Context: an optimization exercise on an open-source flow, tuned for small area. The choices shown serve that exercise and are no tape-out recipe.
Only simulation tests tie the RTL to the original design; equivalence was not proved.
Some runs may be left out. An edit can pass the tests and still lose a function that they never use.

<file path="config.mk">
export PLATFORM = sky130hd
export DESIGN_NAME = processor
export DESIGN_NICKNAME = processor
export VERILOG_FILES = /design/flow/design.v
export SDC_FILE = /design/flow/constraint.sdc
export NUM_CORES = 4
export LEC_CHECK = 0
export CAP_MARGIN = 20
export CORE_MARGIN = 2
export CORE_UTILIZATION = 40
export SLEW_MARGIN = 20
</file>
<file path="run.sh">
#!/bin/bash
# synth_recipe.tcl (not shown) runs the flow's synth.tcl, then flattens the netlist and writes it again
# the make line also repeats each setting of config.mk as NAME=value (left out here)
make -C /OpenROAD-flow-scripts/flow DESIGN_CONFIG=/design/flow/config.mk WORK_HOME=/design/flow/orfs CLKGATE_MAP_FILE= SYNTH_SCRIPT=/design/flow/synth_recipe.tcl finish
</file>
<file path="constraint.sdc">
create_clock -name core_clock -period 20.0 [get_ports {clk}]
set_input_delay 4.0000 -clock core_clock [delete_from_list [all_inputs] [get_ports {clk}]]
set_output_delay 4.0000 -clock core_clock [all_outputs]
set_load 0.01 [all_outputs]
</file>
<file path="design.v">
module controller (input clk,
                   input reset,
                   input posedge_sample_clock,
                   input note_is_last,
                   input osc_choice_is_noise,
                   input event_key_press,
                   input event_key_release,
                   input event_increase,
                   input event_decrease,
                   input event_menu_change,
                   input current_menu_volume,
                   input current_menu_filter,
                   input current_menu_osc,
                   input should_write_out_history,
                   output reg en_previous_sample_clock,
                   output reg en_note,
                   output reg en_note_on,
                   output reg en_note_phase,
                   output reg en_note_duration,
                   output reg en_osc_choice,
                   output reg en_osc_noise,
                   output reg en_osc_out,
                   output reg en_filter_choice,
                   output reg en_filter,
                   output reg en_volume,
                   output reg en_mix,
                   output reg en_mix_out,
                   output reg en_menu_choice,
                   output reg en_out_history_index,
                   output reg en_wait_history_index,
                   output reg s_menu_choice,
                   output reg s_previous_sample_clock,
                   output reg [1:0] s_note,
                   output reg s_note_on,
                   output reg s_note_phase,
                   output reg s_note_duration,
                   output reg s_osc_choice,
                   output reg s_osc_noise,
                   output reg [1:0] s_osc_out,
                   output reg [2:0] s_ram_raddr,
                   output reg [2:0] s_ram_waddr,
                   output reg [2:0] s_ram_din,
                   output reg s_filter_choice,
                   output reg s_filter,
                   output reg s_clear_evt,
                   output reg s_volume,
                   output reg s_mix,
                   output reg s_mix_out,
                   output reg s_out_history_index,
                   output reg s_wait_history_index,
                   output reg en_ram_w);
    parameter INIT                              = 6'd0;
    parameter WAIT                              = 6'd1;
    parameter OSC_READ_CHOICE_0                 = 6'd2;
    parameter OSC_READ_CHOICE_1                 = 6'd3;
    parameter OSC_ADVANCE_PHASE                 = 6'd4;
    parameter OSC_LOOKUP                        = 6'd5;
    parameter OSC_NOISE_OUT_0                   = 6'd7;
    parameter OSC_NOISE_OUT_1                   = 6'd8;
    parameter FILTER_READ_CHOICE_0              = 6'd9;
    parameter FILTER_READ_CHOICE_1              = 6'd10;
    parameter FILTER                            = 6'd11;
    parameter EVT_KEY_PRESS_0                   = 6'd12;
    parameter EVT_KEY_PRESS_1                   = 6'd13;
    parameter EVT_KEY_PRESS_2                   = 6'd14;
    parameter EVT_KEY_PRESS_3                   = 6'd15;
    parameter EVT_KEY_RELEASE_0                 = 6'd16;
    parameter EVT_KEY_RELEASE_1                 = 6'd17;
    parameter NOTE_READ_START                   = 6'd18;
    parameter NOTE_READ_0                       = 6'd19;
    parameter NOTE_READ_1                       = 6'd20;
    parameter NOTE_READ_2                       = 6'd21;
    parameter NOTE_READ_3                       = 6'd22;
    parameter NOTE_WRITE_0                      = 6'd23;
    parameter NOTE_WRITE_1                      = 6'd24;
    parameter MIX                               = 6'd25;
    parameter MIX_OUT                           = 6'd26;
    parameter MENU_READ_VOLUME                  = 6'd27;
    parameter MENU_READ_FILTER_CHOICE           = 6'd28;
    parameter MENU_READ_OSC_CHOICE              = 6'd29;
    parameter MENU_READ_CURRENT_MENU            = 6'd30;
    parameter MENU_FINAL_READ                   = 6'd31;
    parameter MENU_UPDATE_CURRENT_MENU          = 6'd32;
    parameter MENU_DETERMINE_CHANGING_PARAMETER = 6'd33;
    parameter MENU_CHANGE_VOLUME                = 6'd34;
    parameter MENU_CHANGE_FILTER_CHOICE         = 6'd35;
    parameter MENU_CHANGE_OSC_CHOICE            = 6'd36;
    parameter MENU_CHANGE_CURRENT_MENU          = 6'd37;
    parameter READ_VOLUME_0                     = 6'd38;
    parameter READ_VOLUME_1                     = 6'd39;
    parameter WRITE_OUT_HISTORY                 = 6'd40;
    parameter WRITE_OUT_INCREMENT_WAIT          = 6'd41;
    parameter WRITE_OUT_INCREMENT_INDEX         = 6'd42;
    reg [5:0] state, next_state;
    always @(posedge clk)
        if (reset)
            state <= INIT;
        else
            state <= next_state;
    always @(*) begin
        en_previous_sample_clock = 0;
        en_note                  = 0;
        en_note_on               = 0;
        en_note_phase            = 0;
        en_note_duration         = 0;
        en_osc_choice            = 0;
        en_osc_noise             = 0;
        en_osc_out               = 0;
        en_menu_choice           = 0;
        en_filter_choice         = 0;
        en_filter                = 0;
        en_volume                = 0;
        en_mix                   = 0;
        en_mix_out               = 0;
        en_out_history_index     = 0;
        en_wait_history_index    = 0;
        s_previous_sample_clock = 0;
        s_note                  = 0;
        s_note_on               = 0;
        s_note_phase            = 0;
        s_note_duration         = 0;
        s_osc_choice            = 0;
        s_osc_noise             = 0;
        s_osc_out               = 0;
        s_menu_choice           = 0;
        s_ram_raddr             = 0;
        s_ram_waddr             = 0;
        s_ram_din               = 0;
        s_filter_choice         = 0;
        s_filter                = 0;
        s_clear_evt             = 0;
        s_volume                = 0;
        s_mix                   = 0;
        s_mix_out               = 0;
        s_out_history_index     = 0;
        s_wait_history_index    = 0;
        en_ram_w = 0;
        case (state)
            INIT: begin
                en_previous_sample_clock = 1;
                en_note                  = 1;
                en_note_on               = 1;
                en_note_phase            = 1;
                en_note_duration         = 1;
                en_osc_choice            = 1;
                en_osc_noise             = 1;
                en_osc_out               = 1;
                en_menu_choice           = 1;
                en_filter_choice         = 1;
                en_filter                = 1;
                en_volume                = 1;
                en_mix                   = 1;
                en_mix_out               = 1;
                en_out_history_index     = 1;
                en_wait_history_index    = 1;
                next_state = WAIT;
            end
            WAIT: begin
                en_previous_sample_clock = 1;
                s_previous_sample_clock  = 1;
                if (posedge_sample_clock)
                    next_state = OSC_READ_CHOICE_0;
                else if (event_key_press)
                    next_state = EVT_KEY_PRESS_0;
                else if (event_key_release)
                    next_state = EVT_KEY_RELEASE_0;
                else if (event_increase | event_decrease | event_menu_change)
                    next_state = MENU_READ_VOLUME;
                else
                    next_state = WAIT;
            end
            EVT_KEY_PRESS_0: begin
                s_clear_evt = 1;  
                en_note = 1;  
                s_note  = 1;  
                next_state = EVT_KEY_PRESS_1;
            end
            EVT_KEY_PRESS_1: begin
                en_ram_w    = 1;  
                s_ram_waddr = 3;  
                s_ram_din   = 1;   
                next_state = EVT_KEY_PRESS_2;
            end
            EVT_KEY_PRESS_2: begin
                en_ram_w    = 1;  
                s_ram_waddr = 4;  
                s_ram_din   = 0;   
                next_state = WAIT;
            end
            EVT_KEY_RELEASE_0: begin
                s_clear_evt = 1;  
                en_note = 1;  
                s_note  = 1;  
                next_state = EVT_KEY_RELEASE_1;
            end
            EVT_KEY_RELEASE_1: begin
                en_ram_w    = 1;  
                s_ram_waddr = 3;  
                s_ram_din   = 0;  
                next_state = WAIT;
            end
            MENU_READ_VOLUME: begin
                s_ram_raddr = 0;
                next_state  = MENU_READ_FILTER_CHOICE;
            end
            MENU_READ_FILTER_CHOICE: begin
                en_volume   = 1;
                s_volume    = 1;
                s_ram_raddr = 1;
                next_state  = MENU_READ_OSC_CHOICE;
            end
            MENU_READ_OSC_CHOICE: begin
                en_filter_choice = 1;
                s_filter_choice  = 1;
                s_ram_raddr      = 2;
                next_state       = MENU_READ_CURRENT_MENU;
            end
            MENU_READ_CURRENT_MENU: begin
                en_osc_choice = 1;
                s_osc_choice  = 1;
                s_ram_raddr   = 5;
                next_state    = MENU_FINAL_READ;
            end
            MENU_FINAL_READ: begin
                en_menu_choice = 1;
                s_menu_choice  = 1;
                next_state     = MENU_DETERMINE_CHANGING_PARAMETER;
            end
            MENU_DETERMINE_CHANGING_PARAMETER: begin
                if (event_menu_change)
                    next_state = MENU_CHANGE_CURRENT_MENU;
                else if (current_menu_volume)
                    next_state = MENU_CHANGE_VOLUME;
                else if (current_menu_filter)
                    next_state = MENU_CHANGE_FILTER_CHOICE;
                else if (current_menu_osc)
                    next_state = MENU_CHANGE_OSC_CHOICE;
                else
                    next_state = WAIT;
            end
            MENU_CHANGE_VOLUME: begin
                s_clear_evt = 1;
                en_ram_w    = 1;
                s_ram_waddr = 0;
                s_ram_din   = 2;
                next_state  = WAIT;
            end
            MENU_CHANGE_FILTER_CHOICE: begin
                s_clear_evt = 1;
                en_ram_w    = 1;
                s_ram_waddr = 1;
                s_ram_din   = 3;
                next_state  = WAIT;
            end
            MENU_CHANGE_OSC_CHOICE: begin
                s_clear_evt = 1;
                en_ram_w    = 1;
                s_ram_waddr = 2;
                s_ram_din   = 4;
                next_state  = WAIT;
            end
            MENU_CHANGE_CURRENT_MENU: begin
                s_clear_evt = 1;
                en_ram_w    = 1;
                s_ram_waddr = 5;
                s_ram_din   = 6;
                next_state  = WAIT;
            end
            OSC_READ_CHOICE_0: begin
                s_ram_raddr = 2;
                next_state  = OSC_READ_CHOICE_1;
            end
            OSC_READ_CHOICE_1: begin
                en_osc_choice = 1;
                s_osc_choice  = 1;
                next_state    = NOTE_READ_START;
            end
            NOTE_READ_START: begin
                en_note = 1;  
                s_note  = 0;  
                en_mix = 1;  
                s_mix  = 0;  
                next_state = NOTE_READ_0;
            end
            NOTE_READ_0: begin
                s_ram_raddr = 3;  
                next_state = NOTE_READ_1;
            end
            NOTE_READ_1: begin
                s_ram_raddr = 4;  
                en_note_on = 1;  
                s_note_on  = 1;  
                next_state = NOTE_READ_2;
            end
            NOTE_READ_2: begin
                en_note_phase = 1;  
                s_note_phase  = 1;  
                if (osc_choice_is_noise)
                    next_state = OSC_NOISE_OUT_0;
                else
                    next_state = OSC_LOOKUP;
            end
            OSC_LOOKUP: begin
                en_osc_out = 1;
                s_osc_out  = 1;
                next_state = MIX;
            end
            OSC_NOISE_OUT_0: begin
                en_osc_noise = 1;
                s_osc_noise  = 1;
                next_state = OSC_NOISE_OUT_1;
            end
            OSC_NOISE_OUT_1: begin
                en_osc_out = 1;
                s_osc_out  = 2;
                next_state = MIX;
            end
            MIX: begin
                en_mix = 1;  
                s_mix  = 1;  
                next_state = NOTE_WRITE_0;
            end
            NOTE_WRITE_0: begin
                en_ram_w    = 1;  
                s_ram_waddr = 4;  
                s_ram_din   = 5;  
                next_state = NOTE_WRITE_1;
            end
            NOTE_WRITE_1: begin
                en_note = 1;  
                s_note  = 2;  
                if (note_is_last)
                    next_state = MIX_OUT;
                else
                    next_state = NOTE_READ_0;
            end
            MIX_OUT: begin
                en_mix_out = 1;
                s_mix_out  = 1;
                next_state = FILTER_READ_CHOICE_0;
            end
            FILTER_READ_CHOICE_0: begin
                s_ram_raddr = 1;
                next_state = FILTER_READ_CHOICE_1;
            end
            FILTER_READ_CHOICE_1: begin
                en_filter_choice = 1;
                s_filter_choice  = 1;
                next_state = FILTER;
            end
            FILTER: begin
                en_filter = 1;
                s_filter  = 1;
                next_state = READ_VOLUME_0;
            end
            READ_VOLUME_0: begin
                s_ram_raddr = 0;
                next_state = READ_VOLUME_1;
            end
            READ_VOLUME_1: begin
                en_volume = 1;
                s_volume = 1;
                if (should_write_out_history)
                    next_state = WRITE_OUT_HISTORY;
                else
                    next_state = WRITE_OUT_INCREMENT_WAIT;
            end
            WRITE_OUT_HISTORY: begin
                en_ram_w = 1;
                s_ram_waddr = 6;
                s_ram_din = 7;  
                next_state = WRITE_OUT_INCREMENT_INDEX;
            end
            WRITE_OUT_INCREMENT_INDEX: begin
                en_out_history_index = 1;  
                s_out_history_index = 1;
                next_state = WRITE_OUT_INCREMENT_WAIT;
            end
            WRITE_OUT_INCREMENT_WAIT: begin
                en_wait_history_index = 1;
                s_wait_history_index = 1;
                next_state = WAIT;
            end
            default: begin
                next_state = INIT;
            end
        endcase
    end
endmodule
module datapath_noise(
    input clk,
    input en_noise,
    input s_noise,
    output reg [31:0] out
    );
    always @(posedge clk)
        if (en_noise)
            if (s_noise)
                out <= {out[30:0], out[1] ^ out[5] ^ out[6] ^ out[31]};
            else
                out <= 32'd4190284019;
endmodule
module datapath_oscillator (input clk,
                            input [4:0] note,
                            input [31:0] note_phase,
                            input [2:0] osc_choice,         
                            input [31:0] osc_rom_dout,      
                            input en_osc_noise,
                            input en_osc_out,
                            input s_osc_noise,
                            input [1:0] s_osc_out,
                            output [31:0] next_note_phase,
                            output [9:0] osc_rom_raddr,     
                            output osc_choice_is_noise,
                            output reg signed [31:0] out);  
    localparam BASE_FREQ_STEP = 32'd89478;
    localparam OSC_CHOICE_NOISE = 4;
    reg [31:0] freq;
    wire [31:0] osc_phase_step;
    wire signed [31:0] noise_out;
    datapath_noise datapath_noise(
    .clk(clk),
    .en_noise(en_osc_noise),
    .s_noise(s_osc_noise),
    .out(noise_out)
    );
    always @(posedge clk)
        if (en_osc_out)
            case (s_osc_out)
                2'd0:    out <= 0;
                2'd1:    out <= osc_rom_dout;
                2'd2:    out <= noise_out;
                default: out <= 0;
            endcase
    assign osc_phase_step = BASE_FREQ_STEP * freq;
    assign next_note_phase = note_phase + osc_phase_step;
    assign osc_rom_raddr = {osc_choice[1:0], note_phase[31:24]};
    assign osc_choice_is_noise = osc_choice == OSC_CHOICE_NOISE;
    always @(*)
        case (note)
            5'd0:    freq = 32'd261;
            5'd1:    freq = 32'd277;
            5'd2:    freq = 32'd294;
            5'd3:    freq = 32'd311;
            5'd4:    freq = 32'd330;
            5'd5:    freq = 32'd349;
            5'd6:    freq = 32'd370;
            5'd7:    freq = 32'd392;
            5'd8:    freq = 32'd415;
            5'd9:    freq = 32'd440;
            5'd10:   freq = 32'd466;
            5'd11:   freq = 32'd494;
            5'd12:   freq = 32'd523;
            5'd13:   freq = 32'd554;
            5'd14:   freq = 32'd587;
            5'd15:   freq = 32'd622;
            5'd16:   freq = 32'd659;
            5'd17:   freq = 32'd698;
            5'd18:   freq = 32'd740;
            5'd19:   freq = 32'd784;
            5'd20:   freq = 32'd831;
            5'd21:   freq = 32'd880;
            5'd22:   freq = 32'd932;
            5'd23:   freq = 32'd988;
            default: freq = 0;
        endcase
endmodule
module datapath_filter (input clk,                      
                        input en_filter,
                        input s_filter,
                        input signed [31:0] in,         
                        input filter_choice,            
                        output reg signed [31:0] out);  
    localparam FILTER_CHOICE_ON  = 0;
    localparam FILTER_CHOICE_OFF = 1;
    localparam LOGALPHA = 3;
    reg signed [32:0] filtered_out;
    always @(posedge clk)
        if (en_filter)
            if (s_filter)
                filtered_out <= (filtered_out + ({in[31], in} - filtered_out) >>> LOGALPHA) >> 1; 
            else
                filtered_out <= 0;
    always @(*)
        case (filter_choice)
            FILTER_CHOICE_ON:   out = filtered_out >> 1;
            FILTER_CHOICE_OFF:  out = in;
            default:            out = in;
        endcase
endmodule
module datapath(input clk,                       
                input sample_clock,              
                input [7:0] evt,                 
                input [31:0] osc_rom_dout,       
                input [31:0] ram_dout,           
                input en_previous_sample_clock,
                input en_note,
                input en_note_on,
                input en_note_phase,
                input en_note_duration,
                input en_osc_choice,
                input en_osc_noise,
                input en_osc_out,
                input en_filter_choice,
                input en_filter,
                input en_volume,
                input en_mix,
                input en_mix_out,
                input en_menu_choice,
                input en_out_history_index,
                input en_wait_history_index,
                input s_menu_choice,
                input s_previous_sample_clock,
                input [1:0] s_note,
                input s_note_on,
                input s_note_phase,
                input s_note_duration,
                input s_osc_choice,
                input s_osc_noise,
                input [1:0] s_osc_out,
                input [2:0] s_ram_raddr,
                input [2:0] s_ram_waddr,
                input [2:0] s_ram_din,
                input s_filter_choice,
                input s_filter,
                input s_clear_evt,
                input s_volume,
                input s_mix,
                input s_mix_out,
                input s_out_history_index,
                input s_wait_history_index,
                output [9:0] osc_rom_raddr,      
                output reg [7:0] ram_raddr,      
                output reg [7:0] ram_waddr,      
                output reg [31:0] ram_din,       
                output clear_evt,                
                output signed [31:0] out,    
                output posedge_sample_clock,     
                output note_is_last,
                output osc_choice_is_noise,
                output event_key_press,
                output event_key_release,
                output event_increase,
                output event_decrease,
                output event_menu_change,
                output current_menu_volume,
                output current_menu_filter,
                output current_menu_osc,
                output should_write_out_history);
    localparam VOLUME_RAM_ADDRESS          = 8'd0;
    localparam FILTER_CHOICE_ADDRESS       = 8'd1;
    localparam OSC_CHOICE_ADDRESS          = 8'd2;
    localparam SETTINGS_MENU_ADDRESS       = 8'd3;
    localparam NOTE_ON_START_ADDRESS       = 8'd4;
    localparam NOTE_PHASE_START_ADDRESS    = NOTE_ON_START_ADDRESS + 8'd24;
    localparam OUT_HISTORY_START_ADDRESS   = NOTE_PHASE_START_ADDRESS + 8'd24;
    localparam EVT_INVALID     = 3'h0;
    localparam EVT_PRESS_KEY   = 3'h1;
    localparam EVT_RELEASE_KEY = 3'h2;
    localparam EVT_INCREASE    = 3'h3;
    localparam EVT_DECREASE    = 3'h4;
    localparam EVT_CHANGE_MENU = 3'h5;
    localparam OSC_CHOICE_NOISE = 4;
    reg previous_sample_clock;
    reg [4:0] note;
    reg note_on;
    reg [31:0] note_phase;
    wire [31:0] next_note_phase;
    reg [2:0] osc_choice;
    wire signed [31:0] osc_out, filter_out;
    wire signed [36:0] osc_out_ext;
    reg signed [36:0] out_mix_sum;
    reg signed [31:0] out_mix;
    reg [1:0] filter_choice;
    reg [1:0] menu_choice;
    reg [2:0] volume;
	reg [2:0] next_volume, next_osc_choice;
    reg [1:0] next_filter_choice;
    wire [1:0] next_menu_choice;
    reg [7:0] out_history_index;
    reg [2:0] wait_history_index;
    always @(posedge clk)
        if (en_previous_sample_clock)
            if (s_previous_sample_clock)
                previous_sample_clock <= sample_clock;
            else
                previous_sample_clock <= 0;
    always @(posedge clk)
        if (en_note)
            case (s_note)
                2'd0: note    <= 5'd0;
                2'd1: note    <= evt[4:0];
                2'd2: note    <= note + 5'd1;
                default: note <= 5'd0;
            endcase
    always @(posedge clk)
        if (en_mix)
            if (s_mix)
                out_mix_sum <= out_mix_sum + (note_on ? osc_out_ext : 37'd0);
            else
                out_mix_sum <= 0;
    always @(posedge clk)
        if (en_mix_out)
            if (s_mix_out)
                out_mix <= out_mix_sum / 24;
            else
                out_mix <= 0;
    always @(posedge clk)
        if (en_filter_choice)
            if (s_filter_choice)
                filter_choice <= ram_dout;
            else
                filter_choice <= 0;
    always @(posedge clk)
        if (en_osc_choice)
            if (s_osc_choice)
                osc_choice <= ram_dout;
            else
                osc_choice <= 0;
    always @(posedge clk)
        if (en_note_on)
            if (s_note_on)
                note_on <= ram_dout;
            else
                note_on <= 0;
    always @(posedge clk)
        if (en_note_phase)
            if (s_note_phase)
                note_phase <= ram_dout;
            else
                note_phase <= 0;
    always @(posedge clk)
        if (en_volume)
            if (s_volume)
                volume <= ram_dout;
            else
                volume <= 0;
    always @(posedge clk)
        if (en_menu_choice)
            if (s_menu_choice)
                menu_choice <= ram_dout;
            else
                menu_choice <= 0;
    always @(posedge clk)
        if (en_out_history_index)
            if (s_out_history_index)
                out_history_index <= (out_history_index == 8'd159) ? 8'd0 : (out_history_index + 8'd1);
            else
                out_history_index <= 0;
    always @(posedge clk)
        if (en_wait_history_index)
            if (s_wait_history_index)
                wait_history_index <= wait_history_index + 1;
            else
                wait_history_index <= 0;
    datapath_oscillator datapath_oscillator(
    .clk(clk),
    .note(note),
    .note_phase(note_phase),
    .osc_choice(osc_choice),
    .osc_rom_dout(osc_rom_dout),
    .en_osc_noise(en_osc_noise),
    .en_osc_out(en_osc_out),
    .s_osc_noise(s_osc_noise),
    .s_osc_out(s_osc_out),
    .next_note_phase(next_note_phase),
    .osc_rom_raddr(osc_rom_raddr),
    .osc_choice_is_noise(osc_choice_is_noise),
    .out(osc_out)
    );
    datapath_filter datapath_filter(
    .clk(clk),
    .en_filter(en_filter),
    .s_filter(s_filter),
    .in(out_mix),
    .filter_choice(filter_choice),
    .out(filter_out)
    );
    assign out = filter_out >>> (3'd4 - volume);
    assign posedge_sample_clock = !previous_sample_clock && sample_clock;
    assign note_is_last = (note == 5'd23);
    always @(*)
        case (s_ram_raddr)
            0: ram_raddr       = VOLUME_RAM_ADDRESS;
            1: ram_raddr       = FILTER_CHOICE_ADDRESS;
            2: ram_raddr       = OSC_CHOICE_ADDRESS;
            3: ram_raddr       = NOTE_ON_START_ADDRESS + {3'd0, note};
            4: ram_raddr       = NOTE_PHASE_START_ADDRESS + {3'd0, note};
            5: ram_raddr       = SETTINGS_MENU_ADDRESS;
            default: ram_raddr = 0;
        endcase
    always @(*)
        case (s_ram_waddr)
            0: ram_waddr       = VOLUME_RAM_ADDRESS;
            1: ram_waddr       = FILTER_CHOICE_ADDRESS;
            2: ram_waddr       = OSC_CHOICE_ADDRESS;
            3: ram_waddr       = NOTE_ON_START_ADDRESS + {3'd0, note};
            4: ram_waddr       = NOTE_PHASE_START_ADDRESS + {3'd0, note};
            5: ram_waddr       = SETTINGS_MENU_ADDRESS;
            6: ram_waddr       = OUT_HISTORY_START_ADDRESS + out_history_index;
            default: ram_waddr = 0;
        endcase
    always @(*)
        case (s_ram_din)
            0: ram_din       = 0;
            1: ram_din       = 1;
            2: ram_din       = next_volume;
            3: ram_din       = next_filter_choice;
            4: ram_din       = next_osc_choice;
            5: ram_din       = next_note_phase;
            6: ram_din       = next_menu_choice;
            7: ram_din       = out;
            default: ram_din = 0;
        endcase
    always @(*)
        if (event_increase) begin
            next_volume = (volume == 3'd4) ? 3'd0 : volume + 3'd1; 
            next_filter_choice = (filter_choice == 1'd1) ? 1'd0 : filter_choice + 1'd1;
            next_osc_choice = (osc_choice == 3'd4) ? 3'd0 : osc_choice + 3'd1;
        end
        else begin
            next_volume = (volume == 3'd0) ? 3'd4 : volume - 3'd1;
            next_filter_choice = (filter_choice == 1'd0) ? 1'd1 : filter_choice - 1'd1;
            next_osc_choice = (osc_choice == 3'd0) ? 3'd4 : osc_choice - 3'd1;
        end
    assign next_menu_choice = (menu_choice == 2'd2) ? 2'd0 : menu_choice + 2'd1;
    assign event_key_press   = evt[7:5] == EVT_PRESS_KEY;
    assign event_key_release = evt[7:5] == EVT_RELEASE_KEY;
    assign event_increase    = evt[7:5] == EVT_INCREASE;
    assign event_decrease    = evt[7:5] == EVT_DECREASE;
    assign event_menu_change = evt[7:5] == EVT_CHANGE_MENU;
    assign current_menu_volume = menu_choice == 2'h0;
    assign current_menu_filter = menu_choice == 2'h1;
    assign current_menu_osc    = menu_choice == 2'h2;
    assign osc_out_ext = {osc_out[31], osc_out[31], osc_out[31], osc_out[31], osc_out[31], osc_out[31:0]};
    assign clear_evt = s_clear_evt;
    assign should_write_out_history = (wait_history_index == 8'd0);
endmodule
module processor (input clk,                   
                  input reset,                 
                  input sample_clock,          
                  input [7:0] evt,             
                  input [31:0] ram_dout,
                  input [31:0] osc_rom_dout,
                  output [7:0] ram_raddr,
                  output [7:0] ram_waddr,
                  output [31:0] ram_din,
                  output ram_wen,
                  output [9:0] osc_rom_raddr,
                  output clear_evt,            
                  output [31:0] out);          
    wire posedge_sample_clock;
    wire note_is_last;
    wire osc_choice_is_noise;
    wire event_key_press;
    wire event_key_release;
    wire event_increase;
    wire event_decrease;
    wire event_menu_change;
    wire current_menu_volume;
    wire current_menu_filter;
    wire current_menu_osc;
    wire should_write_out_history;
    wire en_previous_sample_clock;
    wire en_note;
    wire en_note_on;
    wire en_note_phase;
    wire en_note_duration;
    wire en_osc_choice;
    wire en_osc_noise;
    wire en_osc_out;
    wire en_filter_choice;
    wire en_filter;
    wire en_volume;
    wire en_mix;
    wire en_mix_out;
    wire en_menu_choice;
    wire en_out_history_index;
    wire en_wait_history_index;
    wire s_menu_choice;
    wire s_previous_sample_clock;
    wire [1:0] s_note;
    wire s_note_on;
    wire s_note_phase;
    wire s_note_duration;
    wire s_osc_choice;
    wire s_osc_noise;
    wire [1:0] s_osc_out;
    wire [2:0] s_ram_raddr;
    wire [2:0] s_ram_waddr;
    wire [2:0] s_ram_din;
    wire s_filter_choice;
    wire s_filter;
    wire s_volume;
    wire s_clear_evt;
    wire s_mix;
    wire s_mix_out;
    wire s_out_history_index;
    wire s_wait_history_index;
    controller controller(
    .clk(clk),
    .reset(reset),
    .posedge_sample_clock(posedge_sample_clock),
    .note_is_last(note_is_last),
    .osc_choice_is_noise(osc_choice_is_noise),
    .event_key_press(event_key_press),
    .event_key_release(event_key_release),
    .event_increase(event_increase),
    .event_decrease(event_decrease),
    .event_menu_change(event_menu_change),
    .current_menu_volume(current_menu_volume),
    .current_menu_filter(current_menu_filter),
    .current_menu_osc(current_menu_osc),
    .should_write_out_history(should_write_out_history),
    .en_previous_sample_clock(en_previous_sample_clock),
    .en_note(en_note),
    .en_note_on(en_note_on),
    .en_note_phase(en_note_phase),
    .en_note_duration(en_note_duration),
    .en_osc_choice(en_osc_choice),
    .en_osc_noise(en_osc_noise),
    .en_osc_out(en_osc_out),
    .en_filter_choice(en_filter_choice),
    .en_filter(en_filter),
    .en_volume(en_volume),
    .en_mix(en_mix),
    .en_mix_out(en_mix_out),
    .en_menu_choice(en_menu_choice),
    .en_out_history_index(en_out_history_index),
    .en_wait_history_index(en_wait_history_index),
    .s_menu_choice(s_menu_choice),
    .s_previous_sample_clock(s_previous_sample_clock),
    .s_note(s_note),
    .s_note_on(s_note_on),
    .s_note_phase(s_note_phase),
    .s_note_duration(s_note_duration),
    .s_osc_choice(s_osc_choice),
    .s_osc_noise(s_osc_noise),
    .s_osc_out(s_osc_out),
    .s_ram_raddr(s_ram_raddr),
    .s_ram_waddr(s_ram_waddr),
    .s_ram_din(s_ram_din),
    .s_filter_choice(s_filter_choice),
    .s_filter(s_filter),
    .s_clear_evt(s_clear_evt),
    .s_volume(s_volume),
    .s_mix(s_mix),
    .s_mix_out(s_mix_out),
    .s_out_history_index(s_out_history_index),
    .s_wait_history_index(s_wait_history_index),
    .en_ram_w(ram_wen)
    );
    datapath datapath(
    .clk(clk),
    .sample_clock(sample_clock),
    .evt(evt),
    .osc_rom_dout(osc_rom_dout),
    .ram_dout(ram_dout),
    .en_previous_sample_clock(en_previous_sample_clock),
    .en_note(en_note),
    .en_note_on(en_note_on),
    .en_note_phase(en_note_phase),
    .en_note_duration(en_note_duration),
    .en_osc_choice(en_osc_choice),
    .en_osc_noise(en_osc_noise),
    .en_osc_out(en_osc_out),
    .en_filter_choice(en_filter_choice),
    .en_filter(en_filter),
    .en_volume(en_volume),
    .en_mix(en_mix),
    .en_mix_out(en_mix_out),
    .en_menu_choice(en_menu_choice),
    .en_out_history_index(en_out_history_index),
    .en_wait_history_index(en_wait_history_index),
    .s_menu_choice(s_menu_choice),
    .s_previous_sample_clock(s_previous_sample_clock),
    .s_note(s_note),
    .s_note_on(s_note_on),
    .s_note_phase(s_note_phase),
    .s_note_duration(s_note_duration),
    .s_osc_choice(s_osc_choice),
    .s_osc_noise(s_osc_noise),
    .s_osc_out(s_osc_out),
    .s_ram_raddr(s_ram_raddr),
    .s_ram_waddr(s_ram_waddr),
    .s_ram_din(s_ram_din),
    .s_filter_choice(s_filter_choice),
    .s_filter(s_filter),
    .s_clear_evt(s_clear_evt),
    .s_volume(s_volume),
    .s_mix(s_mix),
    .s_mix_out(s_mix_out),
    .s_out_history_index(s_out_history_index),
    .s_wait_history_index(s_wait_history_index),
    .osc_rom_raddr(osc_rom_raddr),
    .ram_raddr(ram_raddr),
    .ram_waddr(ram_waddr),
    .ram_din(ram_din),
    .clear_evt(clear_evt),
    .out(out),
    .posedge_sample_clock(posedge_sample_clock),
    .note_is_last(note_is_last),
    .osc_choice_is_noise(osc_choice_is_noise),
    .event_key_press(event_key_press),
    .event_key_release(event_key_release),
    .event_increase(event_increase),
    .event_decrease(event_decrease),
    .event_menu_change(event_menu_change),
    .current_menu_volume(current_menu_volume),
    .current_menu_filter(current_menu_filter),
    .current_menu_osc(current_menu_osc),
    .should_write_out_history(should_write_out_history)
    );
endmodule
</file>
==> flow_summary.ini, run 1 <==
[run_status]
outcome = complete, no violations

[clock_tree]
cts_hold_repair.buffers = 0
cts_resized = 0
clockRootBuffer = clkbuf_16
clk_pin_slew_ns = 0.06
cts-htree-levels = 1

[global_routing]
grt_pass1_wl_mm = 114
grt_overflow = 0
grt_pass1_vias = 21300
antenna_found_initial = 2

[synthesis]
synth_area_leaders = edfxtp_1 (26%), ha_1 (12%), nor2_1 (4.2%), inv_1 (3.7%), xnor2_1 (3.6%)
ys_types = 113
syn_avg_cell_area_um2 = 8.63
synth_warnings = 6
synth_top_flop_cell = edfxtp_1
synth_area_leader_cell = edfxtp_1

[cells_and_area]
mostFrequentLayoutCells = nor2_1 (286), inv_1 (255), ha_1 (236), nand2_1 (229), edfxtp_1 (222)
final_common_cell = nor2_1
nets = 3405
drive_gt1_share_pct = 6.61

[timing]
tns_ns = 0
drv_slew = 0
setup_viol_count_final = 0
fin_skew_ns = 0.0150
worstMarginPinSlew_ns = 1.04
min_period_ns = 12.69

[drt]
avgViaCountPerCell = 5.65
drc = 0
drtPass1Iterations = 6
final_antenna_net_count = 0
initialDrtViolationCount = 1627

[floorplan]
core_um2 = 63200
die_x_um = 257
start_util_pct = 40.6
ios = 167

[worst_setup_path]
crit_path_max_fanout = 8
worstSetupEndpoint = ram_din[30]
crit_arrival_ns = 8.69
r2r-end = datapath.out_mix[22]
cp_slowest_cell = dfxtp_1
cp-end-kind = output pin
cpMostUsedCell = o21ai_0
cpPeakStageDelay_ns = 0.63

[place]
portBuffers = 164
place_area_um2 = 27900

[min_path]
hold_path.class = reg -> reg
==> run 1: per-layer routing <==
| metal | global-route usage [%] | share of wire, % |
|---|---|---|
| met3 | 2.50 | 5.2 |
| met4 | 4.68 | 2.0 |
| met2 | 33.5 | 45 |
| met1 | 29.7 | 48 |
| met5 | 0 | 0.030 |
==> run 1: metrics by stage <==
| step | cells | worst slack [ns] | hold WS, ns |
|---|---|---|---|
| 2_1_floorplan | 2972 | 9.47 | 0.507 |
| 3_3_place_gp | 3862 | 8.07 | 0.511 |
| 3_5_place_dp | 3862 | 7.92 | 0.521 |
| 4_1_cts | 3916 | 7.30 | 0.533 |
| 5_1_grt | 3917 | 6.66 | 0.562 |
| 6_report | 3918 | 7.31 | 0.528 |
==> run 1: cells in the mapped netlist, types with 28 or more instances <==
library cell,count
nand2b_1,51
and2_1,93
mux4_2,28
inv_1,255
nor2_1,288
fa_1,44
ha_1,238
nor2b_1,51
xor2_1,86
o21ai_0,181
clkbuf_1,101
nor3_1,90
o31ai_1,31
and3_1,36
mux2i_1,51
a22oi_1,44
xnor2_1,106
edfxtp_1,222
a21oi_1,174
nand2_1,230
nand3_1,61
==> run 1: registers in the layout, indices dropped and copies added (netlist names) <==
name,flops
datapath.volume,3
datapath.note_on,1
datapath.datapath_oscillator.datapath_noise.out,32
controller.state,6
datapath.menu_choice,2
datapath.datapath_oscillator.out,32
datapath.note,5
datapath.note_phase,32
datapath.previous_sample_clock,1
datapath.out_history_index,8
datapath.out_mix,32
datapath.wait_history_index,3
datapath.filter_choice,2
datapath.datapath_filter.filtered_out,29
datapath.datapath_oscillator.freq,10
datapath.osc_choice,3
datapath.out_mix_sum,37
==> run 1: worst min-delay path by stage <==
| stage | from | slack, ns | cells past startpoint | end |
|---|---|---|---|---|
| 2_1_floorplan | flip-flop | 0.51 | 1 | flip-flop |
| 3_3_place_gp | flip-flop | 0.51 | 1 | flip-flop |
| 3_5_place_dp | flip-flop | 0.52 | 1 | flip-flop |
| 4_1_cts | flip-flop | 0.53 | 1 | flip-flop |
| 5_1_grt | flip-flop | 0.56 | 1 | flip-flop |
| 6_report | flip-flop | 0.53 | 1 | flip-flop |
==> run 1: cell families (layout without fill, tap and decap cells) <==
family | after synthesis | after routing | synth area share, %
other | 1 | 3 | 0.0146
multiplexers | 91 | 91 | 4.99
flip-flops | 238 | 238 | 27.2
buffers and inverters | 401 | 500 | 6.35
adder cells (fa/ha/maj) | 284 | 284 | 15.1
XOR/XNOR | 195 | 195 | 6.75
AND/OR/NAND/NOR | 1020 | 1020 | 19.7
AO/OA/AOI/OAI | 741 | 741 | 19.8
==> run 1: area by class of cell <==
type / count / area (um^2)
fillers: 6081 / 34300
multi-input cells: 2333 / 17100
flip-flops and latches: 238 / 6990
repair buffers: 191 / 1860
well taps: 846 / 1060
inverters: 255 / 957
clock buffers: 30 / 729
clock inverters: 24 / 213
diodes: 1 / 2.50
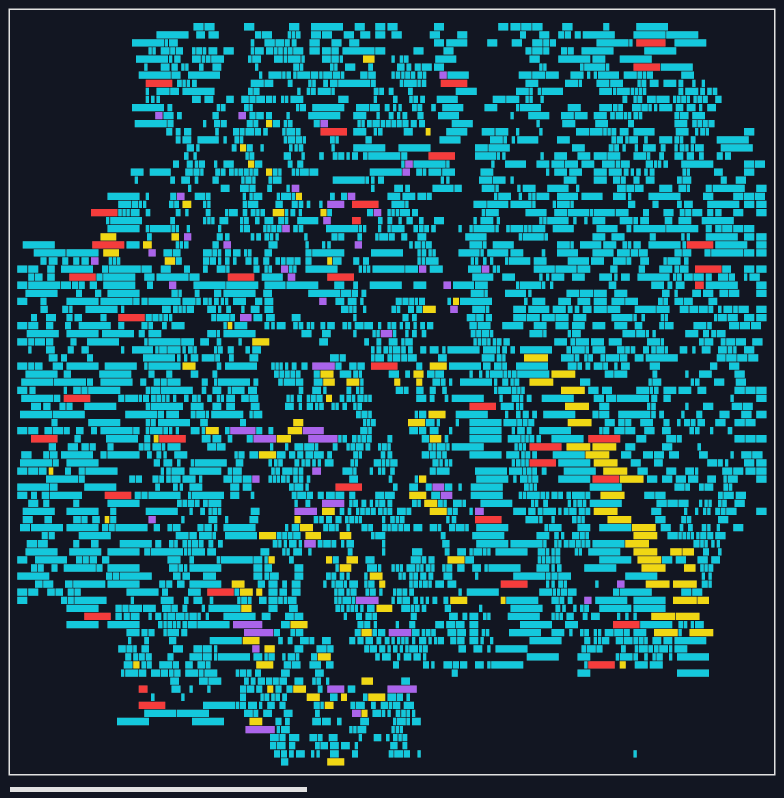
Fig. 1. Sizing map (run 1).
The bar under the picture is 100 um long.
colour	size	cells	share	most used
purple	_3 and _4 cells	53	1.7%	buf_4
red	_6 and larger	36	1.2%	clkbuf_16
yellow	_2 cells	114	3.7%	mux4_2
cyan	_0 and _1 cells	2868	93%	nor2_1
synthesis-to-layout area growth: 12.7%
Plain + repair buffers: 191
post-route cell area: 28900 um^2

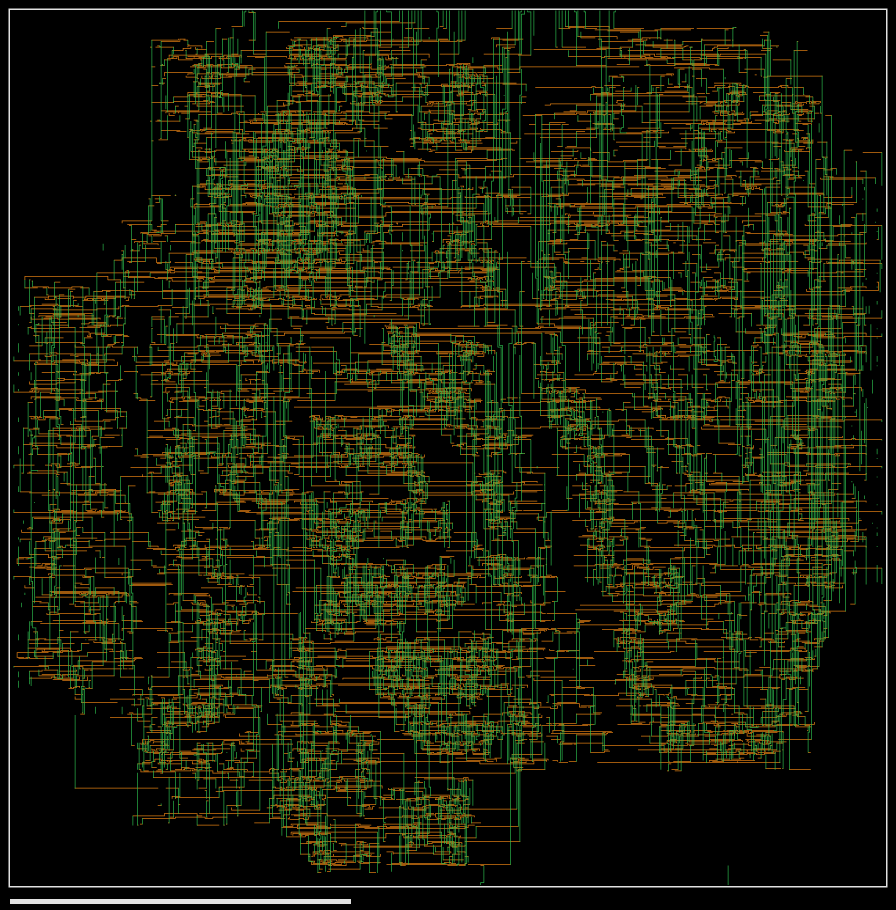
Fig. 2. Signal wires by layer (run 1).
The bar under the picture is 100 um long. Only two layers are drawn.
colour	layer	wire length
orange	metal 1	33.6 mm
green	metal 2	31.6 mm
DRT Wirelength: 70.4 mm
Vias: 22100
wire per inst: 18.0 um
GRT Overall Usage: 20.8%

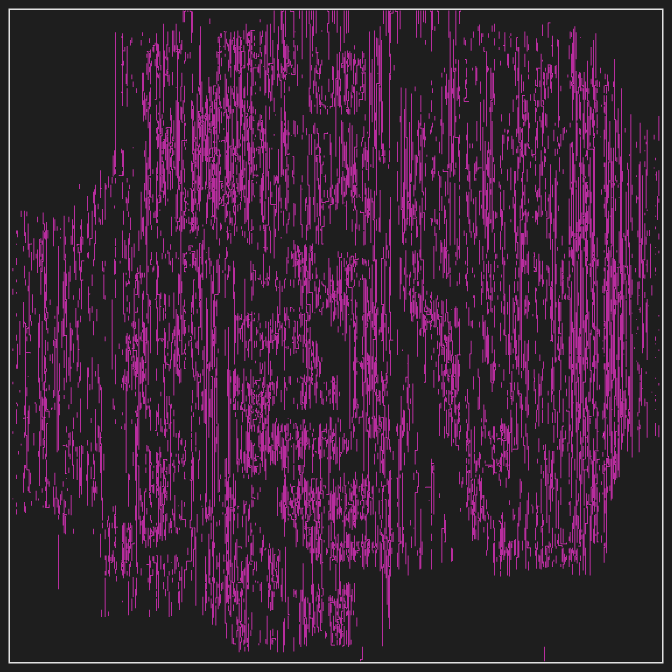
Fig. 3. Metal 2 (run 1).
share of all routed wire	45%
nets with wire on the layer	2871
wire length on this layer	31.6 mm
longest straight run	91.6 um
main direction	vertical
met2 usage in global routing: 33.5%

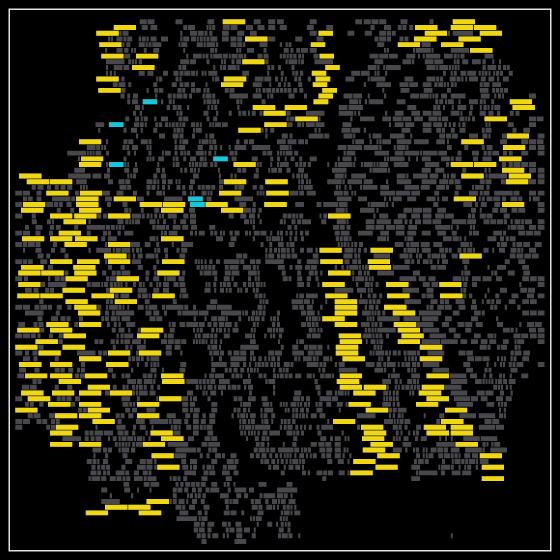
Fig. 4. Flops by top-level scope (run 1).
colour	scope	flops
cyan	`controller`	6
yellow	`datapath`	232
Layout Utilization: 45.8%
die area: 66200 um^2
final non-filler cell total: 3918

--- run 2 (changed files replaced; the others as in run 1) ---
==> design.v <==
module processor (input clk,
                  input reset,
                  input sample_clock,
                  input [7:0] evt,
                  input [31:0] ram_dout,
                  input [31:0] osc_rom_dout,
                  output reg [7:0] ram_raddr,
                  output reg [7:0] ram_waddr,
                  output reg [31:0] ram_din,
                  output reg ram_wen,
                  output [9:0] osc_rom_raddr,
                  output reg clear_evt,
                  output [31:0] out);
    localparam [5:0] INIT  = 6'd0,  WAIT  = 6'd1,
                     KP0   = 6'd2,  KP1   = 6'd3,  KP2  = 6'd4,
                     KR0   = 6'd5,  KR1   = 6'd6,
                     MRV   = 6'd7,  MRF   = 6'd8,  MRO  = 6'd9,  MRC = 6'd10,
                     MFR   = 6'd11, MDC   = 6'd12,
                     MCV   = 6'd13, MCF   = 6'd14, MCO  = 6'd15, MCC = 6'd16,
                     ORC0  = 6'd17, ORC1  = 6'd18, NRS  = 6'd19,
                     NR0   = 6'd20, NR1   = 6'd21, NR2  = 6'd22,
                     LK    = 6'd23, N0    = 6'd24, N1   = 6'd25, MIX = 6'd26,
                     NW0   = 6'd27, NW1   = 6'd28, MOUT = 6'd29,
                     FRC0  = 6'd30, FRC1  = 6'd31, FILT = 6'd32,
                     RV0   = 6'd33, RV1   = 6'd34,
                     WOH   = 6'd35, WOII  = 6'd36, WOIW = 6'd37;
    reg [5:0]  state, next_state;
    reg        prev_sc;
    reg [4:0]  note;
    reg [31:0] phase;
    reg [2:0]  osc;
    reg [31:0] lfsr;
    reg [36:0] sum;       
    reg [31:0] om;        
    reg [1:0]  fc;
    reg [1:0]  menu;
    reg [2:0]  vol;
    reg [7:0]  hist;      
    reg [2:0]  widx;
    function [36:0] add37(input [36:0] a, input [36:0] b);
        integer k;
        reg c;
        begin
            c = 1'b0;
            for (k = 0; k < 37; k = k + 1) begin
                add37[k] = a[k] ^ b[k] ^ c;
                c = (a[k] & b[k]) | (c & (a[k] ^ b[k]));
            end
        end
    endfunction
    function [31:0] add32(input [31:0] a, input [31:0] b);
        integer k;
        reg c;
        begin
            c = 1'b0;
            for (k = 0; k < 32; k = k + 1) begin
                add32[k] = a[k] ^ b[k] ^ c;
                c = (a[k] & b[k]) | (c & (a[k] ^ b[k]));
            end
        end
    endfunction
    wire [2:0] et = evt[7:5];
    wire ev_press   = et == 3'd1;
    wire ev_release = et == 3'd2;
    wire ev_inc     = et == 3'd3;
    wire ev_dec     = et == 3'd4;
    wire ev_menu    = et == 3'd5;
    wire is_noise  = osc == 3'd4;
    wire note_last = note == 5'd23;
    always @(posedge clk)
        if (reset) state <= INIT;
        else       state <= next_state;
    always @(*) begin
        next_state = INIT;
        case (state)
            INIT: next_state = WAIT;
            WAIT:
                if (!prev_sc && sample_clock)          next_state = ORC0;
                else if (ev_press)                     next_state = KP0;
                else if (ev_release)                   next_state = KR0;
                else if (ev_inc | ev_dec | ev_menu)    next_state = MRV;
                else                                   next_state = WAIT;
            KP0:  next_state = KP1;
            KP1:  next_state = KP2;
            KP2:  next_state = WAIT;
            KR0:  next_state = KR1;
            KR1:  next_state = WAIT;
            MRV:  next_state = MRF;
            MRF:  next_state = MRO;
            MRO:  next_state = MRC;
            MRC:  next_state = MFR;
            MFR:  next_state = MDC;
            MDC:
                if (ev_menu)           next_state = MCC;
                else if (menu == 2'd0) next_state = MCV;
                else if (menu == 2'd1) next_state = MCF;
                else if (menu == 2'd2) next_state = MCO;
                else                   next_state = WAIT;
            MCV, MCF, MCO, MCC: next_state = WAIT;
            ORC0: next_state = ORC1;
            ORC1: next_state = NRS;
            NRS:  next_state = NR0;
            NR0:  next_state = NR1;
            NR1:  next_state = NR2;
            NR2:  next_state = is_noise ? N0 : LK;
            LK:   next_state = MIX;
            N0:   next_state = N1;
            N1:   next_state = MIX;
            MIX:  next_state = NW0;
            NW0:  next_state = NW1;
            NW1:  next_state = note_last ? MOUT : NR0;
            MOUT: next_state = FRC0;
            FRC0: next_state = FRC1;
            FRC1: next_state = FILT;
            FILT: next_state = RV0;
            RV0:  next_state = RV1;
            RV1:  next_state = (widx == 3'd0) ? WOH : WOIW;
            WOH:  next_state = WOII;
            WOII: next_state = WOIW;
            WOIW: next_state = WAIT;
            default: next_state = INIT;
        endcase
    end
    always @(posedge clk)
        if (state == INIT)      prev_sc <= 1'b0;
        else if (state == WAIT) prev_sc <= sample_clock;
    always @(posedge clk)
        if (state == KP0 || state == KR0) note <= evt[4:0];
        else if (state == NRS)            note <= 5'd0;
        else if (state == NW1)            note <= note + 5'd1;
    always @(posedge clk)
        if (state == INIT)     phase[31:24] <= 8'd0;
        else if (state == NR2) phase[31:24] <= ram_dout[31:24];
    always @(posedge clk)
        if (state == NR2)      phase[23:0] <= ram_dout[23:0];
    always @(posedge clk)
        if (state == INIT)                     osc[1:0] <= 2'd0;
        else if (state == ORC1 || state == MRC) osc[1:0] <= ram_dout[1:0];
    always @(posedge clk)
        if (state == ORC1 || state == MRC)     osc[2] <= ram_dout[2];
    wire [31:0] lfsr_nx = {lfsr[30:0], lfsr[1] ^ lfsr[5] ^ lfsr[6] ^ lfsr[31]};
    always @(posedge clk)
        if (state == INIT)                    lfsr <= 32'd4190284019;
        else if (state == NR1 && is_noise)    lfsr <= lfsr_nx;
    wire [31:0] smp  = is_noise ? lfsr_nx : osc_rom_dout;
    wire        acc  = (state == NR1) && ram_dout[0];
    wire        corr   = (state == NR2) && note_last && sum[36];
    wire        dstep  = (state == MIX || state == NW0 || state == NW1) && note_last;
    wire [36:0] addend = acc  ? {{5{smp[31]}}, smp} :
                         corr ? 37'd23 : 37'd0;
    wire [36:0] base   = (state == NRS) ? 37'd0 : sum;
    reg        rr0;
    reg        r0, r1, nr0, nr1, b;
    reg [10:0] q;
    integer i;
    always @(*) begin
        r1 = sum[36];
        r0 = (state == MIX) ? 1'b0 : rr0;
        for (i = 10; i >= 0; i = i - 1) begin
            b    = sum[25 + i];
            q[i] = r1 | (r0 & b);
            nr0  = (~r1 & ~r0 & b) | (r1 & ~b);
            nr1  = (r0 & ~b) | (r1 & b);
            r0   = nr0;
            r1   = nr1;
        end
    end
    always @(posedge clk)
        if (dstep) begin
            sum <= {r1, sum[24:0], q};
            rr0 <= r0;
        end else
            sum <= add37(base, addend);
    always @(posedge clk)
        if (state == INIT)      om <= 32'd0;
        else if (state == FILT) om <= sum[31:0];
    always @(posedge clk)
        if (state == INIT)                      fc[0] <= 1'b0;
        else if (state == MRO || state == FRC1) fc[0] <= ram_dout[0];
    always @(posedge clk)
        if (state == MRO || state == FRC1)      fc[1] <= ram_dout[1];
    always @(posedge clk)
        if (state == MFR) menu <= ram_dout[1:0];
    always @(posedge clk)
        if (state == INIT)                    vol <= 3'd0;
        else if (state == MRF || state == RV1) vol <= ram_dout[2:0];
    always @(posedge clk)
        if (state == INIT)      hist <= 8'd52;
        else if (state == WOII) hist <= (hist == 8'd211) ? 8'd52 : hist + 8'd1;
    always @(posedge clk)
        if (state == INIT)      widx <= 3'd0;
        else if (state == WOIW) widx <= widx + 3'd1;
    wire        window = (state == FRC0) || (state == FRC1) || (state == FILT);
    wire [31:0] mix    = window ? sum[31:0] : om;
    wire signed [31:0] fout = fc[0] ? mix : {4'd0, om[31], om[31:5]};
    assign out = fout >>> (3'd4 - vol);
    assign osc_rom_raddr = {osc[1:0], phase[31:24]};
    reg [26:0] step;
    always @(*)
        case (note)
            5'd0:  step = 27'd23353758;
            5'd1:  step = 27'd24785406;
            5'd2:  step = 27'd26306532;
            5'd3:  step = 27'd27827658;
            5'd4:  step = 27'd29527740;
            5'd5:  step = 27'd31227822;
            5'd6:  step = 27'd33106860;
            5'd7:  step = 27'd35075376;
            5'd8:  step = 27'd37133370;
            5'd9:  step = 27'd39370320;
            5'd10: step = 27'd41696748;
            5'd11: step = 27'd44202132;
            5'd12: step = 27'd46796994;
            5'd13: step = 27'd49570812;
            5'd14: step = 27'd52523586;
            5'd15: step = 27'd55655316;
            5'd16: step = 27'd58966002;
            5'd17: step = 27'd62455644;
            5'd18: step = 27'd66213720;
            5'd19: step = 27'd70150752;
            5'd20: step = 27'd74356218;
            5'd21: step = 27'd78740640;
            5'd22: step = 27'd83393496;
            5'd23: step = 27'd88404264;
            default: step = 27'd0;
        endcase
    wire [31:0] next_phase = add32(phase, {5'd0, step});
    wire [2:0] next_vol = ev_inc ? ((vol == 3'd4) ? 3'd0 : vol + 3'd1)
                                 : ((vol == 3'd0) ? 3'd4 : vol - 3'd1);
    wire [1:0] next_fc  = ev_inc ? ((fc == 2'd1) ? 2'd0 : fc + 2'd1)
                                 : ((fc == 2'd0) ? 2'd1 : fc - 2'd1);
    wire [2:0] next_osc = ev_inc ? ((osc == 3'd4) ? 3'd0 : osc + 3'd1)
                                 : ((osc == 3'd0) ? 3'd4 : osc - 3'd1);
    wire [1:0] next_menu = (menu == 2'd2) ? 2'd0 : menu + 2'd1;
    always @(*) begin
        ram_raddr = 8'd0;
        ram_waddr = 8'd0;
        ram_din   = 32'd0;
        ram_wen   = 1'b0;
        clear_evt = 1'b0;
        case (state)
            KP0, KR0: clear_evt = 1'b1;
            KP1:  begin ram_wen = 1'b1; ram_waddr = 8'd4 + note;  ram_din = 32'd1; end
            KP2:  begin ram_wen = 1'b1; ram_waddr = 8'd28 + note; end
            KR1:  begin ram_wen = 1'b1; ram_waddr = 8'd4 + note;  end
            MRF:  ram_raddr = 8'd1;
            MRO:  ram_raddr = 8'd2;
            MRC:  ram_raddr = 8'd3;
            MCV:  begin clear_evt = 1'b1; ram_wen = 1'b1; ram_waddr = 8'd0; ram_din = {29'd0, next_vol}; end
            MCF:  begin clear_evt = 1'b1; ram_wen = 1'b1; ram_waddr = 8'd1; ram_din = {30'd0, next_fc}; end
            MCO:  begin clear_evt = 1'b1; ram_wen = 1'b1; ram_waddr = 8'd2; ram_din = {29'd0, next_osc}; end
            MCC:  begin clear_evt = 1'b1; ram_wen = 1'b1; ram_waddr = 8'd3; ram_din = {30'd0, next_menu}; end
            ORC0: ram_raddr = 8'd2;
            NR0:  ram_raddr = 8'd4 + note;
            NR1:  ram_raddr = 8'd28 + note;
            NW0:  begin ram_wen = 1'b1; ram_waddr = 8'd28 + note; ram_din = next_phase; end
            FRC0: ram_raddr = 8'd1;
            WOH:  begin ram_wen = 1'b1; ram_waddr = hist; ram_din = out; end
            default: ;
        endcase
    end
endmodule
==> config.mk <==
export PLATFORM = sky130hd
export DESIGN_NAME = processor
export DESIGN_NICKNAME = processor
export VERILOG_FILES = /design/flow/design.v
export SDC_FILE = /design/flow/constraint.sdc
export NUM_CORES = 4
export LEC_CHECK = 0
export ABC_AREA = 1
export CAP_MARGIN = 0
export CORE_MARGIN = 2
export CORE_UTILIZATION = 60
export SLEW_MARGIN = 0
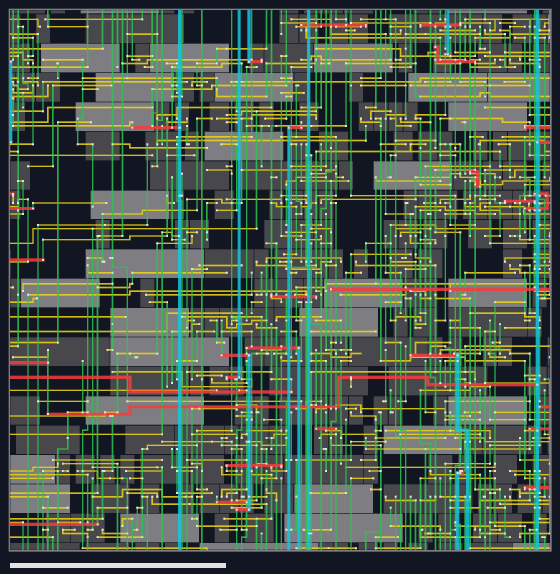
Fig. 5. Zoomed window (run 2).
The bar under the picture is 20 um long. Region (51, 51) to (101, 101) um. Cells in grey, sequential cells in the stronger grey; small squares are vias.
colour	layer
green	metal 2
cyan	metal 4
red	metal 3
yellow	metal 1
netlist names of flops here include	`sum` (7), `step` (6), `om` (3)
cells with their middle in the window	215
sequential cells in the window	27
most frequent	inv_1 (39), nand2_1 (32), dfxtp_1 (23)

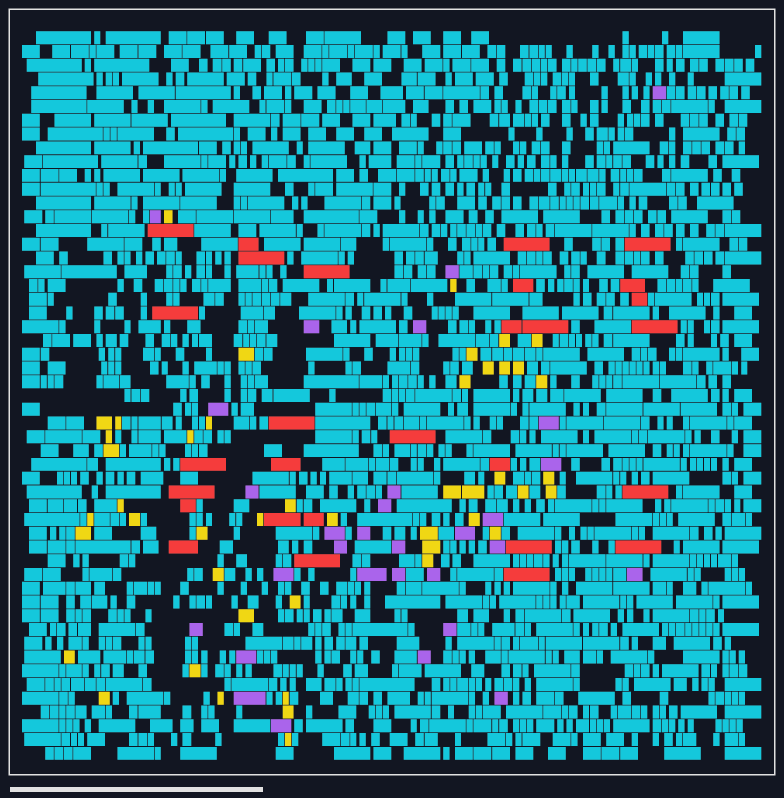
Fig. 6. Sizing map (run 2).
The bar under the picture is 50 um long.
colour	size	cells	share	most used
cyan	_0 and _1 cells	1823	95%	nand2_1
yellow	_2 cells	46	2.4%	nand2_2
purple	_3 and _4 cells	30	1.6%	buf_4
red	_6 and larger	28	1.5%	clkbuf_16
Plain + repair buffers: 179
synthesis-to-layout area growth: 17.5%
Final WS setup: 1.15 ns
post-route cell area: 15200 um^2

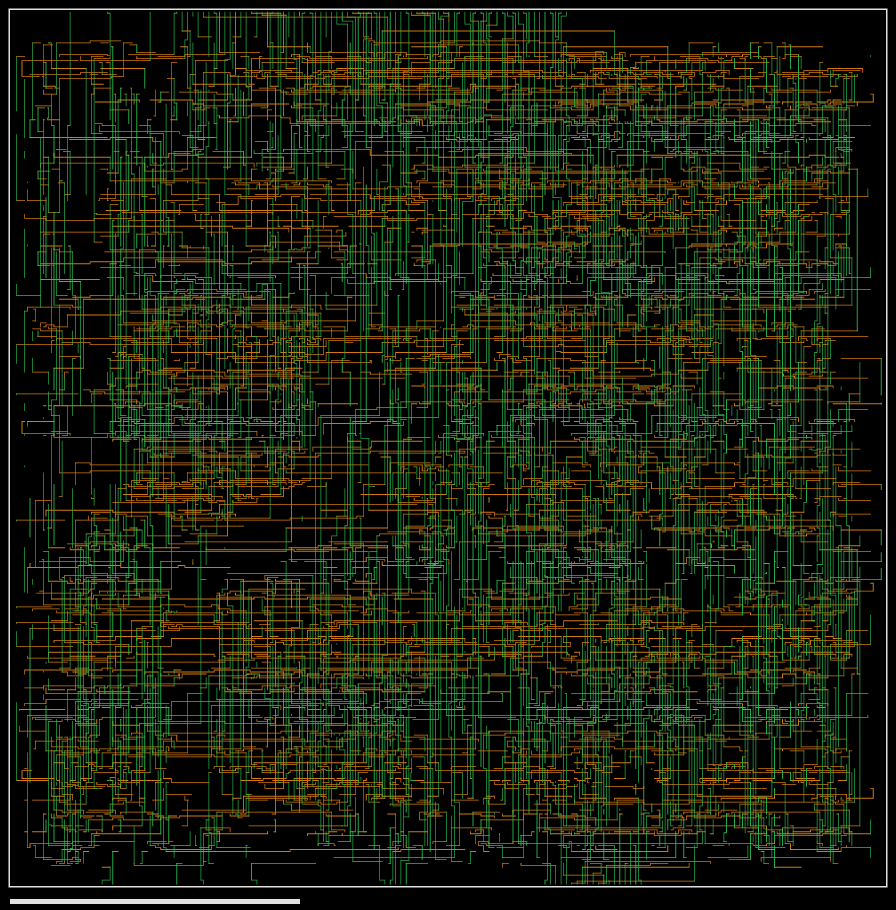
Fig. 7. Signal wires by layer (run 2).
The bar under the picture is 50 um long. Only two layers are drawn.
colour	layer	wire length
green	metal 2	19800 um
orange	metal 1	16900 um
Vias: 13100
DRT Wirelength: 42.1 mm
wire per inst: 19.1 um
GRT Overall Usage: 37.1%

==> flow_summary.ini, run 2 <==
[run_status]
outcome = complete, no violations

[drt]
initialDrtViolationCount = 1183
final_antenna_net_count = 0
drtPass1Iterations = 8
avgViaCountPerCell = 5.96
drc = 0

[timing]
tns_ns = 0
min_period_ns = 18.85
drv_slew = 0
worstMarginPinSlew_ns = 1.16
fin_skew_ns = 0.0188

[synthesis]
ys_types = 56
synth_common_cells = nand2_1 (424), o21ai_0 (234), inv_1 (229), dfxtp_1 (159), a21oi_1 (151)
synth_area_leaders = dfxtp_1 (25%), nand2_1 (12%), fa_1 (9.3%), o21ai_0 (9.0%), edfxtp_1 (7.9%)
async_flop_share_pct = 0
synth_top_flop_cell = dfxtp_1
yosysMostFrequentCell = nand2_1
synth_area_leader_cell = dfxtp_1
synth_warnings = 1
yosysTopAreaCellShare_pct = 24.5

[cells_and_area]
fin_cells = 2202
diodes = 0
mostFrequentLayoutCells = nand2_1 (424), o21ai_0 (234), inv_1 (229), clkdlybuf4s50_1 (164), dfxtp_1 (159)
drive_gt1_share_pct = 5.40
final_common_cell = nand2_1
multi_input_comb_area_um2 = 7440
largest_reg_flops = 37
regMostFlops = sum
seqCellArea_um2 = 4200

[clock_tree]
cts-htree-levels = 4
cts_resized = 0
cts_hold_repair.buffers = 0
clockRootBuffer = clkbuf_16

[global_routing]
grt_overflow = 0
grt_pass1_wl_mm = 64.8
grt_pass1_vias = 12200
antenna_found_initial = 1

[min_path]
min_from = prev_sc
hold_path.class = reg -> reg
whs_path_depth = 2

[worst_setup_path]
cp_slowest_cell = clkdlybuf4s50_1
cp-end-kind = flip-flop
r2r-end = sum[36]
crit_arrival_ns = 19.24
crit_path_max_fanout = 29
cpMostUsedCell = fa_1

[place]
portBuffers = 164
dp.cells = 2170

[floorplan]
ios = 167
core_um2 = 21100
die_area_um2 = 22800
die_x_um = 151
-- run 2: changes by cell type in the layout (fill, tap and decap cells not counted), sizes merged, moves of 81 or more --
cell    before  now
nor2       290  107
xnor2      106    5
nand2      236  444
dfxtp       16  159
xor2        89    8
edfxtp     222   34
ha         238   38
and2        95    0
-- run 2: worst max path at each step --
stage	from	to	slack (ns)
finish	ram_dout[0]	sum[36]	1.15
global route	ram_dout[0]	sum[36]	0.65
CTS	ram_dout[0]	sum[36]	1.24
detailed placement	ram_dout[0]	sum[36]	0.93
global placement	ram_dout[0]	sum[36]	1.13
floorplan	ram_dout[0]	sum[36]	2.28
-- run 2: worst min-delay path: cells and delay by family, from the launching register on --
kind	cells	cell delay, ns
DFF	1	0.30
buffers and inverters	1	0.06
AOI/OAI and AO/OA	1	0.06
-- run 2: kinds of logic (layout without fill, tap and decap cells) --
family | after synthesis | in the layout | synth area share, %
XOR/XNOR | 13 | 13 | 0.878
flip-flops | 193 | 193 | 32.4
other | 1 | 2 | 0.0289
AND/OR/NAND/NOR | 667 | 667 | 22.1
multiplexers | 7 | 7 | 0.540
AO/OA/AOI/OAI | 492 | 492 | 20.7
adder cells (fa/ha/maj) | 98 | 98 | 12.9
buffers and inverters | 342 | 455 | 10.4
-- run 2: per-stage QoR --
step | setup slack (ns) | util (%)
4_1_cts | 1.24 | 72.3
3_5_place_dp | 0.927 | 69.5
5_1_grt | 0.645 | 72.3
2_1_floorplan | 2.28 | -
6_report | 1.15 | 72.3
3_3_place_gp | 1.13 | 69.5
-- run 2: routing by layer --
layer  part of all wire [%]  track usage [%]  routed length [um]
met1                     40             47.4               16900
met2                     47             61.8               19800
met3                    8.0             6.36                3360
met4                    4.9             17.1                2050
met5                  0.038                0                  16
-- run 2: area by class of cell --
cell class,instances,share of cell area [%]
multi-input cells,1279,48.8
flip-flops and latches,193,27.6
repair buffers,179,11.5
inverters,244,6.01
clock buffers,19,2.91
well taps,275,2.26
clock inverters,13,0.911
==> run 2 -> run 3 <==
--- a/config.mk
+++ b/config.mk
@@ -7,6 +7,6 @@
 export LEC_CHECK = 0
 export ABC_AREA = 1
-export CAP_MARGIN = 0
+export CAP_MARGIN = 20
 export CORE_MARGIN = 2
-export CORE_UTILIZATION = 60
-export SLEW_MARGIN = 0
+export CORE_UTILIZATION = 40
+export SLEW_MARGIN = 20
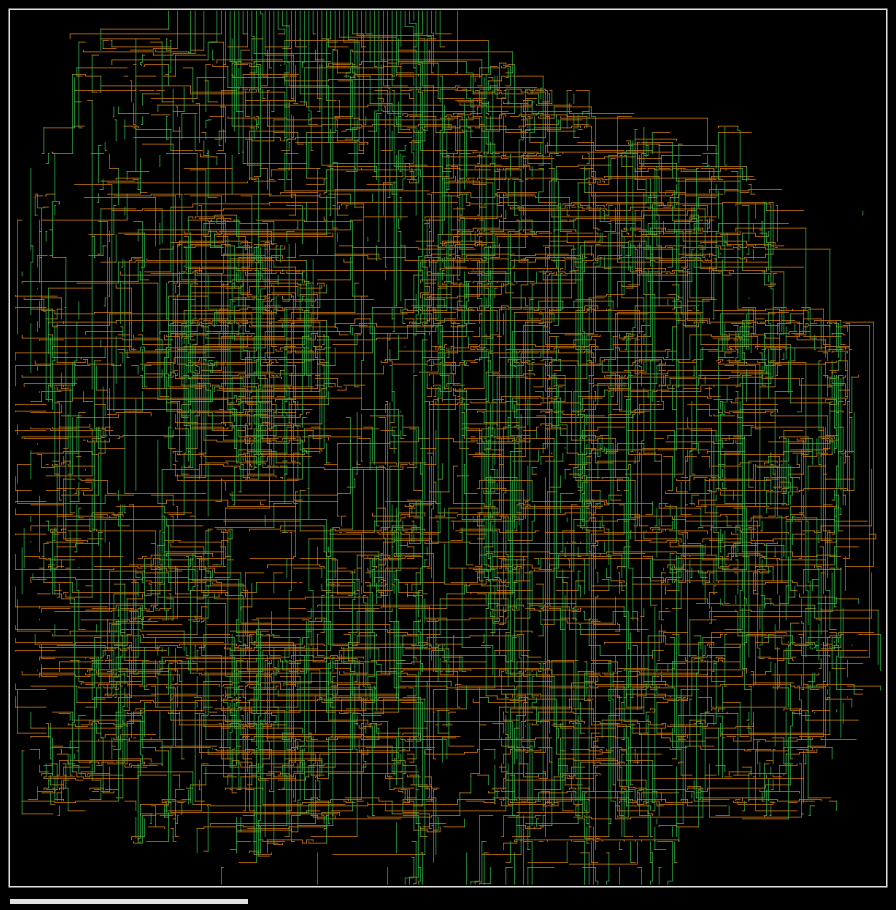
Fig. 8. Signal wires by layer (run 3).
The bar under the picture is 50 um long. Only two layers are drawn.
colour	layer	wire length
orange	metal 1	19000 um
green	metal 2	20.4 mm
DRT Wirelength: 43.3 mm
wire per inst: 18.6 um
GRT Overall Usage: 26.0%

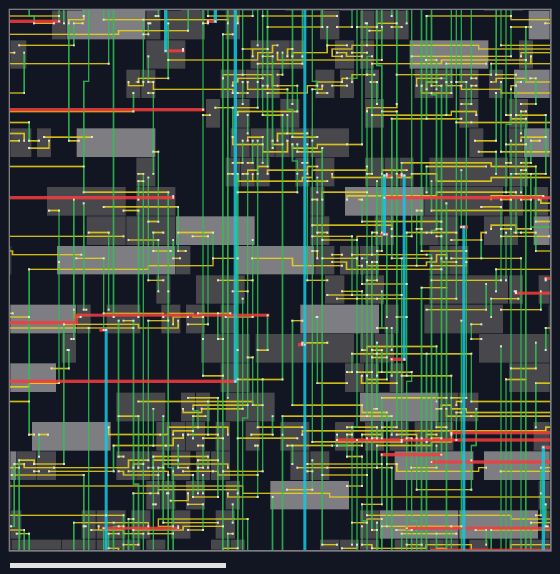
Fig. 9. Zoomed window (run 3).
The bar under the picture is 20 um long. Region (67, 67) to (117, 117) um. Cells in grey, sequential cells in the stronger grey; small squares are vias.
colour	layer
red	metal 3
yellow	metal 1
green	metal 2
cyan	metal 4
sequential cells in the window	16
cells with their middle in the window	154
most frequent	nand2_1 (34), o21ai_0 (28), a21oi_1 (20)
netlist names of flops here include	`om` (8), `step` (3), `sum` (2)

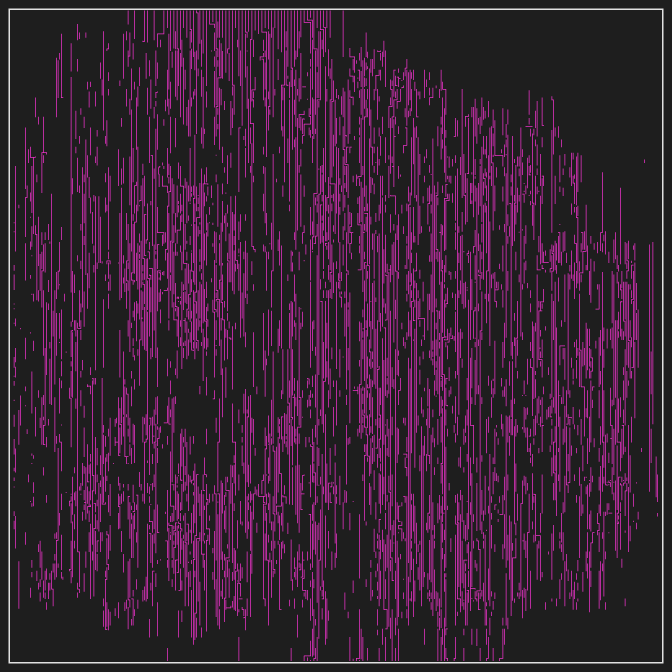
Fig. 10. Metal 2 (run 3).
main direction	vertical
nets with wire on the layer	1706
wire length on this layer	20.4 mm
share of all routed wire	47%
Vias: 12500
met2 usage in global routing: 42.7%

==> flow_summary.ini, run 3 <==
[worst_setup_path]
cpMostUsedCell = fa_1
cp_slowest_cell = clkdlybuf4s50_1
crit_arrival_ns = 19.14
cp-end-kind = flip-flop
setup.worst_path.start = ram_dout[0]

[cells_and_area]
mostFrequentLayoutCells = nand2_1 (424), o21ai_0 (234), inv_1 (229), clkdlybuf4s50_1 (164), dfxtp_1 (159)
final_common_cell = nand2_1
regMostFlops = sum
syn2layout_area_growth_pct = 19.0
drive_gt1_share_pct = 5.39

[clock_tree]
cts_resized = 0
clockRootBuffer = clkbuf_16
cts_hold_repair.buffers = 0

[floorplan]
die_area_um2 = 33900

[timing]
tns_ns = 0
fin_skew_ns = 0.0121
drv_slew = 0

[drt]
drtPass1Iterations = 5
initialDrtViolationCount = 1062
final_antenna_net_count = 0

[global_routing]
grt_pass1_wl_mm = 67.5
grt_overflow = 0

[synthesis]
synth_area_leaders = dfxtp_1 (25%), nand2_1 (12%), fa_1 (9.3%), o21ai_0 (9.0%), edfxtp_1 (7.9%)
ys_types = 56
async_flop_share_pct = 0
synth_top_flop_cell = dfxtp_1

[min_path]
min_from = prev_sc

[run_status]
outcome = complete, no violations
## run 3: routing by layer
metal / GRT usage [%] / vias up / part of all wire [%]
met5: 0 / - / 0.062
li1: - / 6152 / -
met4: 8.00 / 4 / 2.3
met3: 6.12 / 61 / 6.8
met2: 42.7 / 382 / 47
met1: 33.9 / 5950 / 44
## run 3: kinds of logic (layout without fill, tap and decap cells)
group	Yosys count	in the layout	share of synthesized area [%]
multiplexers	7	7	0.540
adder cells (fa/ha/maj)	98	98	12.9
XOR/XNOR	13	13	0.878
flip-flops	193	193	32.4
AO/OA/AOI/OAI	492	492	20.7
other	1	2	0.0289
AND/OR/NAND/NOR	667	667	22.1
buffers and inverters	342	456	10.4
## run 3: worst paths after layout
check / cells after the start / slack [ns] / end
worst min-delay path: 2 / 0.46 / prev_sc
worst max-delay path: 51 / 1.26 / sum[36]
worst max register to register: 56 / 4.35 / sum[36]
worst min register to register: 2 / 0.46 / prev_sc
## run 3: cell type report
type	instances	area, um^2	share of cell area (%)
multi-input combinational	1279	7440	48.3
inverter	244	916	5.94
clock buffer	24	536	3.47
timing repair buffer	180	1760	11.4
clock inverter	8	62.6	0.406
sequential	193	4200	27.3
tap	402	503	3.26
## run 3: critical path, delay by kind of cell
kind | cells | cell delay (ns)
adder cells (fa/ha/maj) | 36 | 12.88
buffers and inverters | 8 | 1.08
AND/OR/NAND/NOR | 3 | 0.54
XOR/XNOR | 2 | 0.35
AO/OA/AOI/OAI | 2 | 0.27
## run 3: per-stage QoR
step                worst slack [ns]  utilization [%]  area, um^2
floorplan                       2.28                -       13000
global placement               0.980             46.7       14800
detailed placement             0.811             46.7       14800
CTS                             1.31             48.6       15400
global route                   0.515             48.6       15400
finish                          1.26             48.6       15400
==> run 4: a larger rewrite; changed files in full <==
==> design.v <==
module processor (input clk,
                  input reset,
                  input sample_clock,
                  input [7:0] evt,
                  input [31:0] ram_dout,
                  input [31:0] osc_rom_dout,
                  output [7:0] ram_raddr,
                  output [7:0] ram_waddr,
                  output [31:0] ram_din,
                  output ram_wen,
                  output [9:0] osc_rom_raddr,
                  output clear_evt,
                  output [31:0] out);
    localparam [5:0] INIT  = 6'd0;
    localparam [5:0] WAIT  = 6'd1;
    localparam [5:0] KP0   = 6'd2;
    localparam [5:0] KP1   = 6'd3;
    localparam [5:0] KP2   = 6'd4;
    localparam [5:0] KR0   = 6'd5;
    localparam [5:0] KR1   = 6'd6;
    localparam [5:0] MRV   = 6'd7;
    localparam [5:0] MRF   = 6'd8;
    localparam [5:0] MRO   = 6'd9;
    localparam [5:0] MRC   = 6'd10;
    localparam [5:0] MFR   = 6'd11;
    localparam [5:0] MDC   = 6'd12;
    localparam [5:0] MCV   = 6'd13;
    localparam [5:0] MCF   = 6'd14;
    localparam [5:0] MCO   = 6'd15;
    localparam [5:0] MCC   = 6'd16;
    localparam [5:0] ORC0  = 6'd17;
    localparam [5:0] ORC1  = 6'd18;
    localparam [5:0] NRS   = 6'd19;
    localparam [5:0] NR0   = 6'd20;
    localparam [5:0] NR1   = 6'd21;
    localparam [5:0] NR2   = 6'd22;
    localparam [5:0] LK    = 6'd23;
    localparam [5:0] N0    = 6'd24;
    localparam [5:0] N1    = 6'd25;
    localparam [5:0] MIX   = 6'd26;
    localparam [5:0] NW0   = 6'd27;
    localparam [5:0] NW1   = 6'd28;
    localparam [5:0] MOUT  = 6'd29;
    localparam [5:0] FRC0  = 6'd30;
    localparam [5:0] FRC1  = 6'd31;
    localparam [5:0] FILT  = 6'd32;
    localparam [5:0] RV0   = 6'd33;
    localparam [5:0] RV1   = 6'd34;
    localparam [5:0] WOH   = 6'd35;
    localparam [5:0] WOII  = 6'd36;
    localparam [5:0] WOIW  = 6'd37;
    reg [5:0]  state, next_state;
    reg        prev_sc;
    reg [4:0]  note;
    reg [31:0] phase;
    reg [2:0]  osc;
    reg [31:0] lfsr;
    reg [36:0] sum;       
    reg        rr0;       
    reg [31:0] om;        
    reg [1:0]  fc;
    reg [1:0]  menu;
    reg [2:0]  vol;
    reg [7:0]  hist;      
    reg [2:0]  widx;
    function [36:0] add37(input [36:0] a, input [36:0] b);
        integer k;
        reg c;
        begin
            c = 1'b0;
            for (k = 0; k < 37; k = k + 1) begin
                add37[k] = a[k] ^ b[k] ^ c;
                c = (a[k] & b[k]) | (c & (a[k] ^ b[k]));
            end
        end
    endfunction
    function [31:0] add32(input [31:0] a, input [31:0] b);
        integer k;
        reg c;
        begin
            c = 1'b0;
            for (k = 0; k < 32; k = k + 1) begin
                add32[k] = a[k] ^ b[k] ^ c;
                c = (a[k] & b[k]) | (c & (a[k] ^ b[k]));
            end
        end
    endfunction
    wire [2:0] et = evt[7:5];
    wire ev_press   = et == 3'd1;
    wire ev_release = et == 3'd2;
    wire ev_inc     = et == 3'd3;
    wire ev_dec     = et == 3'd4;
    wire ev_menu    = et == 3'd5;
    wire is_noise  = osc == 3'd4;
    wire note_last = note == 5'd23;
    always @(posedge clk)
        if (reset) state <= INIT;
        else       state <= next_state;
    always @(*) begin
        next_state = 6'bx;
        case (state)
            INIT: next_state = WAIT;
            WAIT:
                if (!prev_sc && sample_clock)          next_state = ORC0;
                else if (ev_press)                     next_state = KP0;
                else if (ev_release)                   next_state = KR0;
                else if (ev_inc | ev_dec | ev_menu)    next_state = MRV;
                else                                   next_state = WAIT;
            KP0:  next_state = KP1;
            KP1:  next_state = KP2;
            KP2:  next_state = WAIT;
            KR0:  next_state = KR1;
            KR1:  next_state = WAIT;
            MRV:  next_state = MRF;
            MRF:  next_state = MRO;
            MRO:  next_state = MRC;
            MRC:  next_state = MFR;
            MFR:  next_state = MDC;
            MDC:
                if (ev_menu)           next_state = MCC;
                else if (menu == 2'd0) next_state = MCV;
                else if (menu == 2'd1) next_state = MCF;
                else if (menu == 2'd2) next_state = MCO;
                else                   next_state = WAIT;
            MCV, MCF, MCO, MCC: next_state = WAIT;
            ORC0: next_state = ORC1;
            ORC1: next_state = NRS;
            NRS:  next_state = NR0;
            NR0:  next_state = NR1;
            NR1:  next_state = NR2;
            NR2:  next_state = is_noise ? N0 : LK;
            LK:   next_state = MIX;
            N0:   next_state = N1;
            N1:   next_state = MIX;
            MIX:  next_state = NW0;
            NW0:  next_state = NW1;
            NW1:  next_state = note_last ? MOUT : NR0;
            MOUT: next_state = FRC0;
            FRC0: next_state = FRC1;
            FRC1: next_state = FILT;
            FILT: next_state = RV0;
            RV0:  next_state = RV1;
            RV1:  next_state = (widx == 3'd0) ? WOH : WOIW;
            WOH:  next_state = WOII;
            WOII: next_state = WOIW;
            WOIW: next_state = WAIT;
            default: next_state = 6'bx;
        endcase
    end
    wire st_init = state == INIT;
    wire st_wait = state == WAIT;
    wire st_kp0  = state == KP0;
    wire st_kp1  = state == KP1;
    wire st_kp2  = state == KP2;
    wire st_kr0  = state == KR0;
    wire st_kr1  = state == KR1;
    wire st_mrv  = state == MRV;
    wire st_mrf  = state == MRF;
    wire st_mro  = state == MRO;
    wire st_mrc  = state == MRC;
    wire st_mfr  = state == MFR;
    wire st_mdc  = state == MDC;
    wire st_mcv  = state == MCV;
    wire st_mcf  = state == MCF;
    wire st_mco  = state == MCO;
    wire st_mcc  = state == MCC;
    wire st_orc0 = state == ORC0;
    wire st_orc1 = state == ORC1;
    wire st_nrs  = state == NRS;
    wire st_nr0  = state == NR0;
    wire st_nr1  = state == NR1;
    wire st_nr2  = state == NR2;
    wire st_lk   = state == LK;
    wire st_n0   = state == N0;
    wire st_n1   = state == N1;
    wire st_mix  = state == MIX;
    wire st_nw0  = state == NW0;
    wire st_nw1  = state == NW1;
    wire st_mout = state == MOUT;
    wire st_frc0 = state == FRC0;
    wire st_frc1 = state == FRC1;
    wire st_filt = state == FILT;
    wire st_rv0  = state == RV0;
    wire st_rv1  = state == RV1;
    wire st_woh  = state == WOH;
    wire st_woii = state == WOII;
    wire st_woiw = state == WOIW;
    always @(posedge clk)
        if (st_init)      prev_sc <= 1'b0;
        else if (st_wait) prev_sc <= sample_clock;
    always @(posedge clk)
        if (st_kp0 || st_kr0) note <= evt[4:0];
        else if (st_nrs)      note <= 5'd0;
        else if (st_nw1)      note <= note + 5'd1;
    always @(posedge clk)
        if (st_init)     phase[31:24] <= 8'd0;
        else if (st_nr2) phase[31:24] <= ram_dout[31:24];
    always @(posedge clk)
        if (st_nr2)      phase[23:0] <= ram_dout[23:0];
    always @(posedge clk)
        if (st_init)                osc[1:0] <= 2'd0;
        else if (st_orc1 || st_mrc) osc[1:0] <= ram_dout[1:0];
    always @(posedge clk)
        if (st_orc1 || st_mrc)      osc[2] <= ram_dout[2];
    wire [31:0] lfsr_nx = {lfsr[30:0], lfsr[1] ^ lfsr[5] ^ lfsr[6] ^ lfsr[31]};
    always @(posedge clk)
        if (st_init)                lfsr <= 32'd4190284019;
        else if (st_nr1 && is_noise) lfsr <= lfsr_nx;
    wire acc_rom   = st_nr1 && ram_dout[0] && !is_noise;
    wire acc_noise = st_nr1 && ram_dout[0] && is_noise;
    wire [31:0] smp = ({32{acc_rom}} & osc_rom_dout) | ({32{acc_noise}} & lfsr_nx);
    wire        corr   = st_nr2 && note_last && sum[36];
    wire        dstep  = (st_mix || st_nw0 || st_nw1) && note_last;
    wire        keep   = !st_nrs && !dstep;
    wire [36:0] addend = {{5{smp[31]}}, smp[31:5], smp[4:0] | {corr, 1'b0, corr, corr, corr}};
    reg        r0, r1, nr0, nr1, b;
    reg [10:0] q;
    integer i;
    always @(*) begin
        r1 = sum[36];
        r0 = st_mix ? 1'b0 : rr0;
        for (i = 10; i >= 0; i = i - 1) begin
            b    = sum[25 + i];
            q[i] = r1 | (r0 & b);
            nr0  = (~r1 & ~r0 & b) | (r1 & ~b);
            nr1  = (r0 & ~b) | (r1 & b);
            r0   = nr0;
            r1   = nr1;
        end
    end
    wire [36:0] shifted = {r1, sum[24:0], q};
    wire [36:0] base    = ({37{keep}} & sum) | ({37{dstep}} & shifted);
    always @(posedge clk)
        sum <= add37(base, addend);
    always @(posedge clk)
        if (dstep) rr0 <= r0;
    always @(posedge clk)
        if (st_init)      om <= 32'd0;
        else if (st_filt) om <= sum[31:0];
    always @(posedge clk)
        if (st_init)                fc[0] <= 1'b0;
        else if (st_mro || st_frc1) fc[0] <= ram_dout[0];
    always @(posedge clk)
        if (st_mro || st_frc1)      fc[1] <= ram_dout[1];
    always @(posedge clk)
        if (st_mfr) menu <= ram_dout[1:0];
    always @(posedge clk)
        if (st_init)               vol <= 3'd0;
        else if (st_mrf || st_rv1) vol <= ram_dout[2:0];
    always @(posedge clk)
        if (st_init)      hist <= 8'd52;
        else if (st_woii) hist <= (hist == 8'd211) ? 8'd52 : hist + 8'd1;
    always @(posedge clk)
        if (st_init)      widx <= 3'd0;
        else if (st_woiw) widx <= widx + 3'd1;
    wire        window = st_frc0 || st_frc1 || st_filt;
    wire [31:0] mix    = (window && fc[0]) ? sum[31:0] : om;
    wire signed [31:0] fout = fc[0] ? mix : {4'd0, om[31], om[31:5]};
    assign out = fout >>> (3'd4 - vol);
    assign osc_rom_raddr = {osc[1:0], phase[31:24]};
    reg [26:0] step;
    always @(*)
        case (note)
            5'd0:  step = 27'd23353758;
            5'd1:  step = 27'd24785406;
            5'd2:  step = 27'd26306532;
            5'd3:  step = 27'd27827658;
            5'd4:  step = 27'd29527740;
            5'd5:  step = 27'd31227822;
            5'd6:  step = 27'd33106860;
            5'd7:  step = 27'd35075376;
            5'd8:  step = 27'd37133370;
            5'd9:  step = 27'd39370320;
            5'd10: step = 27'd41696748;
            5'd11: step = 27'd44202132;
            5'd12: step = 27'd46796994;
            5'd13: step = 27'd49570812;
            5'd14: step = 27'd52523586;
            5'd15: step = 27'd55655316;
            5'd16: step = 27'd58966002;
            5'd17: step = 27'd62455644;
            5'd18: step = 27'd66213720;
            5'd19: step = 27'd70150752;
            5'd20: step = 27'd74356218;
            5'd21: step = 27'd78740640;
            5'd22: step = 27'd83393496;
            5'd23: step = 27'd88404264;
            default: step = 27'd0;
        endcase
    wire [31:0] next_phase = add32(phase, {5'd0, step});
    wire [2:0] next_vol = ev_inc ? ((vol == 3'd4) ? 3'd0 : vol + 3'd1)
                                 : ((vol == 3'd0) ? 3'd4 : vol - 3'd1);
    wire [1:0] next_fc  = ev_inc ? ((fc == 2'd1) ? 2'd0 : fc + 2'd1)
                                 : ((fc == 2'd0) ? 2'd1 : fc - 2'd1);
    wire [2:0] next_osc = ev_inc ? ((osc == 3'd4) ? 3'd0 : osc + 3'd1)
                                 : ((osc == 3'd0) ? 3'd4 : osc - 3'd1);
    wire [1:0] next_menu = (menu == 2'd2) ? 2'd0 : menu + 2'd1;
    wire wr = st_kp1 || st_kp2 || st_kr1 || st_mcv || st_mcf || st_mco || st_mcc || st_nw0 || st_woh;
    wire [7:0] addr = ((st_nr0 || st_kp1 || st_kr1) ? 8'd4 + note : 8'd0)
                    | ((st_nr1 || st_kp2 || st_nw0) ? 8'd28 + note : 8'd0)
                    | (st_woh ? hist : 8'd0)
                    | {6'd0, (st_mro || st_mrc || st_orc0 || st_mco || st_mcc),
                             (st_mrf || st_mrc || st_frc0 || st_mcf || st_mcc)};
    assign ram_wen   = wr;
    assign ram_waddr = addr;
    assign ram_raddr = wr ? 8'd0 : addr;
    assign clear_evt = st_kp0 || st_kr0 || st_mcv || st_mcf || st_mco || st_mcc;
    assign ram_din   = (st_nw0 ? next_phase : 32'd0)
                     | (st_woh ? out : 32'd0)
                     | {29'd0, (st_mcv ? next_vol : 3'd0) | (st_mco ? next_osc : 3'd0)
                             | {1'b0, st_mcf ? next_fc : 2'd0} | {1'b0, st_mcc ? next_menu : 2'd0}
                             | {2'b0, st_kp1}};
endmodule
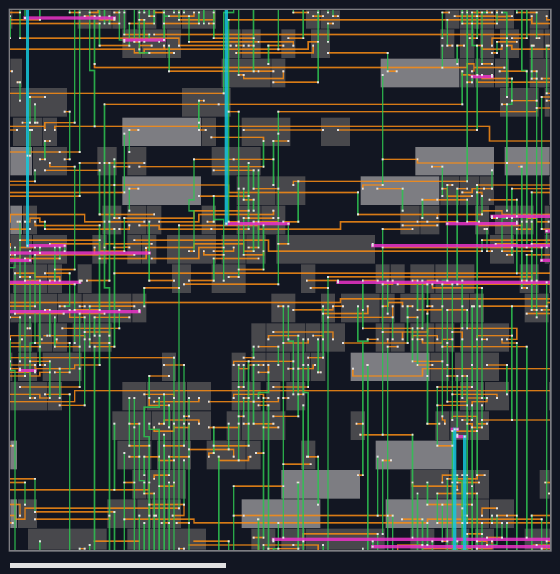
Fig. 11. Zoomed window (run 4).
The bar under the picture is 20 um long. Region (66, 66) to (116, 116) um. Cells in grey, sequential cells in the stronger grey; small squares are vias.
colour	layer
green	metal 2
orange	metal 1
magenta	metal 3
cyan	metal 4
sequential cells in the window	11
most frequent	inv_1 (28), nand2_1 (27), o21ai_0 (18)
cells with their middle in the window	179
netlist names of flops here include	`sum` (5), `om` (3), `vol` (2)

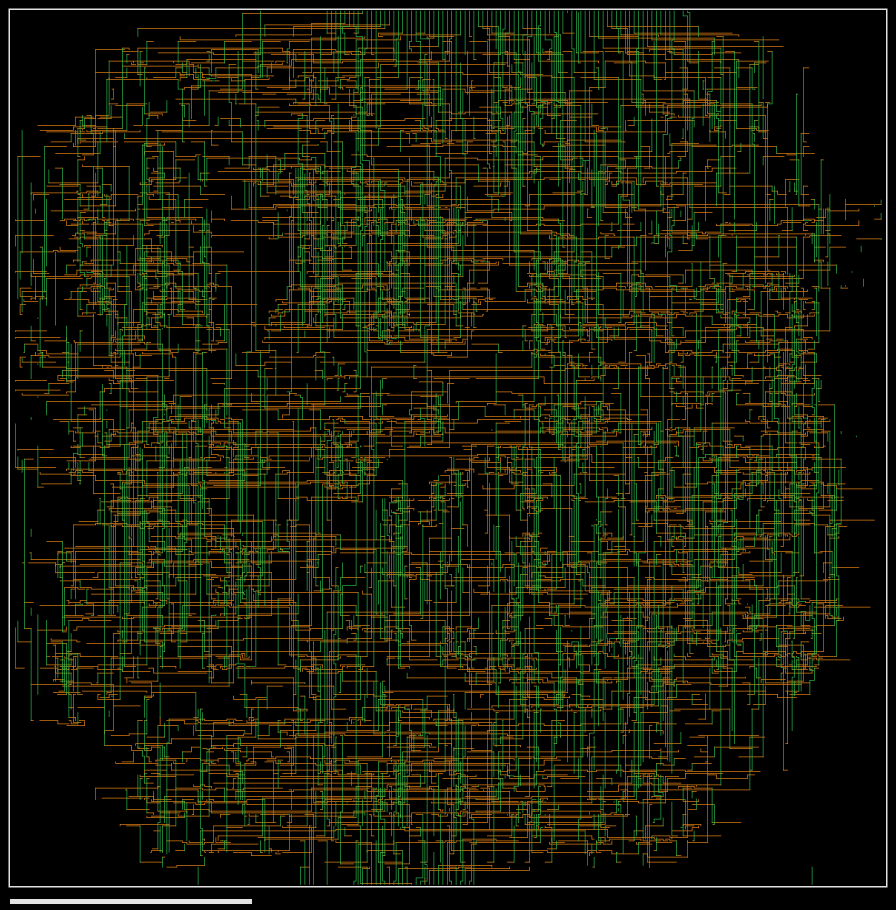
Fig. 12. Signal wires by layer (run 4).
The bar under the picture is 50 um long. Only two layers are drawn.
colour	layer	wire length
orange	metal 1	20.1 mm
green	metal 2	20.2 mm
Vias: 12100
GRT Overall Usage: 26.5%
wire per inst: 19.8 um
DRT Wirelength: 43.5 mm

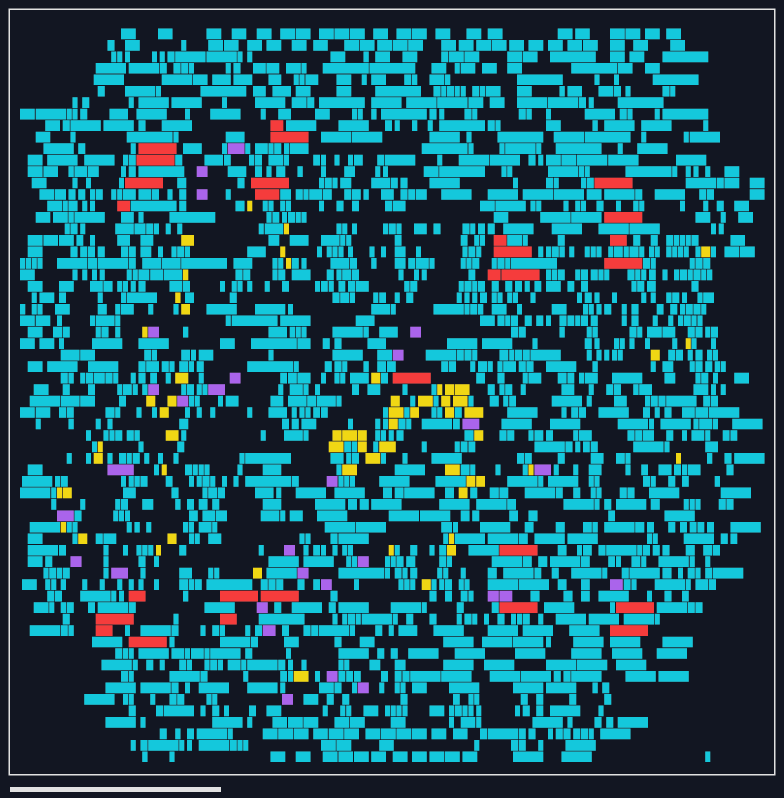
Fig. 13. Sizing map (run 4).
The bar under the picture is 50 um long.
colour	size	cells	share	most used
purple	_3 and _4 cells	29	1.6%	buf_4
cyan	_0 and _1 cells	1690	94%	nand2_1
red	_6 and larger	28	1.5%	clkbuf_16
yellow	_2 cells	60	3.3%	inv_2
post-route cell area: 15100 um^2
synthesis-to-layout area growth: 20.0%
Plain + repair buffers: 182

==> flow_summary.ini, run 4 <==
[run_status]
outcome = complete, no violations

[cells_and_area]
drive_gt1_share_pct = 6.47
regMostFlops = sum
mostFrequentLayoutCells = nand2_1 (308), o21ai_0 (228), inv_1 (220), clkdlybuf4s50_1 (164), dfxtp_1 (159)
final_common_cell = nand2_1

[drt]
drtPass1Iterations = 8
wl_met1_mm = 20.1
top_layer = met4
met3_length_mm = 2.45
drc = 0
route.met2.wl_mm = 20.2
final_antenna_net_count = 0
initialDrtViolationCount = 1071

[min_path]
hold_path.class = reg -> reg

[clock_tree]
post_cts.repair.setup_buffers = 0
clk_latency_ns = 0.46
clockRootBuffer = clkbuf_16
cts_hold_repair.buffers = 0
clk_pin_slew_ns = 0.07
cts_resized = 0

[place]
place_area_um2 = 14500
hpwl_mm = 34.3
portBuffers = 164

[synthesis]
synth_area_leaders = dfxtp_1 (25%), fa_1 (9.6%), nand2_1 (9.2%), o21ai_0 (9.1%), edfxtp_1 (8.1%)
yosysTopAreaCellShare_pct = 25.4
async_flop_share_pct = 0
ys_types = 59
synth_warnings = 1
synth_top_flop_cell = dfxtp_1
yosysMostFrequentCell = nand2_1

[timing]
drv_slew = 0
tns_ns = 0
min_period_ns = 19.03
fin_skew_ns = 0.0145
timing.hold.ws_ns = 0.460
fmax_mhz = 52.6

[floorplan]
core_um2 = 30700
die_area_um2 = 32800
row_count = 64

[worst_setup_path]
cp_slowest_cell = clkdlybuf4s50_1
cpMostUsedCell = fa_1
path_class = in -> reg
crit_path_max_fanout = 13
cp-end-kind = flip-flop
cpPeakStageDelay_ns = 0.42
startpoint_type = input pin
crit_arrival_ns = 19.38

[global_routing]
grt_pass1_wl_mm = 66.9
antenna_found_initial = 0
grt_overflow = 0
run 4: critical path, delay by kind of cell:
kind	cells	cell delay, ns
buf+inv	3	0.65
simple gates	4	0.39
compound gates	1	0.09
xor+xnor	1	0.21
fa+ha+maj	36	14.04
run 4: area by class of cell:
class / count / area (um^2)
fillers: 3147 / 15700
inverters: 244 / 916
well taps: 396 / 495
clock buffers: 19 / 475
flip-flops and latches: 193 / 4200
clock inverters: 13 / 130
repair buffers: 182 / 1780
multi-input cells: 1156 / 7060
run 4: logic make-up after synthesis:
family	after synthesis	share of synthesized area, %
simple gates	580	20.1
compound gates	450	20.7
buf+inv	333	10.4
flops	193	33.5
fa+ha+maj	99	13.5
xor+xnor	15	1.05
mux	10	0.798
other cells	1	0.0299
run 4: metrics by stage:
step / util, % / setup WS (ns) / cells
after floorplan: - / 1.51 / 1682
after global placement: 47.0 / 0.831 / 2171
after detailed placement: 47.0 / 0.600 / 2171
after CTS: 49.0 / 1.08 / 2203
after global routing: 49.0 / 0.447 / 2203
final: 49.0 / 0.972 / 2203
run 4: worst paths after layout:
kind,start,endpoint,slack [ns],cells past startpoint
worst max-delay path,ram_dout[0],sum[36],0.97,45
worst min-delay path,lfsr[30],lfsr[30],0.46,2
worst max register to register,state[3],sum[36],1.82,55
worst min register to register,lfsr[30],lfsr[30],0.46,2
run 4: metal layers:
| layer | global-route usage [%] | up-vias |
|---|---|---|
| met5 | 0 | - |
| met1 | 37.1 | 5865 |
| met4 | 6.41 | 0 |
| met3 | 4.56 | 47 |
| li1 | - | 5785 |
| met2 | 42.5 | 390 |
==> run 4 -> run 5 <==
==> flow/run.sh (new file) <==
#!/bin/bash
# Own layout flow: the standard flow (standard.sh, its synthesis unchanged), with the
# port buffers made of the smallest buffer and no dummy loads in the clock tree.
set -euo pipefail
export BUFFER_PORTS_ARGS="-buffer_cell sky130_fd_sc_hd__buf_1"
export CTS_ARGS="-sink_clustering_enable -repair_clock_nets -dont_use_dummy_load"
bash standard.sh > standard_flow.log 2>&1
==> standard.sh (new file) <==
#!/bin/bash
# synth_recipe.tcl (not shown) runs the flow's synth.tcl, then flattens the netlist and writes it again
# the make line also repeats each setting of config.mk as NAME=value (left out here)
make -C /OpenROAD-flow-scripts/flow DESIGN_CONFIG=/design/flow/config.mk WORK_HOME=/design/flow/orfs CLKGATE_MAP_FILE= SYNTH_SCRIPT=/design/flow/synth_recipe.tcl "${@:-finish}"
removed: run.sh
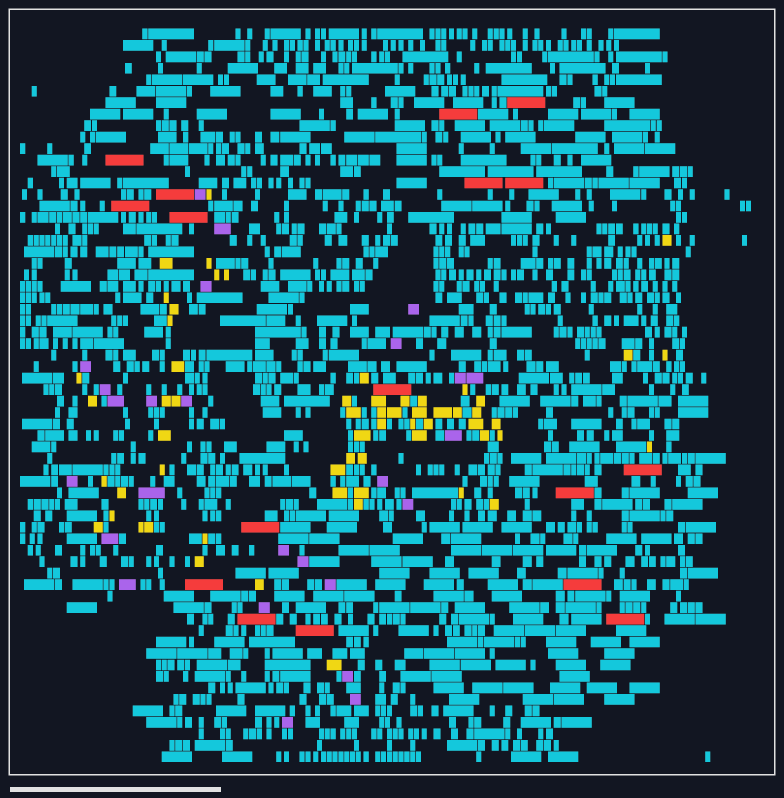
Fig. 14. Sizing map (run 5).
The bar under the picture is 50 um long.
colour	size	cells	share	most used
red	_6 and larger	17	0.95%	clkbuf_16
cyan	_0 and _1 cells	1690	94%	nand2_1
yellow	_2 cells	60	3.3%	inv_2
purple	_3 and _4 cells	26	1.5%	buf_4
synthesis-to-layout area growth: 10.5%
Final WS setup: 1.30 ns
Plain + repair buffers: 183
post-route cell area: 13900 um^2

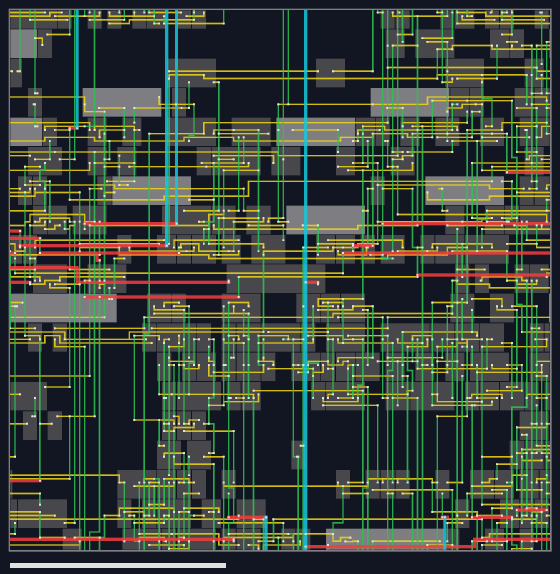
Fig. 15. Zoomed window (run 5).
The bar under the picture is 20 um long. Region (66, 66) to (116, 116) um. Cells in grey, sequential cells in the stronger grey; small squares are vias.
colour	layer
red	metal 3
green	metal 2
cyan	metal 4
yellow	metal 1
sequential cells in the window	8
netlist names of flops here include	`om` (4), `vol` (2)
most frequent	nand2_1 (41), inv_1 (30), o21ai_0 (17)
cells with their middle in the window	195

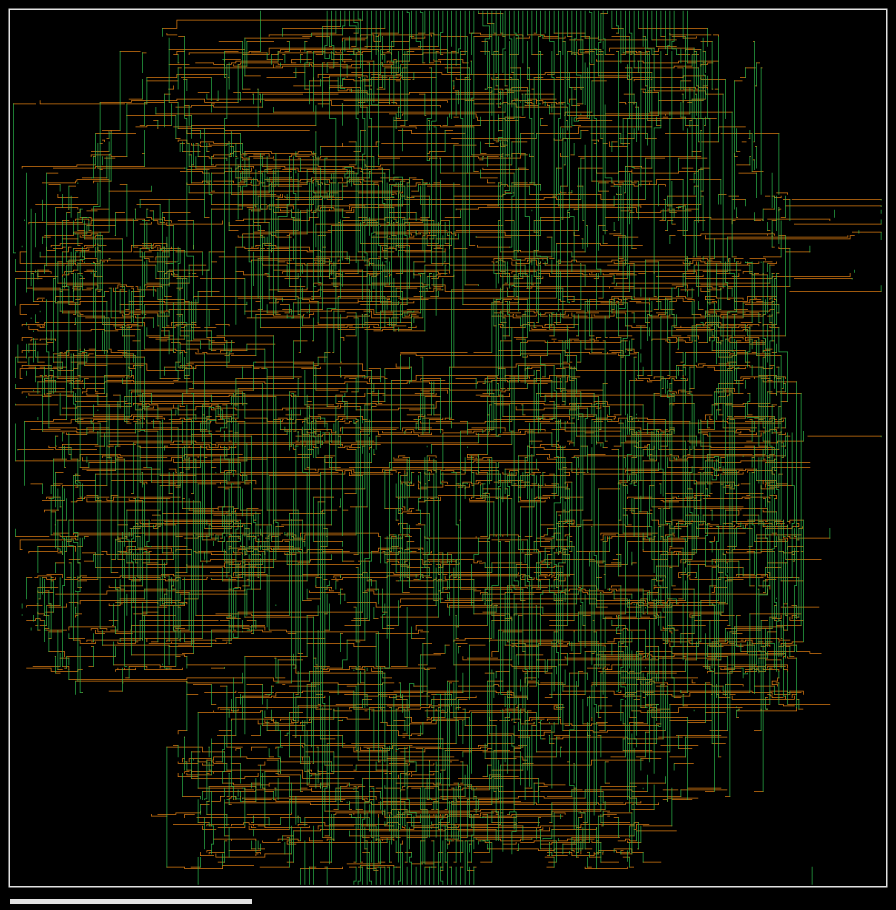
Fig. 16. Signal wires by layer (run 5).
The bar under the picture is 50 um long. Only two layers are drawn.
colour	layer	wire length
green	metal 2	19300 um
orange	metal 1	18600 um
wire per inst: 19.0 um
GRT Overall Usage: 25.8%
Vias: 11900

==> flow_summary.ini, run 5 <==
[cells_and_area]
final_common_cell = nand2_1
regMostFlops = sum

[worst_setup_path]
crit_arrival_ns = 19.03
worstRegToRegCells = 55
cpPeakStageDelay_ns = 0.42
setup.worst_path.start = ram_dout[0]
cp_slowest_cell = fa_1
cpMostUsedCell = fa_1
crit_path_max_fanout = 18
startpoint_type = input pin
worstReg2RegStart = state[3]
path_class = in -> reg

[floorplan]
core_um2 = 30700
die_area_um2 = 32800
row_count = 64

[run_status]
outcome = complete, no violations

[min_path]
hold_path.class = reg -> reg
whs_path_depth = 2
min_from = lfsr[28]

[global_routing]
grt_pass1_wl_mm = 65.3
grt_overflow = 0
antenna_found_initial = 1

[timing]
timing.hold.ws_ns = 0.457
drv_slew = 0
fmax_mhz = 53.5
fin_skew_ns = 0.0235
tns_ns = 0

[place]
portBuffers = 164
place_area_um2 = 13400

[drt]
final_antenna_net_count = 0
initialDrtViolationCount = 1327
routed_wirelength_mm = 41.6
drtPass1Iterations = 5

[synthesis]
yosysMostFrequentCell = nand2_1
async_flop_share_pct = 0
synth_top_flop_cell = dfxtp_1
ys_types = 59
synth_warnings = 1
yosysTopAreaCellShare_pct = 25.4
synth_area_leaders = dfxtp_1 (25%), fa_1 (9.6%), nand2_1 (9.2%), o21ai_0 (9.1%), edfxtp_1 (8.1%)

[clock_tree]
post_cts.repair.setup_buffers = 0
cts_resized = 0
clockRootBuffer = clkbuf_16
clk_pin_slew_ns = 0.06
cts_hold_repair.buffers = 0
run 5: cell count changes in the layout (fill, tap and decap cells not counted):
cell and change:
clkinv_8 -1, clkbuf_16 -2, inv_8 -4, buf_4 +1, clkdlybuf4s50_1 -164, clkinvlp_4 -1, buf_1 +164, inv_6 -4
clkinv_4 -3
run 5: critical path: cells and delay by family:
kind | cells | cell delay, ns
AO/OA/AOI/OAI | 1 | 0.12
XOR/XNOR | 1 | 0.20
adder cells (fa/ha/maj) | 36 | 14.00
buffers and inverters | 5 | 0.56
AND/OR/NAND/NOR | 2 | 0.12
run 5: worst paths after layout:
kind,endpoint,slack [ns]
max,sum[36],1.30
min,lfsr[28],0.46
max reg2reg,sum[36],1.87
min reg2reg,lfsr[28],0.46
run 5: final cells by class:
class                      instances  area, um^2
sequential                       193        4200
clock buffer                      17         425
fill                            3189       16900
tap                              396         495
multi-input combinational       1156        7060
inverter                         244         916
timing repair buffer             183         758
run 5: per-layer routing:
metal	part of all wire [%]	track usage, %	vias to the layer above
met1	45	34.6	5620
li1	-	-	5784
met5	0.036	0	-
met4	2.3	7.93	2
met2	46	41.8	400
met3	6.6	5.22	63
run 5: cell families (layout without fill, tap and decap cells):
group / count (synthesis) / count (layout) / synth area share (%)
xor+xnor: 15 / 15 / 1.05
fa+ha+maj: 99 / 99 / 13.5
compound gates: 450 / 450 / 20.7
flops: 193 / 193 / 33.5
mux: 10 / 10 / 0.798
other cells: 1 / 2 / 0.0299
buf+inv: 333 / 444 / 10.4
simple gates: 580 / 580 / 20.1
run 5: per-stage QoR:
step | setup WS [ns] | util, % | cells
2_1_floorplan | 1.51 | - | 1682
3_3_place_gp | 1.17 | 43.7 | 2172
3_5_place_dp | 0.961 | 43.7 | 2172
4_1_cts | 1.41 | 45.1 | 2189
5_1_grt | 0.758 | 45.1 | 2189
6_report | 1.30 | 45.1 | 2189
==> run 5 -> run 6 <==
==> flow/run.sh (replaced) <==
#!/bin/bash
# Own layout flow: the standard flow (standard.sh) with three changes:
#  - synthesis is the standard synthesis script, except that ABC maps the logic with
#    flow/abc_deep.script (deeper area optimisation, no timing-driven buffering or upsizing)
#    in place of ORFS's abc_area.script; registers are mapped before ABC runs, so they are the
#    standard synthesis's;
#  - the port buffers are the smallest buffer (buf_1);
#  - clock tree synthesis adds no dummy loads.
# Every tool's output goes to standard_flow.log here and to ORFS's own logs under orfs/logs.
set -euo pipefail
HERE=$(pwd)
export BUFFER_PORTS_ARGS="-buffer_cell sky130_fd_sc_hd__buf_1"
export CTS_ARGS="-sink_clustering_enable -repair_clock_nets -dont_use_dummy_load"
cat > "$HERE/own_synth.tcl" <<EOT
proc abc {args} {
  set i [lsearch -exact \$args -script]
  if {\$i >= 0} { lset args [expr {\$i + 1}] $HERE/flow/abc_deep.script }
  yosys abc {*}\$args
}
source $HERE/synth_recipe.tcl
EOT
sed "s#SYNTH_SCRIPT=[^ ]*#SYNTH_SCRIPT=$HERE/own_synth.tcl#" standard.sh > own_standard.sh
grep -q "SYNTH_SCRIPT=$HERE/own_synth.tcl" own_standard.sh
bash own_standard.sh > standard_flow.log 2>&1
==> flow/abc_deep.script (new file) <==
strash
&get -n
&deepsyn -T 60
&put
dch -f
map -a
amap
topo
dnsize -c
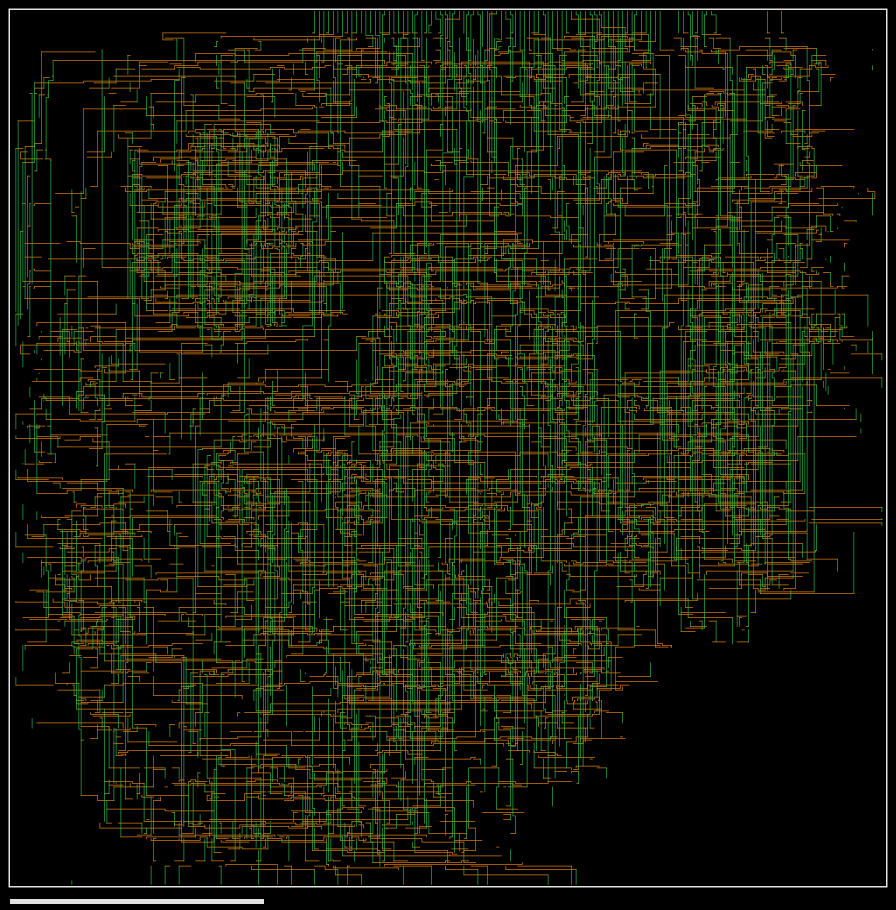
Fig. 17. Signal wires by layer (run 6).
The bar under the picture is 50 um long. Only two layers are drawn.
colour	layer	wire length
green	metal 2	18500 um
orange	metal 1	17800 um
GRT Overall Usage: 26.7%
Vias: 11100

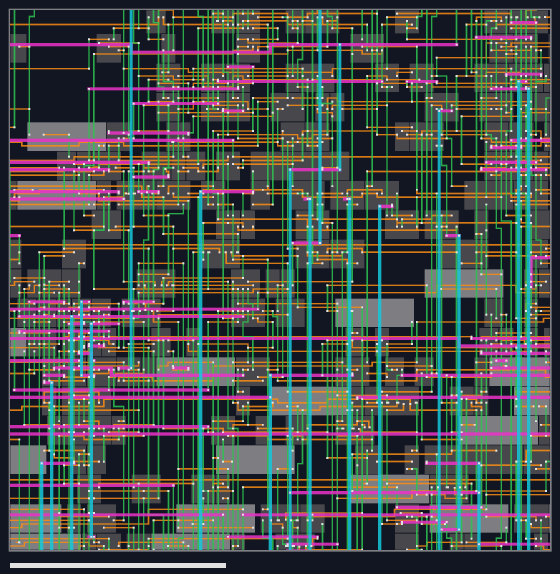
Fig. 18. Zoomed window (run 6).
The bar under the picture is 20 um long. Region (61, 61) to (111, 111) um. Cells in grey, sequential cells in the stronger grey; small squares are vias.
colour	layer
orange	metal 1
cyan	metal 4
green	metal 2
magenta	metal 3
most frequent	o22ai_1 (35), clkinv_1 (22)
netlist names of flops here include	`om` (10), `vol` (3), `sum` (2)
cells with their middle in the window	174
sequential cells in the window	15

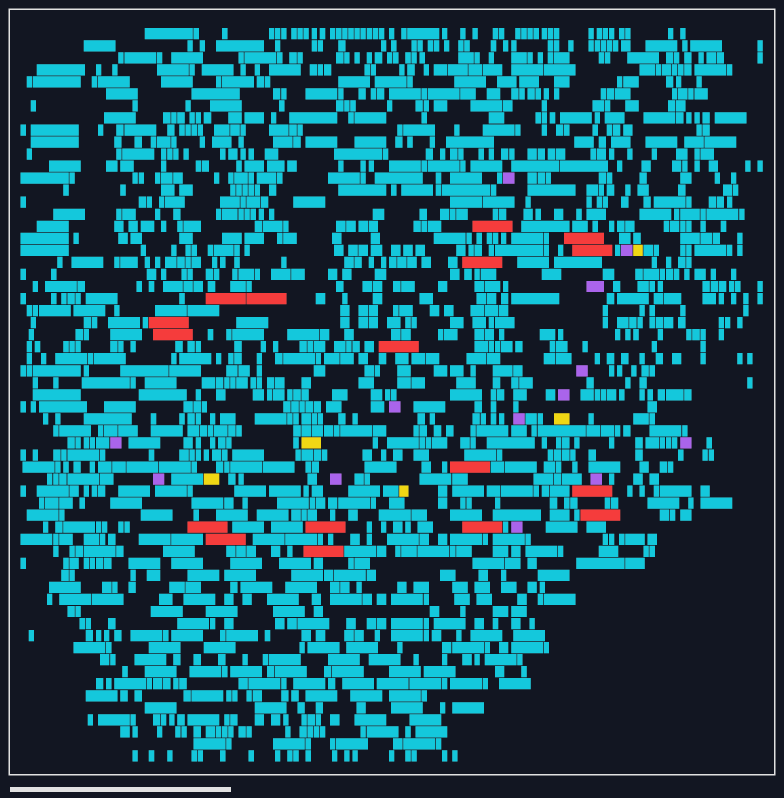
Fig. 19. Sizing map (run 6).
The bar under the picture is 50 um long.
colour	size	cells	share	most used
purple	_3 and _4 cells	13	0.85%	buf_4
cyan	_0 and _1 cells	1489	98%	clkinv_1
red	_6 and larger	17	1.1%	clkbuf_16
yellow	_2 cells	5	0.33%	nor3_2
synthesis-to-layout area growth: 13.6%
post-route cell area: 12900 um^2
Final WS setup: 1.00 ns
Plain + repair buffers: 175

==> flow_summary.ini, run 6 <==
[run_status]
outcome = complete, no violations

[floorplan]
core_um2 = 27900
die_area_um2 = 29800
row_count = 61

[worst_setup_path]
worstRegToRegCells = 61
startpoint_type = flip-flop
worstReg2RegStart = state[5]
r2r-end = sum[36]
crit_path_max_fanout = 11
cpPeakStageDelay_ns = 0.46
rrSetupSlack_ns = 1.00
cpMostUsedCell = fa_1
worstSetupEndpoint = sum[36]
setup.worst_path.start = state[5]

[clock_tree]
clk_pin_slew_ns = 0.09
clockRootBuffer = clkbuf_16
post_cts.repair.setup_buffers = 0
cts_hold_repair.buffers = 0

[drt]
wl_per_cell_um = 21.1
initialDrtViolationCount = 1457
drtPass1Iterations = 7
final_antenna_net_count = 0

[place]
place_area_um2 = 12500
portBuffers = 164

[synthesis]
yosysTopAreaCellShare_pct = 28.0
yosysMostFrequentCell = clkinv_1
async_flop_share_pct = 0
synth_warnings = 1

[timing]
drv_slew = 0
fmax_mhz = 52.6
tns_ns = 0

[min_path]
min_from = lfsr[26]
hold_path.class = reg -> reg

[cells_and_area]
final_common_cell = clkinv_1
mostFrequentLayoutCells = clkinv_1 (254), buf_1 (164), dfxtp_1 (159), o22ai_1 (144), nor2_1 (141)
n_fill_cell = 2808

[global_routing]
antenna_found_initial = 1
grt_pass1_wl_mm = 62.0
-- run 6: changes by cell type after synthesis, moves of 34 or more --
cell,delta
nand2_1,-192
clkbuf_1,-62
o21ai_0,-104
o22ai_1,+95
clkinv_1,+249
a222oi_1,+34
inv_1,-221
nand3_1,-61
-- run 6: worst min-delay path by stage --
stage                to  slack, ns  depth (start not counted)
4_1_cts        lfsr[27]       0.44                          2
6_report       lfsr[27]       0.44                          2
5_1_grt        lfsr[27]       0.46                          2
3_3_place_gp      om[0]       0.43                          2
2_1_floorplan     om[0]       0.43                          2
3_5_place_dp   lfsr[17]       0.45                          2
-- run 6: cell type report --
class	instances	area (um^2)	area share (%)
multi-input combinational	884	6160	47.7
timing repair buffer	175	698	5.40
tap	378	473	3.66
sequential	193	4200	32.5
inverter	255	961	7.44
clock buffer	17	425	3.29
-- run 6: logic make-up (layout without fill, tap and decap cells) --
group	count (synthesis)	count (layout)	share of synthesized area, %
fa+ha+maj	99	99	14.8
other cells	1	2	0.0330
buf+inv	267	447	9.21
simple gates	301	301	10.7
xor+xnor	1	1	0.0770
compound gates	481	481	28.2
flops	193	193	37.0
-- run 6: metrics by stage --
stage | instances | hold WS [ns] | setup WS [ns] | utilization [%]
floorplan | 1344 | 0.425 | 1.47 | -
global placement | 1885 | 0.434 | 0.950 | 44.8
detailed placement | 1885 | 0.446 | 0.751 | 44.8
CTS | 1902 | 0.442 | 1.00 | 46.3
global route | 1902 | 0.462 | 0.0152 | 46.4
finish | 1902 | 0.439 | 1.00 | 46.4
-- run 6: routing by layer --
layer / up-vias / part of all wire [%] / global-route usage, %
li1: 5198 / - / -
met1: 5352 / 44 / 36.8
met2: 471 / 46 / 42.5
met3: 71 / 6.3 / 4.33
met4: 0 / 3.3 / 9.05
met5: - / 0 / 0
-- run 6: what timing repair did --
action / in CTS / in global routing
resized for setup: 0 / 5
endpoints found under the hold margin: 0 / 0
endpoints found under the setup margin: 0 / 1
-- run 6: critical path: cells and delay by family (launching register included) --
kind | cells | cell delay [ns]
fa+ha+maj | 36 | 14.08
compound gates | 15 | 2.93
simple gates | 8 | 0.95
buf+inv | 2 | 0.40
flops | 1 | 0.46
==> run 6 -> run 7 <==
--- a/flow/run.sh
+++ b/flow/run.sh
@@ -11,5 +11,5 @@
 HERE=$(pwd)
 export BUFFER_PORTS_ARGS="-buffer_cell sky130_fd_sc_hd__buf_1"
-export CTS_ARGS="-sink_clustering_enable -repair_clock_nets -dont_use_dummy_load"
+export CTS_ARGS="-sink_clustering_enable -repair_clock_nets -dont_use_dummy_load -buf_list {sky130_fd_sc_hd__clkbuf_8}"
 cat > "$HERE/own_synth.tcl" <<EOT
 proc abc {args} {
--- a/config.mk
+++ b/config.mk
@@ -9,4 +9,4 @@
 export CAP_MARGIN = 20
 export CORE_MARGIN = 2
-export CORE_UTILIZATION = 40
+export CORE_UTILIZATION = 65
 export SLEW_MARGIN = 20
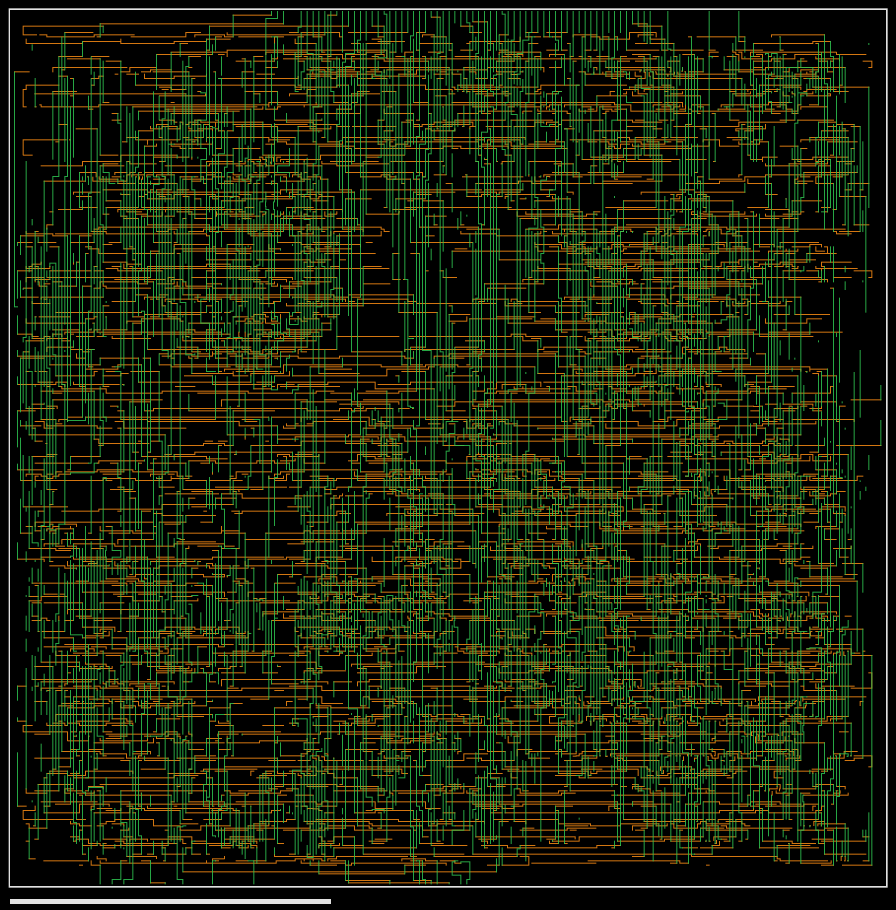
Fig. 20. Signal wires by layer (run 7).
The bar under the picture is 50 um long. Only two layers are drawn.
colour	layer	wire length
green	metal 2	17100 um
orange	metal 1	15300 um
Vias: 11700
wire per inst: 22.1 um
GRT Overall Usage: 41.5%

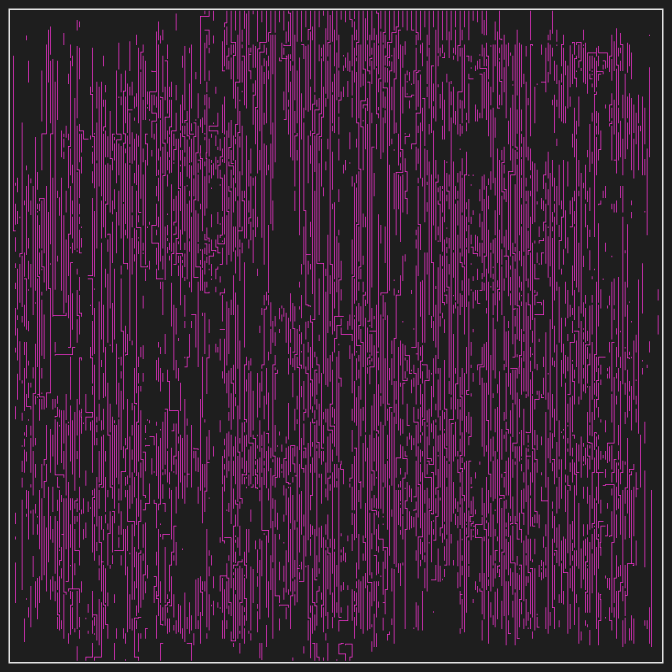
Fig. 21. Metal 2 (run 7).
main direction	vertical
longest straight run	57.8 um
wire length on this layer	17100 um
DRT Wirelength: 38.6 mm
met2 usage in global routing: 63.6%

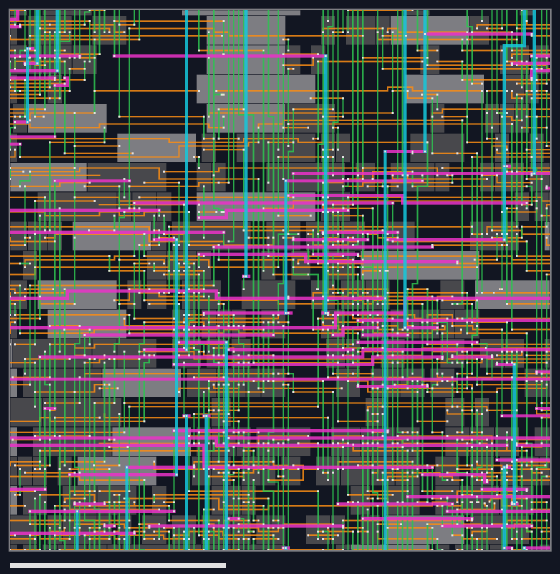
Fig. 22. Zoomed window (run 7).
The bar under the picture is 20 um long. Region (43, 43) to (93, 93) um. Cells in grey, sequential cells in the stronger grey; small squares are vias.
colour	layer
green	metal 2
magenta	metal 3
cyan	metal 4
orange	metal 1
netlist names of flops here include	`step` (6), `sum` (6), `phase` (2)
cells with their middle in the window	192
sequential cells in the window	19
most frequent	o22ai_1 (35), clkinv_1 (25), nor2_1 (21)

==> flow_summary.ini, run 7 <==
[global_routing]
antenna_found_initial = 0

[synthesis]
yosysTopAreaCellShare_pct = 28.0
synth_warnings = 1
async_flop_share_pct = 0
yosysMostFrequentCell = clkinv_1
synth.ff_latch_count = 193

[timing]
fmax_mhz = 52.1
timing.final.ws_setup_ns = 0.796
tns_ns = 0
timing.hold.ws_ns = 0.435
drv_slew = 0

[clock_tree]
clkSinkCount = 193
post_cts.repair.setup_buffers = 0
clk_pin_slew_ns = 0.12
cts_hold_repair.buffers = 0

[cells_and_area]
final_util_pct = 73.0
fin_cells = 1751
mostFrequentLayoutCells = clkinv_1 (255), buf_1 (164), dfxtp_1 (159), o22ai_1 (144), nor2_1 (141)
fin_area_um2 = 12500

[place]
place_ws_ns = 0.726
portBuffers = 164

[floorplan]
core_um2 = 17200

[worst_setup_path]
startpoint_type = flip-flop
crit_path_max_fanout = 11
rrSetupSlack_ns = 0.80
r2r-end = sum[36]
cpMostUsedCell = fa_1
worstRegToRegCells = 61
worstReg2RegStart = state[5]
setup.worst_path.start = state[5]
cpPeakStageDelay_ns = 0.43
worstSetupEndpoint = sum[36]

[drt]
final_antenna_net_count = 0
initialDrtViolationCount = 2250
drtPass1Iterations = 12

[min_path]
whs_path_depth = 2
hold_path.class = reg -> reg

[run_status]
outcome = complete, no violations
[run 7: cell counts after synthesis]
Identical to the previous run, type by type.
[run 7: worst min path at each step]
stage          slack, ns     start  endpoint
6_report            0.43   lfsr[4]   lfsr[5]
5_1_grt             0.46   lfsr[4]   lfsr[5]
4_1_cts             0.43   lfsr[4]   lfsr[5]
3_5_place_dp        0.45  lfsr[16]  lfsr[17]
3_3_place_gp        0.44     om[0]     om[0]
2_1_floorplan       0.43     om[0]     om[0]
[run 7: routing by layer]
| metal | track usage (%) | routed length, um | up-vias | share of wire (%) |
|---|---|---|---|---|
| li1 | - | - | 5214 | - |
| met1 | 58.2 | 15300 | 5491 | 40 |
| met2 | 63.6 | 17100 | 909 | 44 |
| met3 | 9.13 | 4950 | 131 | 13 |
| met4 | 14.8 | 1310 | 0 | 3.4 |
| met5 | 0 | 0 | - | 0 |
[run 7: repair_timing]
action | 4_1_cts | 5_1_grt
resized for setup | 0 | 2
setup endpoints to repair | 0 | 1
hold endpoints to repair | 0 | 0
[run 7: kinds of logic after synthesis]
group | synth area share (%)
compound gates | 28.2
simple gates | 10.7
buf+inv | 9.21
flops | 37.0
fa+ha+maj | 14.8
xor+xnor | 0.0770
other cells | 0.0330
[run 7: worst max-delay path: cells and delay by family (launching register included)]
family	cells	cell delay, ns
adders and majority gates	36	14.27
AOI/OAI and AO/OA	15	3.12
and+or+nand+nor	7	0.90
buffers and inverters	3	0.44
DFF	1	0.37
[run 7: final cells by class]
class                      count  area [um^2]
fill                        1351         4640
clock buffer                  17          234
tap                          225          282
timing repair buffer         177          713
multi-input combinational    884         6150
sequential                   193         4200
inverter                     255          957

## Gallery

Metal 2.
Plate I
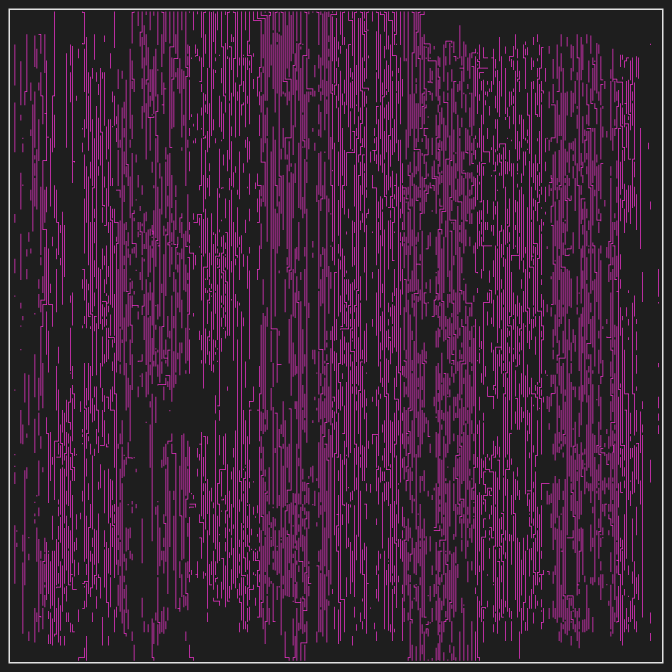
Plate II
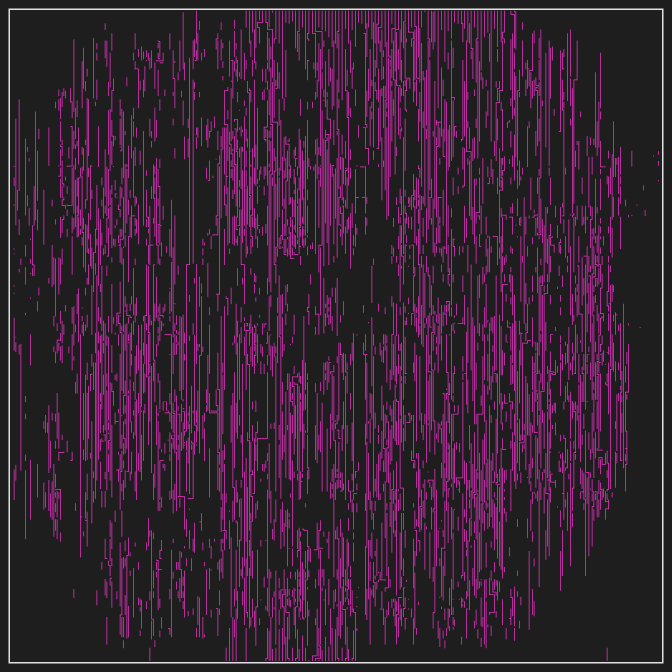
Plate III
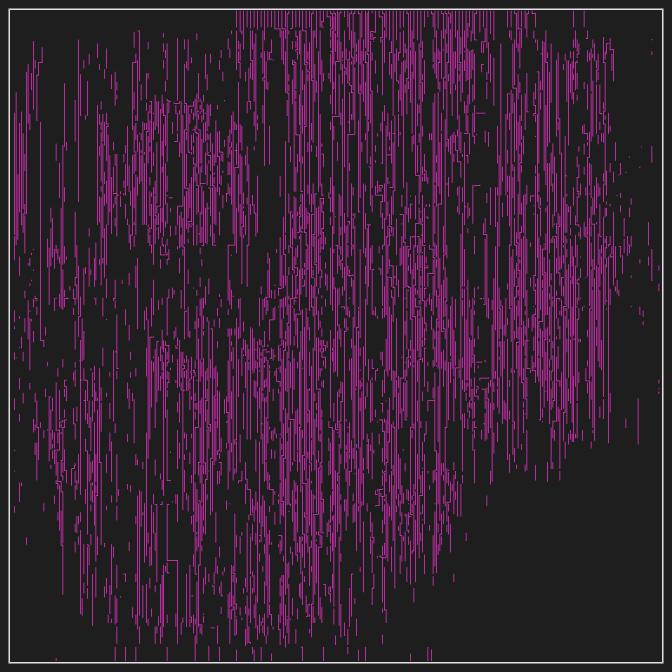
- Plate II = run 4
- Plate I = run 2
- Plate III = run 6

Key to Plate II:
main direction	vertical
nets with wire on the layer	1644
longest straight run	61.9 um
share of all routed wire	47%

-- port drivers added, routing unchanged --
The results above use ideal ports. As a check the final layouts listed here were re-extracted and re-timed, cells and wires unchanged. Step 1 (the two cells are an assumption about what drives the block):
set clk [get_ports {clk}]
set_driving_cell -lib_cell sky130_fd_sc_hd__clkbuf_16 $clk
set_driving_cell -lib_cell sky130_fd_sc_hd__buf_2 [delete_from_list [all_inputs] $clk]
Step 2, shift: input delay + t, output delay - t, t = (earliest + latest rising clock arrival at the registers) / 2. This alone moves slack from input paths to output paths. Slacks: no drivers / after step 1 / after step 2; pairs: no drivers / after step 1.
run | t (ns) | slack for setup (ns) | clock arrival spread, ns | worst register clock-pin slew, ns | worst data-port slew with drivers (ns)
run 1 | 0.635 | 7.312 / 7.251 / 7.672 | 0.015 / 0.015 | 0.06 / 0.06 | 0.08
run 2 | 0.495 | 1.154 / 1.177 / 0.682 | 0.020 / 0.019 | 0.08 / 0.08 | 0.06
run 3 | 0.502 | 1.260 / 1.295 / 0.792 | 0.016 / 0.015 | 0.08 / 0.08 | 0.06
run 4 | 0.508 | 0.972 / 0.999 / 0.491 | 0.016 / 0.016 | 0.08 / 0.08 | 0.07
run 5 | 0.491 | 1.303 / 1.333 / 0.842 | 0.027 / 0.026 | 0.08 / 0.08 | 0.05
run 6 | 0.476 | 1.003 / 1.003 / 0.605 | 0.037 / 0.037 | 0.09 / 0.09 | 0.05
run 7 | 0.506 | 0.796 / 0.796 / 0.456 | 0.048 / 0.049 | 0.12 / 0.12 | 0.06
After both steps every run listed still meets setup and hold. The setup slack of run 4, which loses most, moves by +0.027 ns with the drivers and by -0.481 ns with both steps.
